What follows belongs to an exercise in optimizing a design on an open flow for small area; a production flow would make more cautious choices. At most, simulation tests tie the RTL to the original design; equivalence was not proved. The series may have gaps, and a smaller design here may also do less where the tests do not look. Function not checked in runs 2 to 4: the RTL went through the layout flow alone.

run_1/sizing.png
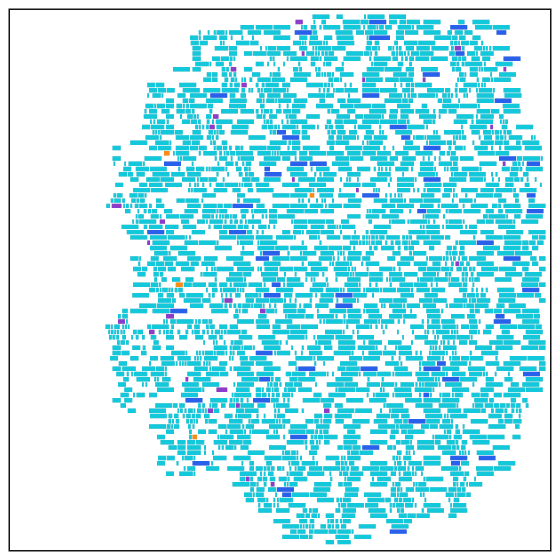
run_1/pinout.png
The bar under the picture is 100 um long. Pins as bars across the die edge, other pins in gray.
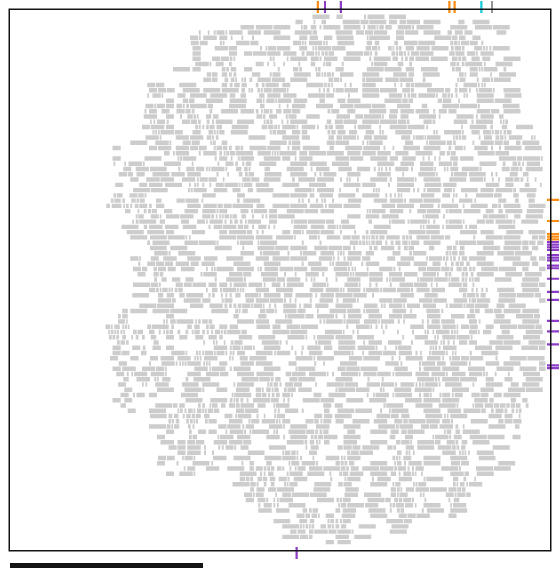
run_1/clock_nets.png
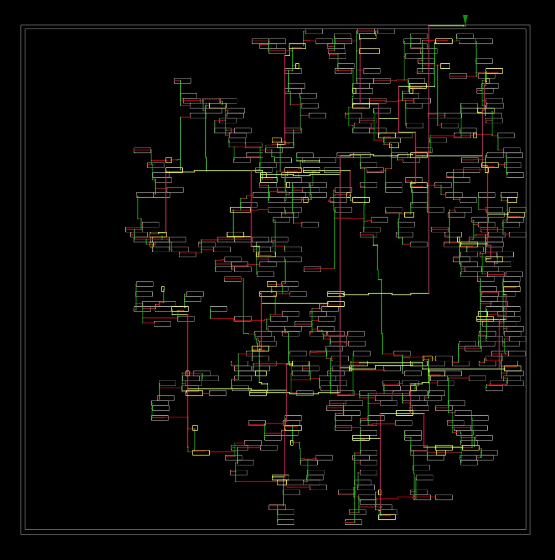
run_1/layers.png
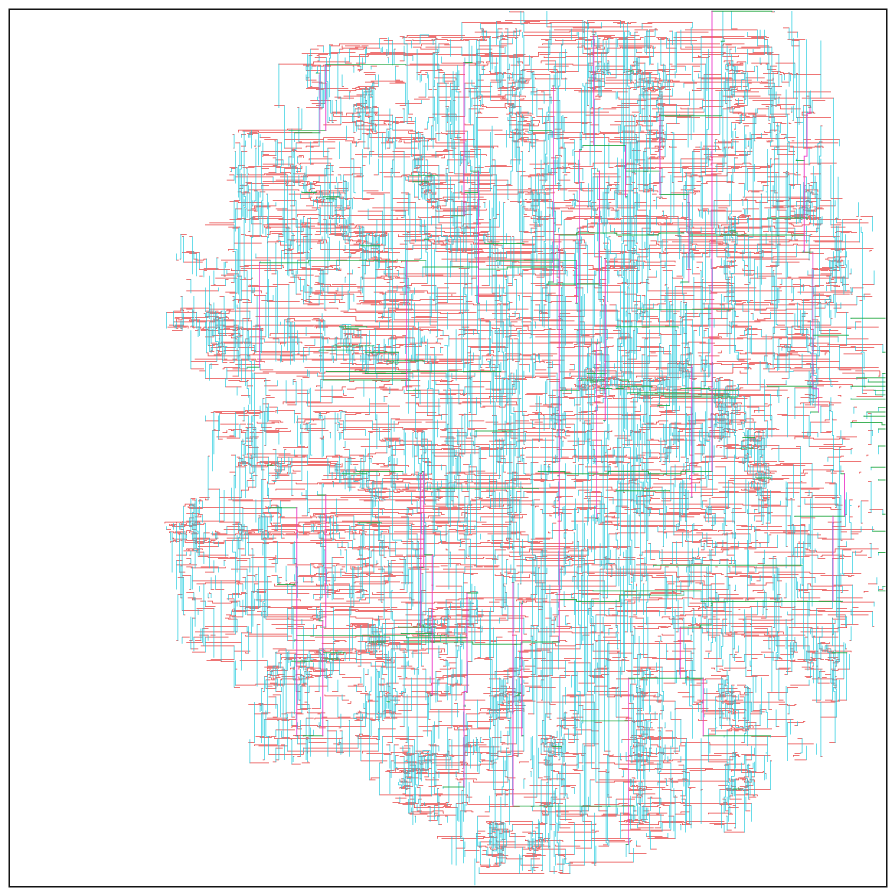
--- design/flow/constraint.sdc ---
create_clock -name core_clock -period 8.0 [get_ports {CLK_Filter}]
set_input_delay 1.6000 -clock core_clock [delete_from_list [all_inputs] [get_ports {CLK_Filter}]]
set_output_delay 1.6000 -clock core_clock [all_outputs]
set_load 0.01 [all_outputs]
--- design/flow/config.mk ---
export PLATFORM = sky130hd
export DESIGN_NAME = fir_filter
export DESIGN_NICKNAME = fir_filter
export VERILOG_FILES = /design/flow/design.v
export SDC_FILE = /design/flow/constraint.sdc
export NUM_CORES = 4
export LEC_CHECK = 0
export CAP_MARGIN = 20
export CORE_MARGIN = 2
export CORE_UTILIZATION = 40
export SLEW_MARGIN = 20
--- design/flow/run.sh ---
#!/bin/bash
# synth_recipe.tcl (not shown) runs the flow's synth.tcl, then flattens the netlist and writes it again
# the make line also repeats each setting of config.mk as NAME=value (left out here)
make -C /OpenROAD-flow-scripts/flow DESIGN_CONFIG=/design/flow/config.mk WORK_HOME=/design/flow/orfs CLKGATE_MAP_FILE= SYNTH_SCRIPT=/design/flow/synth_recipe.tcl finish
--- design/flow/design.v ---
module fir_filter (
    input CLK_Filter,
    input rst_n,
    input wire [7:0] filter_in,		 
    output reg [19:0] filter_out	 
);
    parameter word_width = 8;		  
    parameter order = 21;		 
    parameter output_width   = 20;
    integer i;
    reg[word_width-1:0] delay_pipeline[order:0];  
    wire[word_width-1:0] coef[order:0];
    assign coef[0]=2;
		assign coef[1]=10;
		assign coef[2]=16;
		assign coef[3]=28;
    assign coef[4]=44;
		assign coef[5]=60;
		assign coef[6]=78;
		assign coef[7]=95;
    assign coef[8]=111;
		assign coef[9]=122;
		assign coef[10]=128;
		assign coef[11]=128;
    assign coef[12]=122;
		assign coef[13]=111;
		assign coef[14]=95;
		assign coef[15]=78;
    assign coef[16]=60;
		assign coef[17]=44;
		assign coef[18]=28;
		assign coef[19]=16;
    assign coef[20]=10;
		assign coef[21]=2;
    reg [output_width-1:0] product [order:0];
    reg [output_width-1:0] sum_buf;
		reg [output_width-1:0] acc;  
    always @(posedge CLK_Filter or negedge rst_n) begin
        if (!rst_n) begin
            for (i = 0; i <= order; i = i + 1)
                delay_pipeline[i] <= 0;
        end else begin
            delay_pipeline[0] <= filter_in;
            for (i = 1; i <= order; i = i + 1)
                delay_pipeline[i] <= delay_pipeline[i - 1];
        end
    end
    always @(posedge CLK_Filter or negedge rst_n) begin
        if (!rst_n) begin
            for (i = 0; i <= order; i = i + 1)
                product[i] <= 0;
        end else begin
            for (i = 0; i <= order; i = i + 1)
                product[i] <= coef[i] * delay_pipeline[i];
        end
    end
    always @(posedge CLK_Filter or negedge rst_n) begin
    		if (!rst_n)
        sum_buf <= 0;
    		else begin
        		acc = 0;
        		for (i = 0; i <= order; i = i + 1)
            		acc = acc + product[i];
        		sum_buf <= acc;
    		end
		end
    always @(posedge CLK_Filter or negedge rst_n) begin
        if (!rst_n)
            filter_out <= 0;
        else
            filter_out <= sum_buf;
    end
endmodule
==> out/summary.txt, run 1 <==
Outcome - timing/DRC/antenna clean
Hold Path Class - reg -> reg
Crit-path max FO - 5
Core footprint - 0.07557 mm^2
Slew @ Worst Pin - 0.8721 ns
Headroom to the max-slew limit - 0.4186
Hold_sp - delay_pipeline[19][2]
Count leader, synth - inv_1
Tmin final - 6.053 ns
Vias in the first global route - 19500
Initial antenna violation count - 0
Clock buffer depth - 3
EDFF count, synth - 0
Final setup fails - 0
Sum Neg Setup Slack - 0 ns
Dpl hpwl - 50.22 mm
CP Class - reg -> reg
Area Growth Syn to Fin - 9.989%
CP Data Arrival Time - 6.52 ns
Crit-path slowest cell - fa_1
Met2 WL post-DR - 30.40 mm
Top post-synthesis cells by area - dfrtp_1 (34%), fa_1 (28%), ha_1 (16%)
Final #Nets - 3453
Seq/Total Area, Yosys - 0.3394
CP cell instances - inv_1 > fa_1 > fa_1 > inv_1 > fa_1 > inv_1 > fa_1 > fa_1 > inv_1 > fa_1 > ha_1 > ha_1 > fa_1 > a21oi_1 > o211ai_1 > o221ai_1 > nor4b_1 > or3_1
Post-CTS setup buffers - 0
Biggest area consumer among synthesized cells - dfrtp_1
Pin count of the biggest net entering global routing - 156
Wire length on met1 - 28.31 mm
Initial DRC Count - 790
Rows - 101
Top Layer Used - met4
Distinct cells, synth - 59
I/O pin total - 30
Synth Flop Type - dfrtp_1
GRT overflow - 0
PostCTS Resize Cnt - 0
Antenna Cells - 0
First-pass GRT wire length - 104.1 mm
CP Launch Type - flip-flop
Max incr delay on CP - 0.52 ns
CTS tree - built
Synth warn - 3
Clock Pin Slew Worst Setup and Hold Paths - 0.07 ns
Area post-placement - 0.03193 mm^2
Final hold viol count - 0
Setup Skew - 0.01763 ns
Mapped Avg Cell Area - 11.93 um^2
CP Launch Point - delay_pipeline[13][1]
Final period util - 0.7566
Placer's final routability congestion estimate - 0.8540
TritonRoute pass-1 iters - 5
Slew Viols, Final - 0
H-tree depth - 2
Unrepaired setup endpoints after global routing - false
Cell mode on critical path - fa_1
CTS Hold Buffers Added - 0
Max-Cap Viols - 0
About sizing.png:
| color | size | cells | share |
|---|---|---|---|
| cyan | x1 and smaller | 2557 | 96% |
| blue | x6 and larger | 64 | 2.4% |
| purple | x2 | 30 | 1.1% |
| orange | x3 and x4 | 4 | 0.15% |
layout buffer count excluding clock buffers: 31
Final Cell Area: 0.03341 mm^2

About pinout.png:
| color | port | pins | direction | edge |
|---|---|---|---|---|
| orange | filter_in | 8 | input | 5 right, 3 top |
| purple | filter_out | 20 | output | 17 right, 2 top, 1 bottom |
| cyan | CLK_Filter | 1 | input | top |
Port Buf Inserts: 29
Die Wd: 279.6 um
die height: 279.6 um

About clock_nets.png:
TritonCTS buffer count: 46

About layers.png:
| color | layer | wire length |
|---|---|---|
| magenta | M4 | 1610 um |
| green | M3 | 1600 um |
| red | M1 | 28.3 mm |
| cyan | M2 | 30.4 mm |
Total Routing Usage GR: 0.1692
via count: 17390
final wirelength: 61.92 mm
wire per inst: 17.04 um

-- run 1: layer usage --
metal | GRT usage | vias to the layer above
met5 | 0 | -
met4 | 0.04731 | 0
met3 | 0.01902 | 87
met2 | 0.2850 | 236
li1 | - | 8140
met1 | 0.2321 | 8927
-- run 1: worst max-delay path: cells and delay by family (launching register included) --
kind	cells	cell delay, ns
DFF	1	0.43
and+or+nand+nor	2	0.46
adders and majority gates	9	3.79
buffers and inverters	4	0.37
AOI/OAI and AO/OA	3	0.86
-- run 1: layout by cell type (no fill, tap or decap), drive strengths merged, types with 16 or more instances in the layout --
master and n:
nor2b 22, nand2 49, o211ai 17, a21o 25, a21oi 86, clkdlybuf4s50 28, a211oi 16, ha 400
fa 421, o21ai 39, xnor2 88, clkbuf 63, nor2 97, nand3 37, nor3 32, xor2 35
dfrtp 412, inv 636
-- run 1: cells by family (layout without fill, tap and decap cells) --
logic type,count (synthesis),count (layout),share of synthesized area
xor gates and xnor gates,123,123,0.03547
buffers and inverters,636,746,0.07860
DFF,412,412,0.3394
muxes,4,4,0.001401
and+or+nand+nor,280,280,0.04354
AOI/OAI and AO/OA,269,269,0.05932
adders and majority gates,821,821,0.4422
-- run 1: through the flow --
stage	instances	setup WS [ns]	hold WS, ns	util
global route	3633	1.674	0.3474	0.4421
detailed placement	3552	1.972	0.3347	0.4225
CTS	3633	1.987	0.3381	0.4421
finish	3633	1.947	0.3399	0.4421
global placement	3552	2.090	0.3322	0.4225
floorplan	2545	2.441	0.3312	-
-- run 1: sequential cells by signal, indices dropped and copies added, names as in the netlist --
| name | flops |
|---|---|
| delay_pipeline | 171 |
| filter_out | 20 |
| product | 201 |
| sum_buf | 20 |
-- run 1: path summary, 6_finish.rpt --
check	endpoint	slack (ns)	cells after the start
worst max register to register	sum_buf[19]	1.95	18
max in group asynchronous	delay_pipeline[14][6]	5.55	2
worst min-delay path	delay_pipeline[20][2]	0.34	0
worst max-delay path	sum_buf[19]	1.95	18
min in group asynchronous	delay_pipeline[0][6]	1.03	1
worst min register to register	delay_pipeline[20][2]	0.34	0
-- run 1: final cells by class --
type	instances	area (um^2)
fillers	6844	42160
multi-input cells	1497	17680
flip-flops and latches	412	10310
inverters	634	2380
clock buffers	63	1315
well taps	978	1224
repair buffers	31	335.3
clock inverters	18	167.7
--- run 2 (changed files replaced; the others as in run 1) ---
==> design/flow/design.v <==
module fir_filter (
    input CLK_Filter,
    input rst_n,
    input wire [7:0] filter_in,
    output reg [19:0] filter_out
);
  reg [7:0] d0;
  reg [7:0] d1;
  reg [7:0] d2;
  reg [7:0] d3;
  reg [7:0] d4;
  reg [7:0] d5;
  reg [7:0] d6;
  reg [7:0] d7;
  reg [7:0] d8;
  reg [7:0] d9;
  reg [7:0] d10;
  reg [7:0] d11;
  reg [7:0] d12;
  reg [7:0] d13;
  reg [7:0] d14;
  reg [7:0] d15;
  reg [7:0] d16;
  reg [7:0] d17;
  reg [7:0] d18;
  reg [7:0] d19;
  reg [7:0] d20;
  reg [7:0] d21;
  reg [7:0] d22;
  reg [7:0] d23;
  always @(posedge CLK_Filter or negedge rst_n) begin
    if (!rst_n) begin
      d0 <= 8'd0;
      d1 <= 8'd0;
      d2 <= 8'd0;
      d3 <= 8'd0;
      d4 <= 8'd0;
      d5 <= 8'd0;
      d6 <= 8'd0;
      d7 <= 8'd0;
      d8 <= 8'd0;
      d9 <= 8'd0;
      d10 <= 8'd0;
      d11 <= 8'd0;
      d12 <= 8'd0;
      d13 <= 8'd0;
      d14 <= 8'd0;
      d15 <= 8'd0;
      d16 <= 8'd0;
      d17 <= 8'd0;
      d18 <= 8'd0;
      d19 <= 8'd0;
      d20 <= 8'd0;
      d21 <= 8'd0;
      d22 <= 8'd0;
      d23 <= 8'd0;
    end else begin
      d0 <= filter_in;
      d1 <= d0;
      d2 <= d1;
      d3 <= d2;
      d4 <= d3;
      d5 <= d4;
      d6 <= d5;
      d7 <= d6;
      d8 <= d7;
      d9 <= d8;
      d10 <= d9;
      d11 <= d10;
      d12 <= d11;
      d13 <= d12;
      d14 <= d13;
      d15 <= d14;
      d16 <= d15;
      d17 <= d16;
      d18 <= d17;
      d19 <= d18;
      d20 <= d19;
      d21 <= d20;
      d22 <= d21;
      d23 <= d22;
    end
  end
  wire s0 = d3[0] ^ d22[0];
  wire c1 = d3[0] & d22[0];
  wire s2 = d3[1] ^ d22[1] ^ c1;
  wire c3 = (d3[1] & d22[1]) | (d3[1] & c1) | (d22[1] & c1);
  wire s4 = d3[2] ^ d22[2] ^ c3;
  wire c5 = (d3[2] & d22[2]) | (d3[2] & c3) | (d22[2] & c3);
  wire s6 = d3[3] ^ d22[3] ^ c5;
  wire c7 = (d3[3] & d22[3]) | (d3[3] & c5) | (d22[3] & c5);
  wire s8 = d3[4] ^ d22[4] ^ c7;
  wire c9 = (d3[4] & d22[4]) | (d3[4] & c7) | (d22[4] & c7);
  wire s10 = d3[5] ^ d22[5] ^ c9;
  wire c11 = (d3[5] & d22[5]) | (d3[5] & c9) | (d22[5] & c9);
  wire s12 = d3[6] ^ d22[6] ^ c11;
  wire c13 = (d3[6] & d22[6]) | (d3[6] & c11) | (d22[6] & c11);
  wire s14 = d3[7] ^ d22[7] ^ c13;
  wire c15 = (d3[7] & d22[7]) | (d3[7] & c13) | (d22[7] & c13);
  wire s16 = d5[0] ^ d20[0];
  wire c17 = d5[0] & d20[0];
  wire s18 = d5[1] ^ d20[1] ^ c17;
  wire c19 = (d5[1] & d20[1]) | (d5[1] & c17) | (d20[1] & c17);
  wire s20 = d5[2] ^ d20[2] ^ c19;
  wire c21 = (d5[2] & d20[2]) | (d5[2] & c19) | (d20[2] & c19);
  wire s22 = d5[3] ^ d20[3] ^ c21;
  wire c23 = (d5[3] & d20[3]) | (d5[3] & c21) | (d20[3] & c21);
  wire s24 = d5[4] ^ d20[4] ^ c23;
  wire c25 = (d5[4] & d20[4]) | (d5[4] & c23) | (d20[4] & c23);
  wire s26 = d5[5] ^ d20[5] ^ c25;
  wire c27 = (d5[5] & d20[5]) | (d5[5] & c25) | (d20[5] & c25);
  wire s28 = d5[6] ^ d20[6] ^ c27;
  wire c29 = (d5[6] & d20[6]) | (d5[6] & c27) | (d20[6] & c27);
  wire s30 = d5[7] ^ d20[7] ^ c29;
  wire c31 = (d5[7] & d20[7]) | (d5[7] & c29) | (d20[7] & c29);
  wire n32 = ~s16;
  wire n33 = ~s18;
  wire n34 = ~s20;
  wire n35 = ~s22;
  wire n36 = ~s24;
  wire n37 = ~s26;
  wire n38 = ~s28;
  wire n39 = ~s30;
  wire n40 = ~c31;
  wire s41 = d6[0] ^ d19[0];
  wire c42 = d6[0] & d19[0];
  wire s43 = d6[1] ^ d19[1] ^ c42;
  wire c44 = (d6[1] & d19[1]) | (d6[1] & c42) | (d19[1] & c42);
  wire s45 = d6[2] ^ d19[2] ^ c44;
  wire c46 = (d6[2] & d19[2]) | (d6[2] & c44) | (d19[2] & c44);
  wire s47 = d6[3] ^ d19[3] ^ c46;
  wire c48 = (d6[3] & d19[3]) | (d6[3] & c46) | (d19[3] & c46);
  wire s49 = d6[4] ^ d19[4] ^ c48;
  wire c50 = (d6[4] & d19[4]) | (d6[4] & c48) | (d19[4] & c48);
  wire s51 = d6[5] ^ d19[5] ^ c50;
  wire c52 = (d6[5] & d19[5]) | (d6[5] & c50) | (d19[5] & c50);
  wire s53 = d6[6] ^ d19[6] ^ c52;
  wire c54 = (d6[6] & d19[6]) | (d6[6] & c52) | (d19[6] & c52);
  wire s55 = d6[7] ^ d19[7] ^ c54;
  wire c56 = (d6[7] & d19[7]) | (d6[7] & c54) | (d19[7] & c54);
  wire s57 = d7[0] ^ d18[0];
  wire c58 = d7[0] & d18[0];
  wire s59 = d7[1] ^ d18[1] ^ c58;
  wire c60 = (d7[1] & d18[1]) | (d7[1] & c58) | (d18[1] & c58);
  wire s61 = d7[2] ^ d18[2] ^ c60;
  wire c62 = (d7[2] & d18[2]) | (d7[2] & c60) | (d18[2] & c60);
  wire s63 = d7[3] ^ d18[3] ^ c62;
  wire c64 = (d7[3] & d18[3]) | (d7[3] & c62) | (d18[3] & c62);
  wire s65 = d7[4] ^ d18[4] ^ c64;
  wire c66 = (d7[4] & d18[4]) | (d7[4] & c64) | (d18[4] & c64);
  wire s67 = d7[5] ^ d18[5] ^ c66;
  wire c68 = (d7[5] & d18[5]) | (d7[5] & c66) | (d18[5] & c66);
  wire s69 = d7[6] ^ d18[6] ^ c68;
  wire c70 = (d7[6] & d18[6]) | (d7[6] & c68) | (d18[6] & c68);
  wire s71 = d7[7] ^ d18[7] ^ c70;
  wire c72 = (d7[7] & d18[7]) | (d7[7] & c70) | (d18[7] & c70);
  wire n73 = ~s57;
  wire n74 = ~s59;
  wire n75 = ~s61;
  wire n76 = ~s63;
  wire n77 = ~s65;
  wire n78 = ~s67;
  wire n79 = ~s69;
  wire n80 = ~s71;
  wire n81 = ~c72;
  wire s82 = d8[0] ^ d17[0];
  wire c83 = d8[0] & d17[0];
  wire s84 = d8[1] ^ d17[1] ^ c83;
  wire c85 = (d8[1] & d17[1]) | (d8[1] & c83) | (d17[1] & c83);
  wire s86 = d8[2] ^ d17[2] ^ c85;
  wire c87 = (d8[2] & d17[2]) | (d8[2] & c85) | (d17[2] & c85);
  wire s88 = d8[3] ^ d17[3] ^ c87;
  wire c89 = (d8[3] & d17[3]) | (d8[3] & c87) | (d17[3] & c87);
  wire s90 = d8[4] ^ d17[4] ^ c89;
  wire c91 = (d8[4] & d17[4]) | (d8[4] & c89) | (d17[4] & c89);
  wire s92 = d8[5] ^ d17[5] ^ c91;
  wire c93 = (d8[5] & d17[5]) | (d8[5] & c91) | (d17[5] & c91);
  wire s94 = d8[6] ^ d17[6] ^ c93;
  wire c95 = (d8[6] & d17[6]) | (d8[6] & c93) | (d17[6] & c93);
  wire s96 = d8[7] ^ d17[7] ^ c95;
  wire c97 = (d8[7] & d17[7]) | (d8[7] & c95) | (d17[7] & c95);
  wire n98 = ~s82;
  wire n99 = ~s84;
  wire n100 = ~s86;
  wire n101 = ~s88;
  wire n102 = ~s90;
  wire n103 = ~s92;
  wire n104 = ~s94;
  wire n105 = ~s96;
  wire n106 = ~c97;
  wire s107 = d9[0] ^ d16[0];
  wire c108 = d9[0] & d16[0];
  wire s109 = d9[1] ^ d16[1] ^ c108;
  wire c110 = (d9[1] & d16[1]) | (d9[1] & c108) | (d16[1] & c108);
  wire s111 = d9[2] ^ d16[2] ^ c110;
  wire c112 = (d9[2] & d16[2]) | (d9[2] & c110) | (d16[2] & c110);
  wire s113 = d9[3] ^ d16[3] ^ c112;
  wire c114 = (d9[3] & d16[3]) | (d9[3] & c112) | (d16[3] & c112);
  wire s115 = d9[4] ^ d16[4] ^ c114;
  wire c116 = (d9[4] & d16[4]) | (d9[4] & c114) | (d16[4] & c114);
  wire s117 = d9[5] ^ d16[5] ^ c116;
  wire c118 = (d9[5] & d16[5]) | (d9[5] & c116) | (d16[5] & c116);
  wire s119 = d9[6] ^ d16[6] ^ c118;
  wire c120 = (d9[6] & d16[6]) | (d9[6] & c118) | (d16[6] & c118);
  wire s121 = d9[7] ^ d16[7] ^ c120;
  wire c122 = (d9[7] & d16[7]) | (d9[7] & c120) | (d16[7] & c120);
  wire n123 = ~s107;
  wire n124 = ~s109;
  wire n125 = ~s111;
  wire n126 = ~s113;
  wire n127 = ~s115;
  wire n128 = ~s117;
  wire n129 = ~s119;
  wire n130 = ~s121;
  wire n131 = ~c122;
  wire s132 = d10[0] ^ d15[0];
  wire c133 = d10[0] & d15[0];
  wire s134 = d10[1] ^ d15[1] ^ c133;
  wire c135 = (d10[1] & d15[1]) | (d10[1] & c133) | (d15[1] & c133);
  wire s136 = d10[2] ^ d15[2] ^ c135;
  wire c137 = (d10[2] & d15[2]) | (d10[2] & c135) | (d15[2] & c135);
  wire s138 = d10[3] ^ d15[3] ^ c137;
  wire c139 = (d10[3] & d15[3]) | (d10[3] & c137) | (d15[3] & c137);
  wire s140 = d10[4] ^ d15[4] ^ c139;
  wire c141 = (d10[4] & d15[4]) | (d10[4] & c139) | (d15[4] & c139);
  wire s142 = d10[5] ^ d15[5] ^ c141;
  wire c143 = (d10[5] & d15[5]) | (d10[5] & c141) | (d15[5] & c141);
  wire s144 = d10[6] ^ d15[6] ^ c143;
  wire c145 = (d10[6] & d15[6]) | (d10[6] & c143) | (d15[6] & c143);
  wire s146 = d10[7] ^ d15[7] ^ c145;
  wire c147 = (d10[7] & d15[7]) | (d10[7] & c145) | (d15[7] & c145);
  wire n148 = ~s132;
  wire n149 = ~s134;
  wire n150 = ~s136;
  wire n151 = ~s138;
  wire n152 = ~s140;
  wire n153 = ~s142;
  wire n154 = ~s144;
  wire n155 = ~s146;
  wire n156 = ~c147;
  wire s157 = d11[0] ^ d14[0];
  wire c158 = d11[0] & d14[0];
  wire s159 = d11[1] ^ d14[1] ^ c158;
  wire c160 = (d11[1] & d14[1]) | (d11[1] & c158) | (d14[1] & c158);
  wire s161 = d11[2] ^ d14[2] ^ c160;
  wire c162 = (d11[2] & d14[2]) | (d11[2] & c160) | (d14[2] & c160);
  wire s163 = d11[3] ^ d14[3] ^ c162;
  wire c164 = (d11[3] & d14[3]) | (d11[3] & c162) | (d14[3] & c162);
  wire s165 = d11[4] ^ d14[4] ^ c164;
  wire c166 = (d11[4] & d14[4]) | (d11[4] & c164) | (d14[4] & c164);
  wire s167 = d11[5] ^ d14[5] ^ c166;
  wire c168 = (d11[5] & d14[5]) | (d11[5] & c166) | (d14[5] & c166);
  wire s169 = d11[6] ^ d14[6] ^ c168;
  wire c170 = (d11[6] & d14[6]) | (d11[6] & c168) | (d14[6] & c168);
  wire s171 = d11[7] ^ d14[7] ^ c170;
  wire c172 = (d11[7] & d14[7]) | (d11[7] & c170) | (d14[7] & c170);
  wire n173 = ~s157;
  wire n174 = ~s159;
  wire n175 = ~s161;
  wire n176 = ~s163;
  wire n177 = ~s165;
  wire n178 = ~s167;
  wire n179 = ~s169;
  wire n180 = ~s171;
  wire n181 = ~c172;
  wire s182 = n123 ^ n148;
  wire c183 = n123 & n148;
  wire s184 = d2[0] ^ d23[0] ^ s0;
  wire c185 = (d2[0] & d23[0]) | (d2[0] & s0) | (d23[0] & s0);
  wire s186 = s157 ^ n98 ^ c183;
  wire c187 = (s157 & n98) | (s157 & c183) | (n98 & c183);
  wire s188 = s184 ^ n124 ^ n149;
  wire c189 = (s184 & n124) | (s184 & n149) | (n124 & n149);
  wire s190 = s186 ^ s188;
  wire c191 = s186 & s188;
  wire s192 = 1'b1 ^ d2[1] ^ d23[1];
  wire c193 = (1'b1 & d2[1]) | (1'b1 & d23[1]) | (d2[1] & d23[1]);
  wire s194 = s41 ^ n32 ^ n73;
  wire c195 = (s41 & n32) | (s41 & n73) | (n32 & n73);
  wire s196 = s192 ^ c185 ^ s2;
  wire c197 = (s192 & c185) | (s192 & s2) | (c185 & s2);
  wire s198 = s159 ^ n99 ^ s194;
  wire c199 = (s159 & n99) | (s159 & s194) | (n99 & s194);
  wire s200 = c187 ^ s196 ^ n125;
  wire c201 = (c187 & s196) | (c187 & n125) | (s196 & n125);
  wire s202 = n150 ^ c189 ^ s198;
  wire c203 = (n150 & c189) | (n150 & s198) | (c189 & s198);
  wire s204 = c191 ^ s200 ^ s202;
  wire c205 = (c191 & s200) | (c191 & s202) | (s200 & s202);
  wire s206 = d2[2] ^ d23[2] ^ s0;
  wire c207 = (d2[2] & d23[2]) | (d2[2] & s0) | (d23[2] & s0);
  wire s208 = s41 ^ n173 ^ c193;
  wire c209 = (s41 & n173) | (s41 & c193) | (n173 & c193);
  wire s210 = s43 ^ s206 ^ c195;
  wire c211 = (s43 & s206) | (s43 & c195) | (s206 & c195);
  wire s212 = n33 ^ n74 ^ s208;
  wire c213 = (n33 & n74) | (n33 & s208) | (n74 & s208);
  wire s214 = s4 ^ s161 ^ c197;
  wire c215 = (s4 & s161) | (s4 & c197) | (s161 & c197);
  wire s216 = n100 ^ c199 ^ s210;
  wire c217 = (n100 & c199) | (n100 & s210) | (c199 & s210);
  wire s218 = s212 ^ s214 ^ n126;
  wire c219 = (s212 & s214) | (s212 & n126) | (s214 & n126);
  wire s220 = n151 ^ c201 ^ c203;
  wire c221 = (n151 & c201) | (n151 & c203) | (c201 & c203);
  wire s222 = s216 ^ s218 ^ c205;
  wire c223 = (s216 & s218) | (s216 & c205) | (s218 & c205);
  wire s224 = s220 ^ s222;
  wire c225 = s220 & s222;
  wire s226 = d2[3] ^ d23[3] ^ d4[0];
  wire c227 = (d2[3] & d23[3]) | (d2[3] & d4[0]) | (d23[3] & d4[0]);
  wire s228 = d21[0] ^ s82 ^ n148;
  wire c229 = (d21[0] & s82) | (d21[0] & n148) | (s82 & n148);
  wire s230 = s226 ^ c207 ^ s2;
  wire c231 = (s226 & c207) | (s226 & s2) | (c207 & s2);
  wire s232 = s43 ^ n174 ^ c209;
  wire c233 = (s43 & n174) | (s43 & c209) | (n174 & c209);
  wire s234 = s228 ^ s45 ^ s230;
  wire c235 = (s228 & s45) | (s228 & s230) | (s45 & s230);
  wire s236 = c211 ^ n34 ^ n75;
  wire c237 = (c211 & n34) | (c211 & n75) | (n34 & n75);
  wire s238 = c213 ^ s232 ^ s6;
  wire c239 = (c213 & s232) | (c213 & s6) | (s232 & s6);
  wire s240 = s163 ^ c215 ^ n101;
  wire c241 = (s163 & c215) | (s163 & n101) | (c215 & n101);
  wire s242 = s234 ^ c217 ^ s236;
  wire c243 = (s234 & c217) | (s234 & s236) | (c217 & s236);
  wire s244 = s238 ^ n127 ^ n152;
  wire c245 = (s238 & n127) | (s238 & n152) | (n127 & n152);
  wire s246 = c219 ^ s240 ^ c221;
  wire c247 = (c219 & s240) | (c219 & c221) | (s240 & c221);
  wire s248 = s242 ^ s244 ^ c223;
  wire c249 = (s242 & s244) | (s242 & c223) | (s244 & c223);
  wire s250 = s246 ^ c225 ^ s248;
  wire c251 = (s246 & c225) | (s246 & s248) | (c225 & s248);
  wire s252 = 1'b1 ^ d2[4] ^ d23[4];
  wire c253 = (1'b1 & d2[4]) | (1'b1 & d23[4]) | (d2[4] & d23[4]);
  wire s254 = d4[1] ^ d21[1] ^ s16;
  wire c255 = (d4[1] & d21[1]) | (d4[1] & s16) | (d21[1] & s16);
  wire s256 = s41 ^ s107 ^ c227;
  wire c257 = (s41 & s107) | (s41 & c227) | (s107 & c227);
  wire s258 = s252 ^ s84 ^ s254;
  wire c259 = (s252 & s84) | (s252 & s254) | (s84 & s254);
  wire s260 = c229 ^ n149 ^ s256;
  wire c261 = (c229 & n149) | (c229 & s256) | (n149 & s256);
  wire s262 = s4 ^ s45 ^ c231;
  wire c263 = (s4 & s45) | (s4 & c231) | (s45 & c231);
  wire s264 = n175 ^ c233 ^ s258;
  wire c265 = (n175 & c233) | (n175 & s258) | (c233 & s258);
  wire s266 = s260 ^ s47 ^ c235;
  wire c267 = (s260 & s47) | (s260 & c235) | (s47 & c235);
  wire s268 = s262 ^ n35 ^ n76;
  wire c269 = (s262 & n35) | (s262 & n76) | (n35 & n76);
  wire s270 = c237 ^ s264 ^ s8;
  wire c271 = (c237 & s264) | (c237 & s8) | (s264 & s8);
  wire s272 = s165 ^ c239 ^ n102;
  wire c273 = (s165 & c239) | (s165 & n102) | (c239 & n102);
  wire s274 = c241 ^ s266 ^ c243;
  wire c275 = (c241 & s266) | (c241 & c243) | (s266 & c243);
  wire s276 = s268 ^ s270 ^ n128;
  wire c277 = (s268 & s270) | (s268 & n128) | (s270 & n128);
  wire s278 = n153 ^ c245 ^ s272;
  wire c279 = (n153 & c245) | (n153 & s272) | (c245 & s272);
  wire s280 = c247 ^ s274 ^ s276;
  wire c281 = (c247 & s274) | (c247 & s276) | (s274 & s276);
  wire s282 = s278 ^ c249 ^ s280;
  wire c283 = (s278 & c249) | (s278 & s280) | (c249 & s280);
  wire s284 = c251 ^ s282;
  wire c285 = c251 & s282;
  wire s286 = d2[5] ^ d23[5] ^ d4[2];
  wire c287 = (d2[5] & d23[5]) | (d2[5] & d4[2]) | (d23[5] & d4[2]);
  wire s288 = d21[2] ^ s57 ^ s82;
  wire c289 = (d21[2] & s57) | (d21[2] & s82) | (s57 & s82);
  wire s290 = s107 ^ c253 ^ s286;
  wire c291 = (s107 & c253) | (s107 & s286) | (c253 & s286);
  wire s292 = c255 ^ s18 ^ s43;
  wire c293 = (c255 & s18) | (c255 & s43) | (s18 & s43);
  wire s294 = s109 ^ s288 ^ c257;
  wire c295 = (s109 & s288) | (s109 & c257) | (s288 & c257);
  wire s296 = s290 ^ s86 ^ c259;
  wire c297 = (s290 & s86) | (s290 & c259) | (s86 & c259);
  wire s298 = s292 ^ n150 ^ c261;
  wire c299 = (s292 & n150) | (s292 & c261) | (n150 & c261);
  wire s300 = s294 ^ s6 ^ s47;
  wire c301 = (s294 & s6) | (s294 & s47) | (s6 & s47);
  wire s302 = c263 ^ n176 ^ c265;
  wire c303 = (c263 & n176) | (c263 & c265) | (n176 & c265);
  wire s304 = s296 ^ s298 ^ s49;
  wire c305 = (s296 & s298) | (s296 & s49) | (s298 & s49);
  wire s306 = c267 ^ s300 ^ n36;
  wire c307 = (c267 & s300) | (c267 & n36) | (s300 & n36);
  wire s308 = n77 ^ c269 ^ s302;
  wire c309 = (n77 & c269) | (n77 & s302) | (c269 & s302);
  wire s310 = s10 ^ s167 ^ c271;
  wire c311 = (s10 & s167) | (s10 & c271) | (s167 & c271);
  wire s312 = s304 ^ n103 ^ c273;
  wire c313 = (s304 & n103) | (s304 & c273) | (n103 & c273);
  wire s314 = c275 ^ s306 ^ s308;
  wire c315 = (c275 & s306) | (c275 & s308) | (s306 & s308);
  wire s316 = s310 ^ n129 ^ n154;
  wire c317 = (s310 & n129) | (s310 & n154) | (n129 & n154);
  wire s318 = c277 ^ c279 ^ s312;
  wire c319 = (c277 & c279) | (c277 & s312) | (c279 & s312);
  wire s320 = s314 ^ c281 ^ s316;
  wire c321 = (s314 & c281) | (s314 & s316) | (c281 & s316);
  wire s322 = s318 ^ c283 ^ s320;
  wire c323 = (s318 & c283) | (s318 & s320) | (c283 & s320);
  wire s324 = c285 ^ s322;
  wire c325 = c285 & s322;
  wire s326 = d2[6] ^ d23[6] ^ d4[3];
  wire c327 = (d2[6] & d23[6]) | (d2[6] & d4[3]) | (d23[6] & d4[3]);
  wire s328 = d21[3] ^ d12[0] ^ d13[0];
  wire c329 = (d21[3] & d12[0]) | (d21[3] & d13[0]) | (d12[0] & d13[0]);
  wire s330 = s132 ^ s157 ^ c287;
  wire c331 = (s132 & s157) | (s132 & c287) | (s157 & c287);
  wire s332 = s326 ^ s328 ^ c289;
  wire c333 = (s326 & s328) | (s326 & c289) | (s328 & c289);
  wire s334 = s59 ^ s84 ^ s109;
  wire c335 = (s59 & s84) | (s59 & s109) | (s84 & s109);
  wire s336 = c291 ^ s330 ^ s20;
  wire c337 = (c291 & s330) | (c291 & s20) | (s330 & s20);
  wire s338 = s45 ^ s111 ^ c293;
  wire c339 = (s45 & s111) | (s45 & c293) | (s111 & c293);
  wire s340 = s332 ^ s334 ^ c295;
  wire c341 = (s332 & s334) | (s332 & c295) | (s334 & c295);
  wire s342 = s88 ^ c297 ^ s336;
  wire c343 = (s88 & c297) | (s88 & s336) | (c297 & s336);
  wire s344 = s338 ^ n151 ^ c299;
  wire c345 = (s338 & n151) | (s338 & c299) | (n151 & c299);
  wire s346 = s340 ^ s8 ^ s49;
  wire c347 = (s340 & s8) | (s340 & s49) | (s8 & s49);
  wire s348 = c301 ^ n177 ^ c303;
  wire c349 = (c301 & n177) | (c301 & c303) | (n177 & c303);
  wire s350 = s342 ^ s344 ^ s51;
  wire c351 = (s342 & s344) | (s342 & s51) | (s344 & s51);
  wire s352 = c305 ^ s346 ^ n37;
  wire c353 = (c305 & s346) | (c305 & n37) | (s346 & n37);
  wire s354 = n78 ^ c307 ^ c309;
  wire c355 = (n78 & c307) | (n78 & c309) | (c307 & c309);
  wire s356 = s348 ^ s12 ^ s169;
  wire c357 = (s348 & s12) | (s348 & s169) | (s12 & s169);
  wire s358 = c311 ^ s350 ^ n104;
  wire c359 = (c311 & s350) | (c311 & n104) | (s350 & n104);
  wire s360 = c313 ^ s352 ^ c315;
  wire c361 = (c313 & s352) | (c313 & c315) | (s352 & c315);
  wire s362 = s354 ^ s356 ^ n130;
  wire c363 = (s354 & s356) | (s354 & n130) | (s356 & n130);
  wire s364 = n155 ^ c317 ^ c319;
  wire c365 = (n155 & c317) | (n155 & c319) | (c317 & c319);
  wire s366 = s358 ^ s360 ^ s362;
  wire c367 = (s358 & s360) | (s358 & s362) | (s360 & s362);
  wire s368 = c321 ^ s364 ^ c323;
  wire c369 = (c321 & s364) | (c321 & c323) | (s364 & c323);
  wire s370 = s366 ^ c325 ^ s368;
  wire c371 = (s366 & c325) | (s366 & s368) | (c325 & s368);
  wire s372 = d2[7] ^ d23[7] ^ d4[4];
  wire c373 = (d2[7] & d23[7]) | (d2[7] & d4[4]) | (d23[7] & d4[4]);
  wire s374 = d21[4] ^ d12[1] ^ d13[1];
  wire c375 = (d21[4] & d12[1]) | (d21[4] & d13[1]) | (d12[1] & d13[1]);
  wire s376 = c327 ^ c329 ^ s372;
  wire c377 = (c327 & c329) | (c327 & s372) | (c329 & s372);
  wire s378 = s374 ^ s134 ^ s159;
  wire c379 = (s374 & s134) | (s374 & s159) | (s134 & s159);
  wire s380 = c331 ^ s376 ^ c333;
  wire c381 = (c331 & s376) | (c331 & c333) | (s376 & c333);
  wire s382 = s61 ^ s86 ^ s111;
  wire c383 = (s61 & s86) | (s61 & s111) | (s86 & s111);
  wire s384 = c335 ^ s378 ^ s22;
  wire c385 = (c335 & s378) | (c335 & s22) | (s378 & s22);
  wire s386 = s47 ^ s113 ^ c337;
  wire c387 = (s47 & s113) | (s47 & c337) | (s113 & c337);
  wire s388 = c339 ^ s380 ^ s382;
  wire c389 = (c339 & s380) | (c339 & s382) | (s380 & s382);
  wire s390 = c341 ^ s90 ^ c343;
  wire c391 = (c341 & s90) | (c341 & c343) | (s90 & c343);
  wire s392 = s384 ^ s386 ^ n152;
  wire c393 = (s384 & s386) | (s384 & n152) | (s386 & n152);
  wire s394 = s388 ^ c345 ^ s10;
  wire c395 = (s388 & c345) | (s388 & s10) | (c345 & s10);
  wire s396 = s51 ^ c347 ^ n178;
  wire c397 = (s51 & c347) | (s51 & n178) | (c347 & n178);
  wire s398 = c349 ^ s390 ^ s392;
  wire c399 = (c349 & s390) | (c349 & s392) | (s390 & s392);
  wire s400 = s53 ^ c351 ^ s394;
  wire c401 = (s53 & c351) | (s53 & s394) | (c351 & s394);
  wire s402 = n38 ^ n79 ^ c353;
  wire c403 = (n38 & n79) | (n38 & c353) | (n79 & c353);
  wire s404 = s396 ^ c355 ^ s398;
  wire c405 = (s396 & c355) | (s396 & s398) | (c355 & s398);
  wire s406 = s14 ^ s171 ^ c357;
  wire c407 = (s14 & s171) | (s14 & c357) | (s171 & c357);
  wire s408 = n131 ^ n156 ^ n105;
  wire c409 = (n131 & n156) | (n131 & n105) | (n156 & n105);
  wire s410 = c359 ^ s400 ^ s402;
  wire c411 = (c359 & s400) | (c359 & s402) | (s400 & s402);
  wire s412 = c361 ^ s404 ^ s406;
  wire c413 = (c361 & s404) | (c361 & s406) | (s404 & s406);
  wire s414 = c363 ^ s408 ^ c365;
  wire c415 = (c363 & s408) | (c363 & c365) | (s408 & c365);
  wire s416 = s410 ^ s412 ^ c367;
  wire c417 = (s410 & s412) | (s410 & c367) | (s412 & c367);
  wire s418 = s414 ^ c369 ^ s416;
  wire c419 = (s414 & c369) | (s414 & s416) | (c369 & s416);
  wire s420 = c371 ^ s418;
  wire c421 = c371 & s418;
  wire s422 = d4[5] ^ d21[5] ^ d12[2];
  wire c423 = (d4[5] & d21[5]) | (d4[5] & d12[2]) | (d21[5] & d12[2]);
  wire s424 = d13[2] ^ c373 ^ c375;
  wire c425 = (d13[2] & c373) | (d13[2] & c375) | (c373 & c375);
  wire s426 = s422 ^ c377 ^ s424;
  wire c427 = (s422 & c377) | (s422 & s424) | (c377 & s424);
  wire s428 = s136 ^ s161 ^ c379;
  wire c429 = (s136 & s161) | (s136 & c379) | (s161 & c379);
  wire s430 = s426 ^ c381 ^ s63;
  wire c431 = (s426 & c381) | (s426 & s63) | (c381 & s63);
  wire s432 = s88 ^ s113 ^ c383;
  wire c433 = (s88 & s113) | (s88 & c383) | (s113 & c383);
  wire s434 = s428 ^ s24 ^ s49;
  wire c435 = (s428 & s24) | (s428 & s49) | (s24 & s49);
  wire s436 = s115 ^ c385 ^ c387;
  wire c437 = (s115 & c385) | (s115 & c387) | (c385 & c387);
  wire s438 = c389 ^ s430 ^ s432;
  wire c439 = (c389 & s430) | (c389 & s432) | (s430 & s432);
  wire s440 = s92 ^ c391 ^ s434;
  wire c441 = (s92 & c391) | (s92 & s434) | (c391 & s434);
  wire s442 = s436 ^ n153 ^ c393;
  wire c443 = (s436 & n153) | (s436 & c393) | (n153 & c393);
  wire s444 = s438 ^ s12 ^ s53;
  wire c445 = (s438 & s12) | (s438 & s53) | (s12 & s53);
  wire s446 = c395 ^ n179 ^ c397;
  wire c447 = (c395 & n179) | (c395 & c397) | (n179 & c397);
  wire s448 = s440 ^ c399 ^ s442;
  wire c449 = (s440 & c399) | (s440 & s442) | (c399 & s442);
  wire s450 = c15 ^ c172 ^ s55;
  wire c451 = (c15 & c172) | (c15 & s55) | (c172 & s55);
  wire s452 = n106 ^ c401 ^ s444;
  wire c453 = (n106 & c401) | (n106 & s444) | (c401 & s444);
  wire s454 = n39 ^ n80 ^ c403;
  wire c455 = (n39 & n80) | (n39 & c403) | (n80 & c403);
  wire s456 = s446 ^ s448 ^ c405;
  wire c457 = (s446 & s448) | (s446 & c405) | (s448 & c405);
  wire s458 = c407 ^ s450 ^ c409;
  wire c459 = (c407 & s450) | (c407 & c409) | (s450 & c409);
  wire s460 = s452 ^ c411 ^ s454;
  wire c461 = (s452 & c411) | (s452 & s454) | (c411 & s454);
  wire s462 = s456 ^ c413 ^ s458;
  wire c463 = (s456 & c413) | (s456 & s458) | (c413 & s458);
  wire s464 = c415 ^ s460 ^ c417;
  wire c465 = (c415 & s460) | (c415 & c417) | (s460 & c417);
  wire s466 = s462 ^ c419 ^ s464;
  wire c467 = (s462 & c419) | (s462 & s464) | (c419 & s464);
  wire s468 = c421 ^ s466;
  wire c469 = c421 & s466;
  wire s470 = d4[6] ^ d21[6] ^ d12[3];
  wire c471 = (d4[6] & d21[6]) | (d4[6] & d12[3]) | (d21[6] & d12[3]);
  wire s472 = d13[3] ^ c423 ^ s470;
  wire c473 = (d13[3] & c423) | (d13[3] & s470) | (c423 & s470);
  wire s474 = c425 ^ s472 ^ c427;
  wire c475 = (c425 & s472) | (c425 & c427) | (s472 & c427);
  wire s476 = s138 ^ s163 ^ c429;
  wire c477 = (s138 & s163) | (s138 & c429) | (s163 & c429);
  wire s478 = s474 ^ s65 ^ s90;
  wire c479 = (s474 & s65) | (s474 & s90) | (s65 & s90);
  wire s480 = s115 ^ c431 ^ c433;
  wire c481 = (s115 & c431) | (s115 & c433) | (c431 & c433);
  wire s482 = s476 ^ s26 ^ s51;
  wire c483 = (s476 & s26) | (s476 & s51) | (s26 & s51);
  wire s484 = s117 ^ c435 ^ c437;
  wire c485 = (s117 & c435) | (s117 & c437) | (c435 & c437);
  wire s486 = c439 ^ s478 ^ s480;
  wire c487 = (c439 & s478) | (c439 & s480) | (s478 & s480);
  wire s488 = s94 ^ c441 ^ s482;
  wire c489 = (s94 & c441) | (s94 & s482) | (c441 & s482);
  wire s490 = s484 ^ n154 ^ c443;
  wire c491 = (s484 & n154) | (s484 & c443) | (n154 & c443);
  wire s492 = s486 ^ c56 ^ s14;
  wire c493 = (s486 & c56) | (s486 & s14) | (c56 & s14);
  wire s494 = s55 ^ c445 ^ n40;
  wire c495 = (s55 & c445) | (s55 & n40) | (c445 & n40);
  wire s496 = n81 ^ n180 ^ c447;
  wire c497 = (n81 & n180) | (n81 & c447) | (n180 & c447);
  wire s498 = s488 ^ c449 ^ s490;
  wire c499 = (s488 & c449) | (s488 & s490) | (c449 & s490);
  wire s500 = c451 ^ c453 ^ s492;
  wire c501 = (c451 & c453) | (c451 & s492) | (c453 & s492);
  wire s502 = c455 ^ s494 ^ s496;
  wire c503 = (c455 & s494) | (c455 & s496) | (s494 & s496);
  wire s504 = s498 ^ c457 ^ c459;
  wire c505 = (s498 & c457) | (s498 & c459) | (c457 & c459);
  wire s506 = s500 ^ c461 ^ s502;
  wire c507 = (s500 & c461) | (s500 & s502) | (c461 & s502);
  wire s508 = c463 ^ s504 ^ s506;
  wire c509 = (c463 & s504) | (c463 & s506) | (s504 & s506);
  wire s510 = c465 ^ s508 ^ c467;
  wire c511 = (c465 & s508) | (c465 & c467) | (s508 & c467);
  wire s512 = c469 ^ s510;
  wire c513 = c469 & s510;
  wire s514 = 1'b1 ^ d4[7] ^ d21[7];
  wire c515 = (1'b1 & d4[7]) | (1'b1 & d21[7]) | (d4[7] & d21[7]);
  wire s516 = d12[4] ^ d13[4] ^ c471;
  wire c517 = (d12[4] & d13[4]) | (d12[4] & c471) | (d13[4] & c471);
  wire s518 = s514 ^ c473 ^ s516;
  wire c519 = (s514 & c473) | (s514 & s516) | (c473 & s516);
  wire s520 = s518 ^ c475 ^ s140;
  wire c521 = (s518 & c475) | (s518 & s140) | (c475 & s140);
  wire s522 = s165 ^ c477 ^ s67;
  wire c523 = (s165 & c477) | (s165 & s67) | (c477 & s67);
  wire s524 = s92 ^ s117 ^ c479;
  wire c525 = (s92 & s117) | (s92 & c479) | (s117 & c479);
  wire s526 = c481 ^ s520 ^ s28;
  wire c527 = (c481 & s520) | (c481 & s28) | (s520 & s28);
  wire s528 = s53 ^ s119 ^ c483;
  wire c529 = (s53 & s119) | (s53 & c483) | (s119 & c483);
  wire s530 = c485 ^ c487 ^ s522;
  wire c531 = (c485 & c487) | (c485 & s522) | (c487 & s522);
  wire s532 = s524 ^ c15 ^ c56;
  wire c533 = (s524 & c15) | (s524 & c56) | (c15 & c56);
  wire s534 = s96 ^ n181 ^ c489;
  wire c535 = (s96 & n181) | (s96 & c489) | (n181 & c489);
  wire s536 = s526 ^ s528 ^ n155;
  wire c537 = (s526 & s528) | (s526 & n155) | (s528 & n155);
  wire s538 = c491 ^ s530 ^ c493;
  wire c539 = (c491 & s530) | (c491 & c493) | (s530 & c493);
  wire s540 = s532 ^ c495 ^ c497;
  wire c541 = (s532 & c495) | (s532 & c497) | (c495 & c497);
  wire s542 = s534 ^ s536 ^ c499;
  wire c543 = (s534 & s536) | (s534 & c499) | (s536 & c499);
  wire s544 = c501 ^ s538 ^ c503;
  wire c545 = (c501 & s538) | (c501 & c503) | (s538 & c503);
  wire s546 = s540 ^ s542 ^ c505;
  wire c547 = (s540 & s542) | (s540 & c505) | (s542 & c505);
  wire s548 = c507 ^ s544 ^ s546;
  wire c549 = (c507 & s544) | (c507 & s546) | (s544 & s546);
  wire s550 = c509 ^ s548 ^ c511;
  wire c551 = (c509 & s548) | (c509 & c511) | (s548 & c511);
  wire s552 = c513 ^ s550;
  wire c553 = c513 & s550;
  wire s554 = 1'b1 ^ d12[5] ^ d13[5];
  wire c555 = (1'b1 & d12[5]) | (1'b1 & d13[5]) | (d12[5] & d13[5]);
  wire s556 = c515 ^ s554 ^ c517;
  wire c557 = (c515 & s554) | (c515 & c517) | (s554 & c517);
  wire s558 = c519 ^ s556 ^ s142;
  wire c559 = (c519 & s556) | (c519 & s142) | (s556 & s142);
  wire s560 = s167 ^ c521 ^ s69;
  wire c561 = (s167 & c521) | (s167 & s69) | (c521 & s69);
  wire s562 = s94 ^ s119 ^ c523;
  wire c563 = (s94 & s119) | (s94 & c523) | (s119 & c523);
  wire s564 = c525 ^ s558 ^ c97;
  wire c565 = (c525 & s558) | (c525 & c97) | (s558 & c97);
  wire s566 = s30 ^ s55 ^ s121;
  wire c567 = (s30 & s55) | (s30 & s121) | (s55 & s121);
  wire s568 = c527 ^ c529 ^ n156;
  wire c569 = (c527 & c529) | (c527 & n156) | (c529 & n156);
  wire s570 = c531 ^ s560 ^ s562;
  wire c571 = (c531 & s560) | (c531 & s562) | (s560 & s562);
  wire s572 = c533 ^ s564 ^ c535;
  wire c573 = (c533 & s564) | (c533 & c535) | (s564 & c535);
  wire s574 = s566 ^ c537 ^ s568;
  wire c575 = (s566 & c537) | (s566 & s568) | (c537 & s568);
  wire s576 = s570 ^ c539 ^ c541;
  wire c577 = (s570 & c539) | (s570 & c541) | (c539 & c541);
  wire s578 = s572 ^ c543 ^ s574;
  wire c579 = (s572 & c543) | (s572 & s574) | (c543 & s574);
  wire s580 = c545 ^ s576 ^ s578;
  wire c581 = (c545 & s576) | (c545 & s578) | (s576 & s578);
  wire s582 = c547 ^ s580 ^ c549;
  wire c583 = (c547 & s580) | (c547 & c549) | (s580 & c549);
  wire s584 = s582 ^ c551 ^ c553;
  wire c585 = (s582 & c551) | (s582 & c553) | (c551 & c553);
  wire s586 = 1'b1 ^ d12[6] ^ d13[6];
  wire c587 = (1'b1 & d12[6]) | (1'b1 & d13[6]) | (d12[6] & d13[6]);
  wire s588 = c555 ^ s586 ^ c557;
  wire c589 = (c555 & s586) | (c555 & c557) | (s586 & c557);
  wire s590 = s588 ^ s144 ^ s169;
  wire c591 = (s588 & s144) | (s588 & s169) | (s144 & s169);
  wire s592 = c559 ^ c31 ^ c56;
  wire c593 = (c559 & c31) | (c559 & c56) | (c31 & c56);
  wire s594 = c122 ^ s71 ^ s96;
  wire c595 = (c122 & s71) | (c122 & s96) | (s71 & s96);
  wire s596 = s121 ^ c561 ^ c563;
  wire c597 = (s121 & c561) | (s121 & c563) | (c561 & c563);
  wire s598 = s590 ^ c565 ^ c567;
  wire c599 = (s590 & c565) | (s590 & c567) | (c565 & c567);
  wire s600 = s592 ^ c569 ^ c571;
  wire c601 = (s592 & c569) | (s592 & c571) | (c569 & c571);
  wire s602 = s594 ^ s596 ^ c573;
  wire c603 = (s594 & s596) | (s594 & c573) | (s596 & c573);
  wire s604 = s598 ^ c575 ^ s600;
  wire c605 = (s598 & c575) | (s598 & s600) | (c575 & s600);
  wire s606 = c577 ^ s602 ^ c579;
  wire c607 = (c577 & s602) | (c577 & c579) | (s602 & c579);
  wire s608 = s604 ^ c581 ^ s606;
  wire c609 = (s604 & c581) | (s604 & s606) | (c581 & s606);
  wire s610 = s608 ^ c583 ^ c585;
  wire c611 = (s608 & c583) | (s608 & c585) | (c583 & c585);
  wire s612 = d12[7] ^ d13[7] ^ c587;
  wire c613 = (d12[7] & d13[7]) | (d12[7] & c587) | (d13[7] & c587);
  wire s614 = s612 ^ c589 ^ c72;
  wire c615 = (s612 & c589) | (s612 & c72) | (c589 & c72);
  wire s616 = c97 ^ c122 ^ s146;
  wire c617 = (c97 & c122) | (c97 & s146) | (c122 & s146);
  wire s618 = s171 ^ c591 ^ c593;
  wire c619 = (s171 & c591) | (s171 & c593) | (c591 & c593);
  wire s620 = c595 ^ c597 ^ s614;
  wire c621 = (c595 & c597) | (c595 & s614) | (c597 & s614);
  wire s622 = s616 ^ c599 ^ s618;
  wire c623 = (s616 & c599) | (s616 & s618) | (c599 & s618);
  wire s624 = c601 ^ s620 ^ c603;
  wire c625 = (c601 & s620) | (c601 & c603) | (s620 & c603);
  wire s626 = s622 ^ c605 ^ s624;
  wire c627 = (s622 & c605) | (s622 & s624) | (c605 & s624);
  wire s628 = c607 ^ s626 ^ c609;
  wire c629 = (c607 & s626) | (c607 & c609) | (s626 & c609);
  wire s630 = s628 ^ c611;
  wire c631 = s628 & c611;
  wire s632 = 1'b1 ^ c613 ^ c147;
  wire c633 = (1'b1 & c613) | (1'b1 & c147) | (c613 & c147);
  wire s634 = c172 ^ c615 ^ c617;
  wire c635 = (c172 & c615) | (c172 & c617) | (c615 & c617);
  wire s636 = s632 ^ c619 ^ c621;
  wire c637 = (s632 & c619) | (s632 & c621) | (c619 & c621);
  wire s638 = s634 ^ c623 ^ s636;
  wire c639 = (s634 & c623) | (s634 & s636) | (c623 & s636);
  wire s640 = c625 ^ s638 ^ c627;
  wire c641 = (c625 & s638) | (c625 & c627) | (s638 & c627);
  wire s642 = s640 ^ c629 ^ c631;
  wire c643 = (s640 & c629) | (s640 & c631) | (c629 & c631);
  wire s644 = 1'b1 ^ c633 ^ c635;
  wire c645 = (1'b1 & c633) | (1'b1 & c635) | (c633 & c635);
  wire s646 = c637 ^ s644 ^ c639;
  wire c647 = (c637 & s644) | (c637 & c639) | (s644 & c639);
  wire s648 = s646 ^ c641 ^ c643;
  wire c649 = (s646 & c641) | (s646 & c643) | (c641 & c643);
  wire s650 = 1'b1 ^ c645 ^ c647;
  wire c651 = (1'b1 & c645) | (1'b1 & c647) | (c645 & c647);
  wire s652 = s650 ^ c649;
  wire c653 = s650 & c649;
  wire s654 = 1'b1 ^ c651 ^ c653;
  wire c655 = (1'b1 & c651) | (1'b1 & c653) | (c651 & c653);
  wire s656 = 1'b1 ^ c655;
  wire c657 = 1'b1 & c655;
  wire [19:0] y = {s656, s654, s652, s648, s642, s630, s610, s584, s552, s512, s468, s420, s370, s324, s284, s250, s224, s204, s190, s182};
  always @(posedge CLK_Filter or negedge rst_n) begin
    if (!rst_n) filter_out <= 20'd0;
    else filter_out <= y;
  end
endmodule
==> run 2 against run 1 <==
Net effect:
- now fails the layout checks on negative setup slack
- setup slack got worse by 2.9 ns
- flip-flop and latch count decreased by 200
- global-route usage about the same
- wire length decreased by 60%
- first-iteration DRC count decreased by 69%
- clock-buffer cell count decreased by 27
- critical path depth increased by 16
- worst hold slack improved by 0.0059 ns
- die area decreased by 58%
==> out/summary.txt, run 2 <==
CTS tree - built
Die height - 182.1 um
Flops & latches, synth - 212
Mapped Avg Cell Area - 13.68 um^2
CTS Hold Buffers Added - 0
Top post-synthesis cells by area - fa_1 (42%), dfrtp_1 (42%), inv_1 (12%)
Dpl hpwl - 20.13 mm
Post-route ant nets - 0
Crit-path slowest cell - fa_1
Most frequent cells in the layout - inv_1 (373), fa_1 (216), dfrtp_1 (212)
I/O pin total - 30
Violated checks - negative setup slack
Crit-path max FO - 2
Synth Flop Type - dfrtp_1
Tmin final - 8.986 ns
TritonRoute pass-1 iters - 4
Antenna Cells - 0
Clock buffer depth - 3
Final hold viol count - 0
Required @ worst endpoint - 8.44 ns
Seq/Total Area, Yosys - 0.4183
Hold WS - 0.3458 ns
GRT overflow - 0
Final #Nets - 1384
Commonest non-fill, non-tap cell in the layout - inv_1
H-tree depth - 1
Unrepaired setup endpoints after global routing - true
Die area - 0.03315 mm^2
Wire per inst - 16.54 um
Max FFs per register - 20
Synth Instances - 927
Rows - 65
Distinct cells, synth - 12
DR DRC count - 0
Fmax - 111.3 MHz
EDFF count, synth - 0
Total Routing Usage GR - 0.1693
Async S/R FF share, synth - 1.000
Port Buf Inserts - 29
Slew Viols, Final - 0
CP Capture Type - flip-flop
CP Launch Type - flip-flop
Layout cells sized above 1 - 0.1989
Outcome - finished with violations
Via count - 6219
Core footprint - 0.03139 mm^2
Area post-placement - 0.01421 mm^2
Final wirelength - 24.78 mm
Largest register by flop count - filter_out
Slew @ Worst Pin - 0.9757 ns
Die Wd - 182.1 um
Headroom to the max-slew limit - 0.3495
Synth warn - 1
Synth top area share - 0.4183
Placed insts - 1448
Initial antenna violation count - 0
Count leader, synth - inv_1
Final worst slack - -0.9864 ns
TritonCTS buffer count - 25
Vias in the first global route - 7603
Final setup fails - 5
Initial DRC Count - 245
Filler cell count - 2749
Hold Path Class - reg -> reg
Biggest area consumer among synthesized cells - fa_1
First-pass GRT wire length - 41.81 mm
Pin count of the biggest net entering global routing - 131
Max incr delay on CP - 0.55 ns
Placer's final routability congestion estimate - 0.8612
Clock Pin Slew Worst Setup and Hold Paths - 0.06 ns
Max-Cap Viols - 0
Non-Filler Instances - 1498
CP Class - reg -> reg
Final period util - 1.123
CP Data Arrival Time - 9.42 ns
run 2: changes by cell type in the layout (fill, tap and decap cells not counted), sizes merged, moves of 27 or more:
cell / previous run / this run
inv: 636 / 397
nand3: 37 / 0
nor3: 32 / 0
dfrtp: 412 / 212
a21oi: 86 / 0
xnor2: 88 / 10
nand2: 49 / 0
nor2: 97 / 1
xor2: 35 / 3
buf: 3 / 96
o21ai: 39 / 2
ha: 400 / 31
fa: 421 / 265
clkbuf: 63 / 36
run 2: cell type report:
type | instances | area (um^2) | share of cell area
timing repair buffer | 124 | 1028 | 0.06754
sequential | 212 | 5305 | 0.3484
multi-input combinational | 320 | 6095 | 0.4002
tap | 402 | 503.0 | 0.03303
clock buffer | 36 | 716.9 | 0.04708
inverter | 395 | 1483 | 0.09736
clock inverter | 9 | 97.59 | 0.006409
run 2: timing repair:
item	in CTS	in global routing
endpoints found under the setup margin	7	7
resized for setup	30	32
pin swaps	26	15
buffers inserted	2	2
run 2: metrics by stage:
step / TNS [ns] / setup WS, ns / utilization
after detailed placement: -5.019 / -1.229 / 0.4525
after floorplan: -2.767 / -0.7980 / -
after global routing: -4.967 / -1.275 / 0.4851
after CTS: -3.937 / -1.041 / 0.4815
final: -3.624 / -0.9864 / 0.4851
after global placement: -4.796 / -1.204 / 0.4525
run 2: final timing paths:
check	startpoint	to	slack, ns	cells past startpoint
max in group asynchronous	rst_n	d8[4]	5.51	3
hold reg to reg	d1[5]	d2[5]	0.35	0
setup / recovery	d8[0]	filter_out[18]	-0.99	34
hold / removal	d1[5]	d2[5]	0.35	0
min in group asynchronous	rst_n	d2[2]	1.18	1
setup reg to reg	d8[0]	filter_out[18]	-0.99	34
run 2: worst max-delay path, delay by kind of cell, from the launching register on:
kind                       cells  cell delay [ns]
adders and majority gates     22             7.93
buffers and inverters         12             0.55
DFF                            1             0.41
run 2: cells by family (layout without fill, tap and decap cells):
kind of cell | count (synthesis) | count (layout) | synth area share
DFF | 212 | 212 | 0.4183
xor gates and xnor gates | 13 | 13 | 0.008978
AOI/OAI and AO/OA | 3 | 3 | 0.001381
adders and majority gates | 301 | 301 | 0.4531
and+or+nand+nor | 3 | 3 | 0.001282
buffers and inverters | 395 | 564 | 0.1169
run 2: per-layer routing:
metal | vias to the layer above | track usage | part of all wire
met5 | - | 0 | 0
met4 | 0 | 0.03419 | 0.017
met3 | 32 | 0.02554 | 0.044
met2 | 93 | 0.2780 | 0.48
met1 | 3335 | 0.2435 | 0.46
li1 | 2759 | - | -
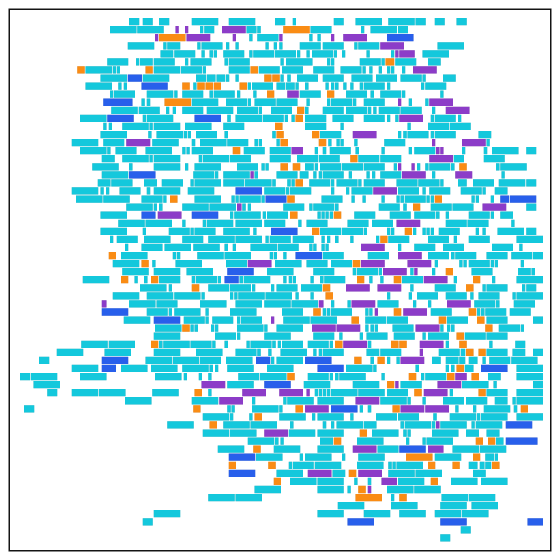
run_2/sizing.png
| color | size | cells | share |
|---|---|---|---|
| blue | x6 and larger | 35 | 3.2% |
| cyan | x1 and smaller | 878 | 80% |
| orange | x3 and x4 | 102 | 9.3% |
| purple | x2 | 81 | 7.4% |
layout buffer count excluding clock buffers: 124
Area Growth Syn to Fin: 20.08%
Final Cell Area: 0.01523 mm^2

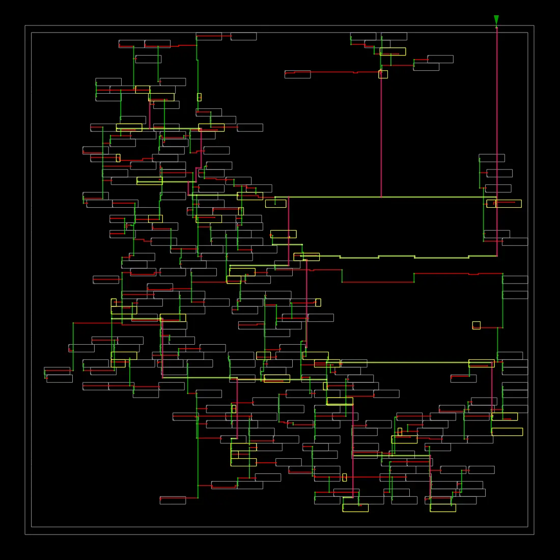
run_2/clock_nets.png
Setup Skew: 0.01724 ns
Seq cells: 212

## Run 3: large edit since run 2, in outline
design/flow/design.v: 747 -> 747 lines; modules unchanged: 0
  fir_filter: edited, 747 -> 747 lines
==> run 3 against run 2 <==
Net effect:
- the layout still fails its checks (negative setup slack)
- flip-flop and latch count fell by 12
- global-route usage grew 0.15 points
- clock skew grew 0.0028 ns
- synthesized cell count rose by 0.86%
- worst hold slack lost 0.0028 ns
- highest routed layer unchanged
==> out/summary.txt, run 3 <==
Outcome - finished with violations
Violated checks - negative setup slack
Mapped Avg Cell Area - 13.40 um^2
CP Data Arrival Time - 9.48 ns
Placed insts - 1466
Hold Path Class - reg -> reg
I/O pin total - 30
Die height - 181 um
Async S/R FF share, synth - 1.000
Rows - 64
First-pass GRT wire length - 41.17 mm
GRT overflow - 0
Non-Filler Instances - 1502
Fmax - 90.22 MHz
Final worst slack - -3.084 ns
Clock buffer depth - 2
Filler cell count - 2720
Seq/Total Area, Yosys - 0.3994
Layout cells sized above 1 - 0.2152
Placer's final routability congestion estimate - 0.8507
Distinct cells, synth - 13
Final #Nets - 1399
Cell mode on critical path - fa_2
Area Growth Syn to Fin - 19.29%
DR DRC count - 0
Final hold viol count - 0
Final period util - 1.386
Final Core Density - 0.4862
Initial DRC Count - 316
CP Capture Type - output pin
Max-Cap Viols - 0
Tmin final - 11.08 ns
Dpl hpwl - 20.59 mm
Most frequent cells in the layout - inv_1 (379), fa_1 (232), dfrtp_1 (199)
Synth top area share - 0.4233
Synth warn - 1
Pin count of the biggest net entering global routing - 120
Die area - 0.03276 mm^2
TritonCTS buffer count - 17
Final setup fails - 11
Count leader, synth - inv_1
Setup Skew - 0.02002 ns
Vias in the first global route - 7731
[run 3: changes by cell type after synthesis]
| cell | delta |
|---|---|
| buf_4 | +20 |
| dfrtp_1 | -12 |
[run 3: routing by layer]
layer  track usage  share of wire  vias to the layer above
li1              -              -                     2778
met3       0.03225          0.040                       19
met1        0.2347           0.46                     3322
met4       0.03902          0.011                        0
met5             0              0                        -
met2        0.2852           0.49                       76
[run 3: cell type report]
class,instances,area (um^2),area share
timing repair buffer,159,1259,0.08420
sequential,200,5006,0.3349
clock buffer,17,425.4,0.02846
multi-input combinational,320,6070,0.4060
clock inverter,15,211.5,0.01414
inverter,395,1483,0.09918
tap,396,495.5,0.03314
[run 3: per-stage QoR]
step	worst slack, ns	cell area [um^2]	hold WS [ns]	setup TNS, ns
after global routing	-3.412	14950	0.3507	-24.63
final	-3.084	14950	0.3429	-21.40
after detailed placement	-3.186	14200	0.3347	-22.05
after CTS	-3.157	14910	0.3505	-22.10
after floorplan	-2.397	12660	0.3312	-14.59
after global placement	-3.167	14200	0.3326	-21.99
[run 3: worst paths after layout]
path	startpoint	end	depth (start not counted)	slack (ns)
max	d9[0]	filter_out[18]	35	-3.08
min	d0[0]	d1[0]	0	0.34
max reg2reg	d9[0]	d10[0]	2	7.22
min reg2reg	d0[0]	d1[0]	0	0.34
max in group asynchronous	rst_n	d15[0]	2	5.49
min in group asynchronous	rst_n	d1[0]	1	1.28
[run 3: what timing repair did]
| action | in CTS | in global routing |
|---|---|---|
| endpoints found under the setup margin | 13 | 13 |
| setup buffers | 3 | 1 |
| pin swaps | 24 | 3 |
| hold buffers | 0 | 0 |
| resized for setup | 77 | 14 |
[run 3: cells by family (layout without fill, tap and decap cells)]
group                    after synthesis  count (layout)  synth area share
XOR/XNOR                              13              13          0.009086
flip-flops                           200             200            0.3994
adder cells (fa/ha/maj)              301             301            0.4586
buffers and inverters                415             586            0.1303
AO/OA/AOI/OAI                          3               3          0.001398
AND/OR/NAND/NOR                        3               3          0.001297
[run 3: worst max-delay path: cells and delay by family, from the launching register on]
| kind | cells | cell delay [ns] |
|---|---|---|
| adder cells (fa/ha/maj) | 22 | 7.94 |
| buffers and inverters | 13 | 0.67 |
| flip-flops | 1 | 0.41 |
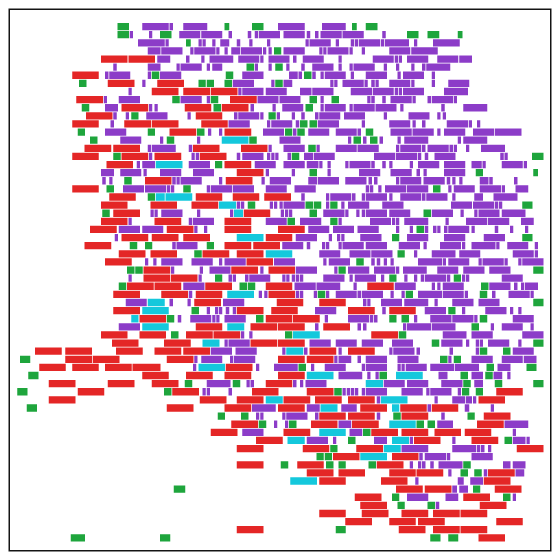
run_3/class_map.png
| color | class | cells | share of their area |
|---|---|---|---|
| cyan | clock drivers and dummy loads | 32 | 4.4% |
| red | registers | 200 | 35% |
| purple | remaining logic cells | 715 | 52% |
| green | remaining buffers and delay cells | 159 | 8.7% |
core footprint: 0.03075 mm^2
Final Cell Area: 0.01495 mm^2
fraction of area in registers: 0.3349

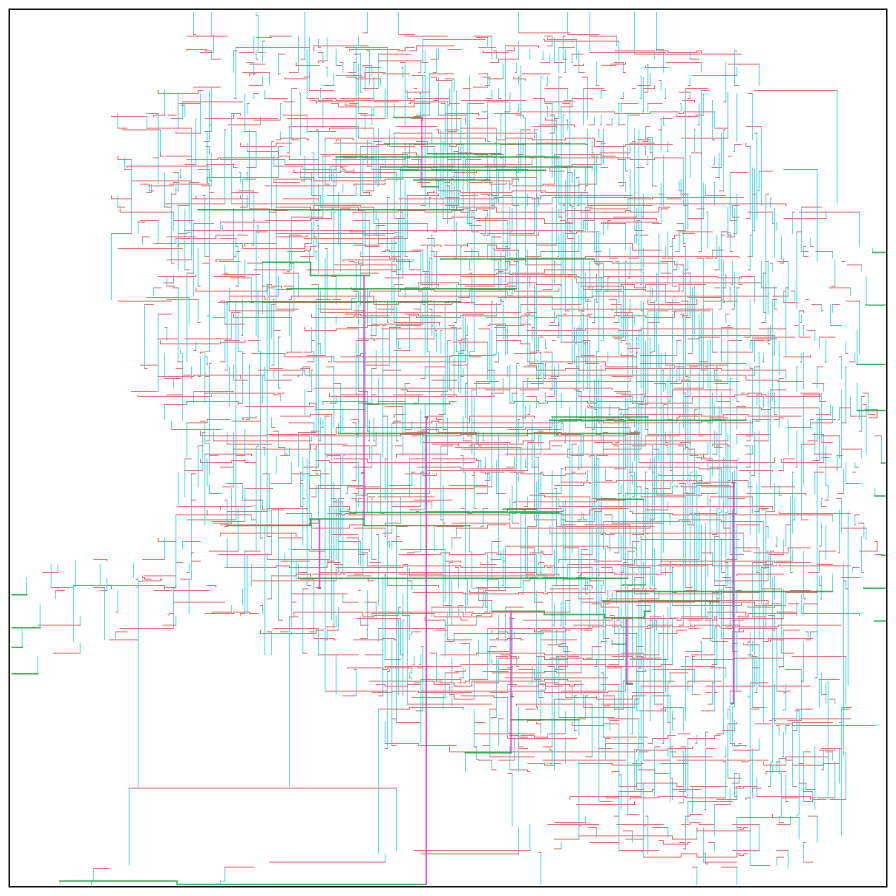
run_3/layers.png
| color | layer | wire length |
|---|---|---|
| green | M3 | 987 um |
| cyan | M2 | 12000 um |
| magenta | M4 | 264 um |
| red | M1 | 11100 um |
Total Routing Usage GR: 0.1708
wire per inst: 16.24 um
final wirelength: 24.39 mm

## Run 4: large edit since run 3, in outline
design/flow/design.v: 747 -> 755 lines; modules unchanged: 0
  fir_filter: edited, 747 -> 747 lines
  fa_cell: new, 4 lines
  ha_cell: new, 4 lines
==> module fa_cell as of run 4 <==
module fa_cell (input a, input b, input c, output s, output co);
  assign s = a ^ b ^ c;
  assign co = (a & b) | (a & c) | (b & c);
endmodule
==> module ha_cell as of run 4 <==
module ha_cell (input a, input b, output s, output co);
  assign s = a ^ b;
  assign co = a & b;
endmodule
--- a/design/flow/config.mk
+++ b/design/flow/config.mk
@@ -10,2 +10,4 @@
 export CORE_UTILIZATION = 40
 export SLEW_MARGIN = 20
+export SYNTH_HIERARCHICAL = 1
+export SYNTH_MINIMUM_KEEP_SIZE = 0
==> run 4 against run 3 <==
Net effect:
- still fails the layout checks on negative setup slack
- clock skew fell by 0.0064 ns
- fmax rose by 23%
- die area fell by 8.8%
- critical path depth fell by 12
- setup slack improved by 2.1 ns
- worst hold slack improved by 0.0044 ns
- critical endpoint is now filter_out[19]
- largest cell class unchanged
==> out/summary.txt, run 4 <==
CTS Hold Buffers Added - 0
Slew Viols, Final - 0
Cell Area, Synth - 0.01141 mm^2
Initial DRC Count - 267
Area post-placement - 0.01292 mm^2
Crit-path max FO - 3
CP cell instances - ha_1 > fa_2 > fa_2 > fa_2 > fa_1 > fa_1 > fa_1 > fa_1 > fa_1 > fa_2 > fa_2 > fa_2 > fa_2 > fa_1 > ha_2 > fa_2 > fa_2 > ha_4 > fa_2 > fa_2 > ha_4 > fa_2 > ha_4
Cell mode on critical path - fa_2
Top post-synthesis cells by area - fa_1 (49%), dfrtp_1 (47%), ha_1 (2.2%)
Tmin final - 8.988 ns
Antenna Cells - 0
Unrepaired setup endpoints after global routing - true
Final worst slack - -0.9883 ns
EDFF count, synth - 0
Fmax - 111.3 MHz
Commonest cells post-synth - fa_1 (282), dfrtp_1 (212), inv_1 (54), ha_1 (20), conb_1 (1)
Mapped Avg Cell Area - 20.05 um^2
Layout cells sized above 1 - 0.2660
Largest register by flop count - filter_out
Final hold viol count - 0
Synth warn - 7
Port Buf Inserts - 29
Final #Nets - 1028
CP Capture Type - flip-flop
CP Data Arrival Time - 9.45 ns
Vias in the first global route - 6391
Count leader, synth - fa_1
Flops & latches, synth - 212
Async S/R FF share, synth - 1.000
Initial antenna violation count - 0
Rows - 61
First-pass GRT wire length - 36.75 mm
Max incr delay on CP - 0.61 ns
Die Wd - 172.9 um
Outcome - finished with violations
Synth top area share - 0.4949
Max-Cap Viols - 0
Headroom to the max-slew limit - 0.3625
Final period util - 1.124
CTS Sinks - 212
Slew @ Worst Pin - 0.9563 ns
TritonCTS buffer count - 23
Filler cell count - 2325
Dpl hpwl - 18.99 mm
Die height - 172.9 um
Required @ worst endpoint - 8.46 ns
Commonest non-fill, non-tap cell in the layout - fa_1
I/O pin total - 30
Core footprint - 0.02793 mm^2
Worst hold stages - 0
Pin count of the biggest net entering global routing - 127
Violated checks - negative setup slack
TritonRoute pass-1 iters - 4
Final setup fails - 4
DR DRC count - 0
Placer's final routability congestion estimate - 0.8599
Via count - 4949
Clock buffer depth - 3
Synth Flop Type - dfrtp_1
GRT overflow - 0
Hold Path Class - reg -> reg
Hold WS - 0.3474 ns
CP Launch Type - flip-flop
Seq/Total Area, Yosys - 0.4651
Crit-path slowest cell - fa_2
Busiest grt layer - met2
CTS tree - built
Setup Skew - 0.01364 ns
Most frequent cells in the layout - fa_1 (224), dfrtp_1 (212), buf_4 (83)
Clock Latency Late Sink - 0.53 ns
Biggest area consumer among synthesized cells - fa_1
Synth Instances - 569
CP Class - reg -> reg
Initial Util - 0.4084
H-tree depth - 1
Distinct cells, synth - 5
Post-route ant nets - 0
Die area - 0.02988 mm^2
Clock Pin Slew Worst Setup and Hold Paths - 0.06 ns
Met1 usage - 0.2398
R2R cell count - 23
CTS root buf - clkbuf_16
M2 GR Usage - 0.2642
Max FFs per register - 20
Drt via density - 4.455
GR Layer Usage met3 - 0.03100
Area Growth Syn to Fin - 21.64%
-- run 4: changes by cell type after synthesis, sizes merged, moves of 10 or more --
| cell | change |
|---|---|
| buf | -20 |
| fa | +17 |
| ha | -11 |
| inv | -341 |
| dfrtp | +12 |
| xnor2 | -10 |
-- run 4: stage by stage --
stage               setup slack (ns)  cells  setup TNS, ns
floorplan                    -0.2830    578        -0.4345
global placement              -1.190   1065         -3.438
detailed placement            -1.236   1065         -3.611
CTS                           -1.031   1110         -2.801
global route                  -1.202   1111         -3.613
finish                       -0.9883   1111         -2.638
-- run 4: final timing paths --
kind | startpoint | end | slack, ns
min in group asynchronous | rst_n | filter_out[6] | 1.15
worst min register to register | d1[6] | d2[6] | 0.35
worst min-delay path | d1[6] | d2[6] | 0.35
worst max register to register | d6[0] | filter_out[19] | -0.99
worst max-delay path | d6[0] | filter_out[19] | -0.99
max in group asynchronous | rst_n | d13[0] | 5.46
-- run 4: area by class of cell --
cell class / instances / area [um^2] / share of cell area
multi-input cells: 312 / 6161 / 0.4440
flip-flops and latches: 212 / 5305 / 0.3823
repair buffers: 113 / 929.6 / 0.06700
inverters: 54 / 202.7 / 0.01461
clock inverters: 17 / 201.4 / 0.01452
well taps: 378 / 473.0 / 0.03408
clock buffers: 25 / 603.1 / 0.04346
-- run 4: repair_timing --
action | CTS | global route
pin swaps | 18 | 2
buffers inserted | 3 | 1
endpoints found under the setup margin | 5 | 5
gates resized for setup | 26 | 5
-- run 4: logic make-up after synthesis --
kind of cell,synth area share
fa+ha+maj,0.5168
buf+inv,0.01777
flops,0.4651
other cells,0.0003287
-- run 4: modules after synthesis (local to each module, per instance) --
module      area, um^2  flops+latches  copies in the design
ha_cell          12.51              0                    20
fir_filter        5512            212                     1
fa_cell          20.02              0                   282
-- run 4: metal layers --
layer  wire (um)  vias up  part of all wire
met3        1042       29             0.046
met1        9971     2845              0.44
li1            -     1996                 -
met2       11090       79              0.49
met4         412        0             0.018
met5           0        -                 0
-- run 4: critical path, delay by kind of cell, from the launching register on --
family | cells | cell delay, ns
fa+ha+maj | 23 | 8.52
flops | 1 | 0.39
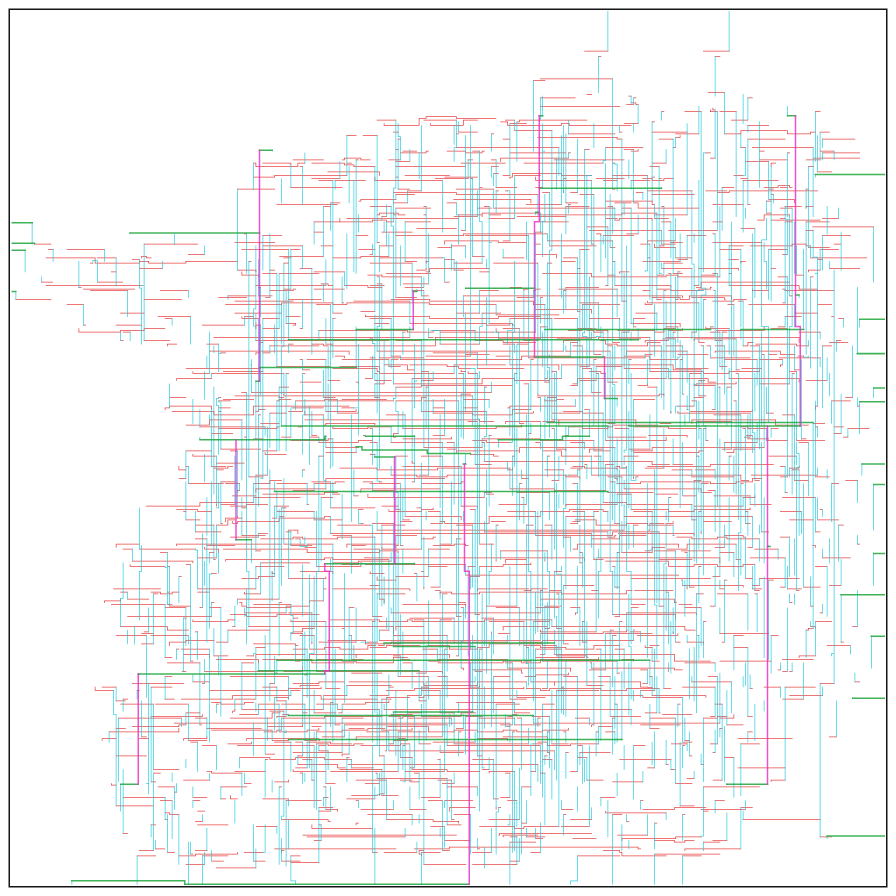
run_4/layers.png
| color | layer | wire length |
|---|---|---|
| cyan | M2 | 11100 um |
| red | M1 | 9970 um |
| magenta | M4 | 413 um |
| green | M3 | 1040 um |
wire per inst: 20.27 um
final wirelength: 22.52 mm
Total Routing Usage GR: 0.1649

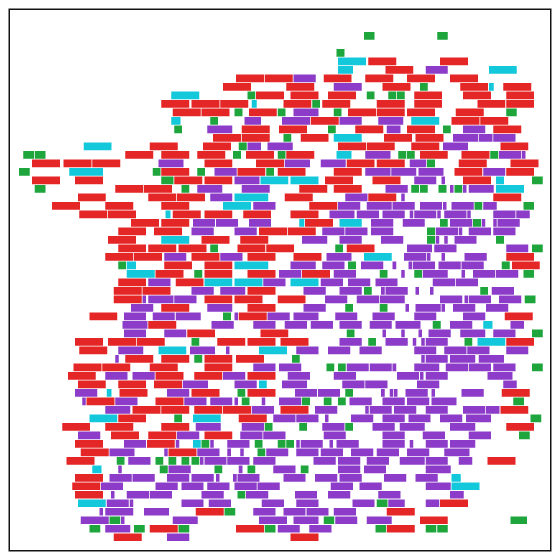
run_4/class_map.png
| color | class | cells | share of their area |
|---|---|---|---|
| green | remaining buffers and delay cells | 113 | 6.9% |
| purple | remaining logic cells | 366 | 47% |
| cyan | clock drivers and dummy loads | 42 | 6.0% |
| red | registers | 212 | 40% |
Final Core Density: 0.4967
Final Cell Area: 0.01388 mm^2

what the ideal ports hide:
How much do the figures lean on ideal ports? The routed layouts below were timed once more, with nothing changed but the port constraints. Step 1 sets driving cells, clkbuf_16 on the clock port and buf_2 on the other inputs (assumed; they add their load-dependent delay and slew). Step 2, shift: input delay + t, output delay - t, t = (earliest + latest rising clock arrival at the registers) / 2. This alone moves slack from input paths to output paths. Slacks: no drivers / after step 1 / after step 2; pairs: no drivers / after step 1.
| run | t, ns | setup slack, ns | hold WS [ns] | clock arrival spread, ns |
|---|---|---|---|---|
| run 1 | 0.641 | 1.947 / 1.947 / 1.947 | 0.340 / 0.340 / 0.340 | 0.020 / 0.020 |
| run 2 | 0.576 | -0.986 / -0.986 / -0.986 | 0.346 / 0.346 / 0.346 | 0.017 / 0.018 |
| run 3 | 0.484 | -3.084 / -3.131 / -2.647 | 0.343 / 0.343 / 0.343 | 0.026 / 0.026 |
| run 4 | 0.568 | -0.988 / -0.988 / -0.988 | 0.347 / 0.347 / 0.347 | 0.013 / 0.014 |
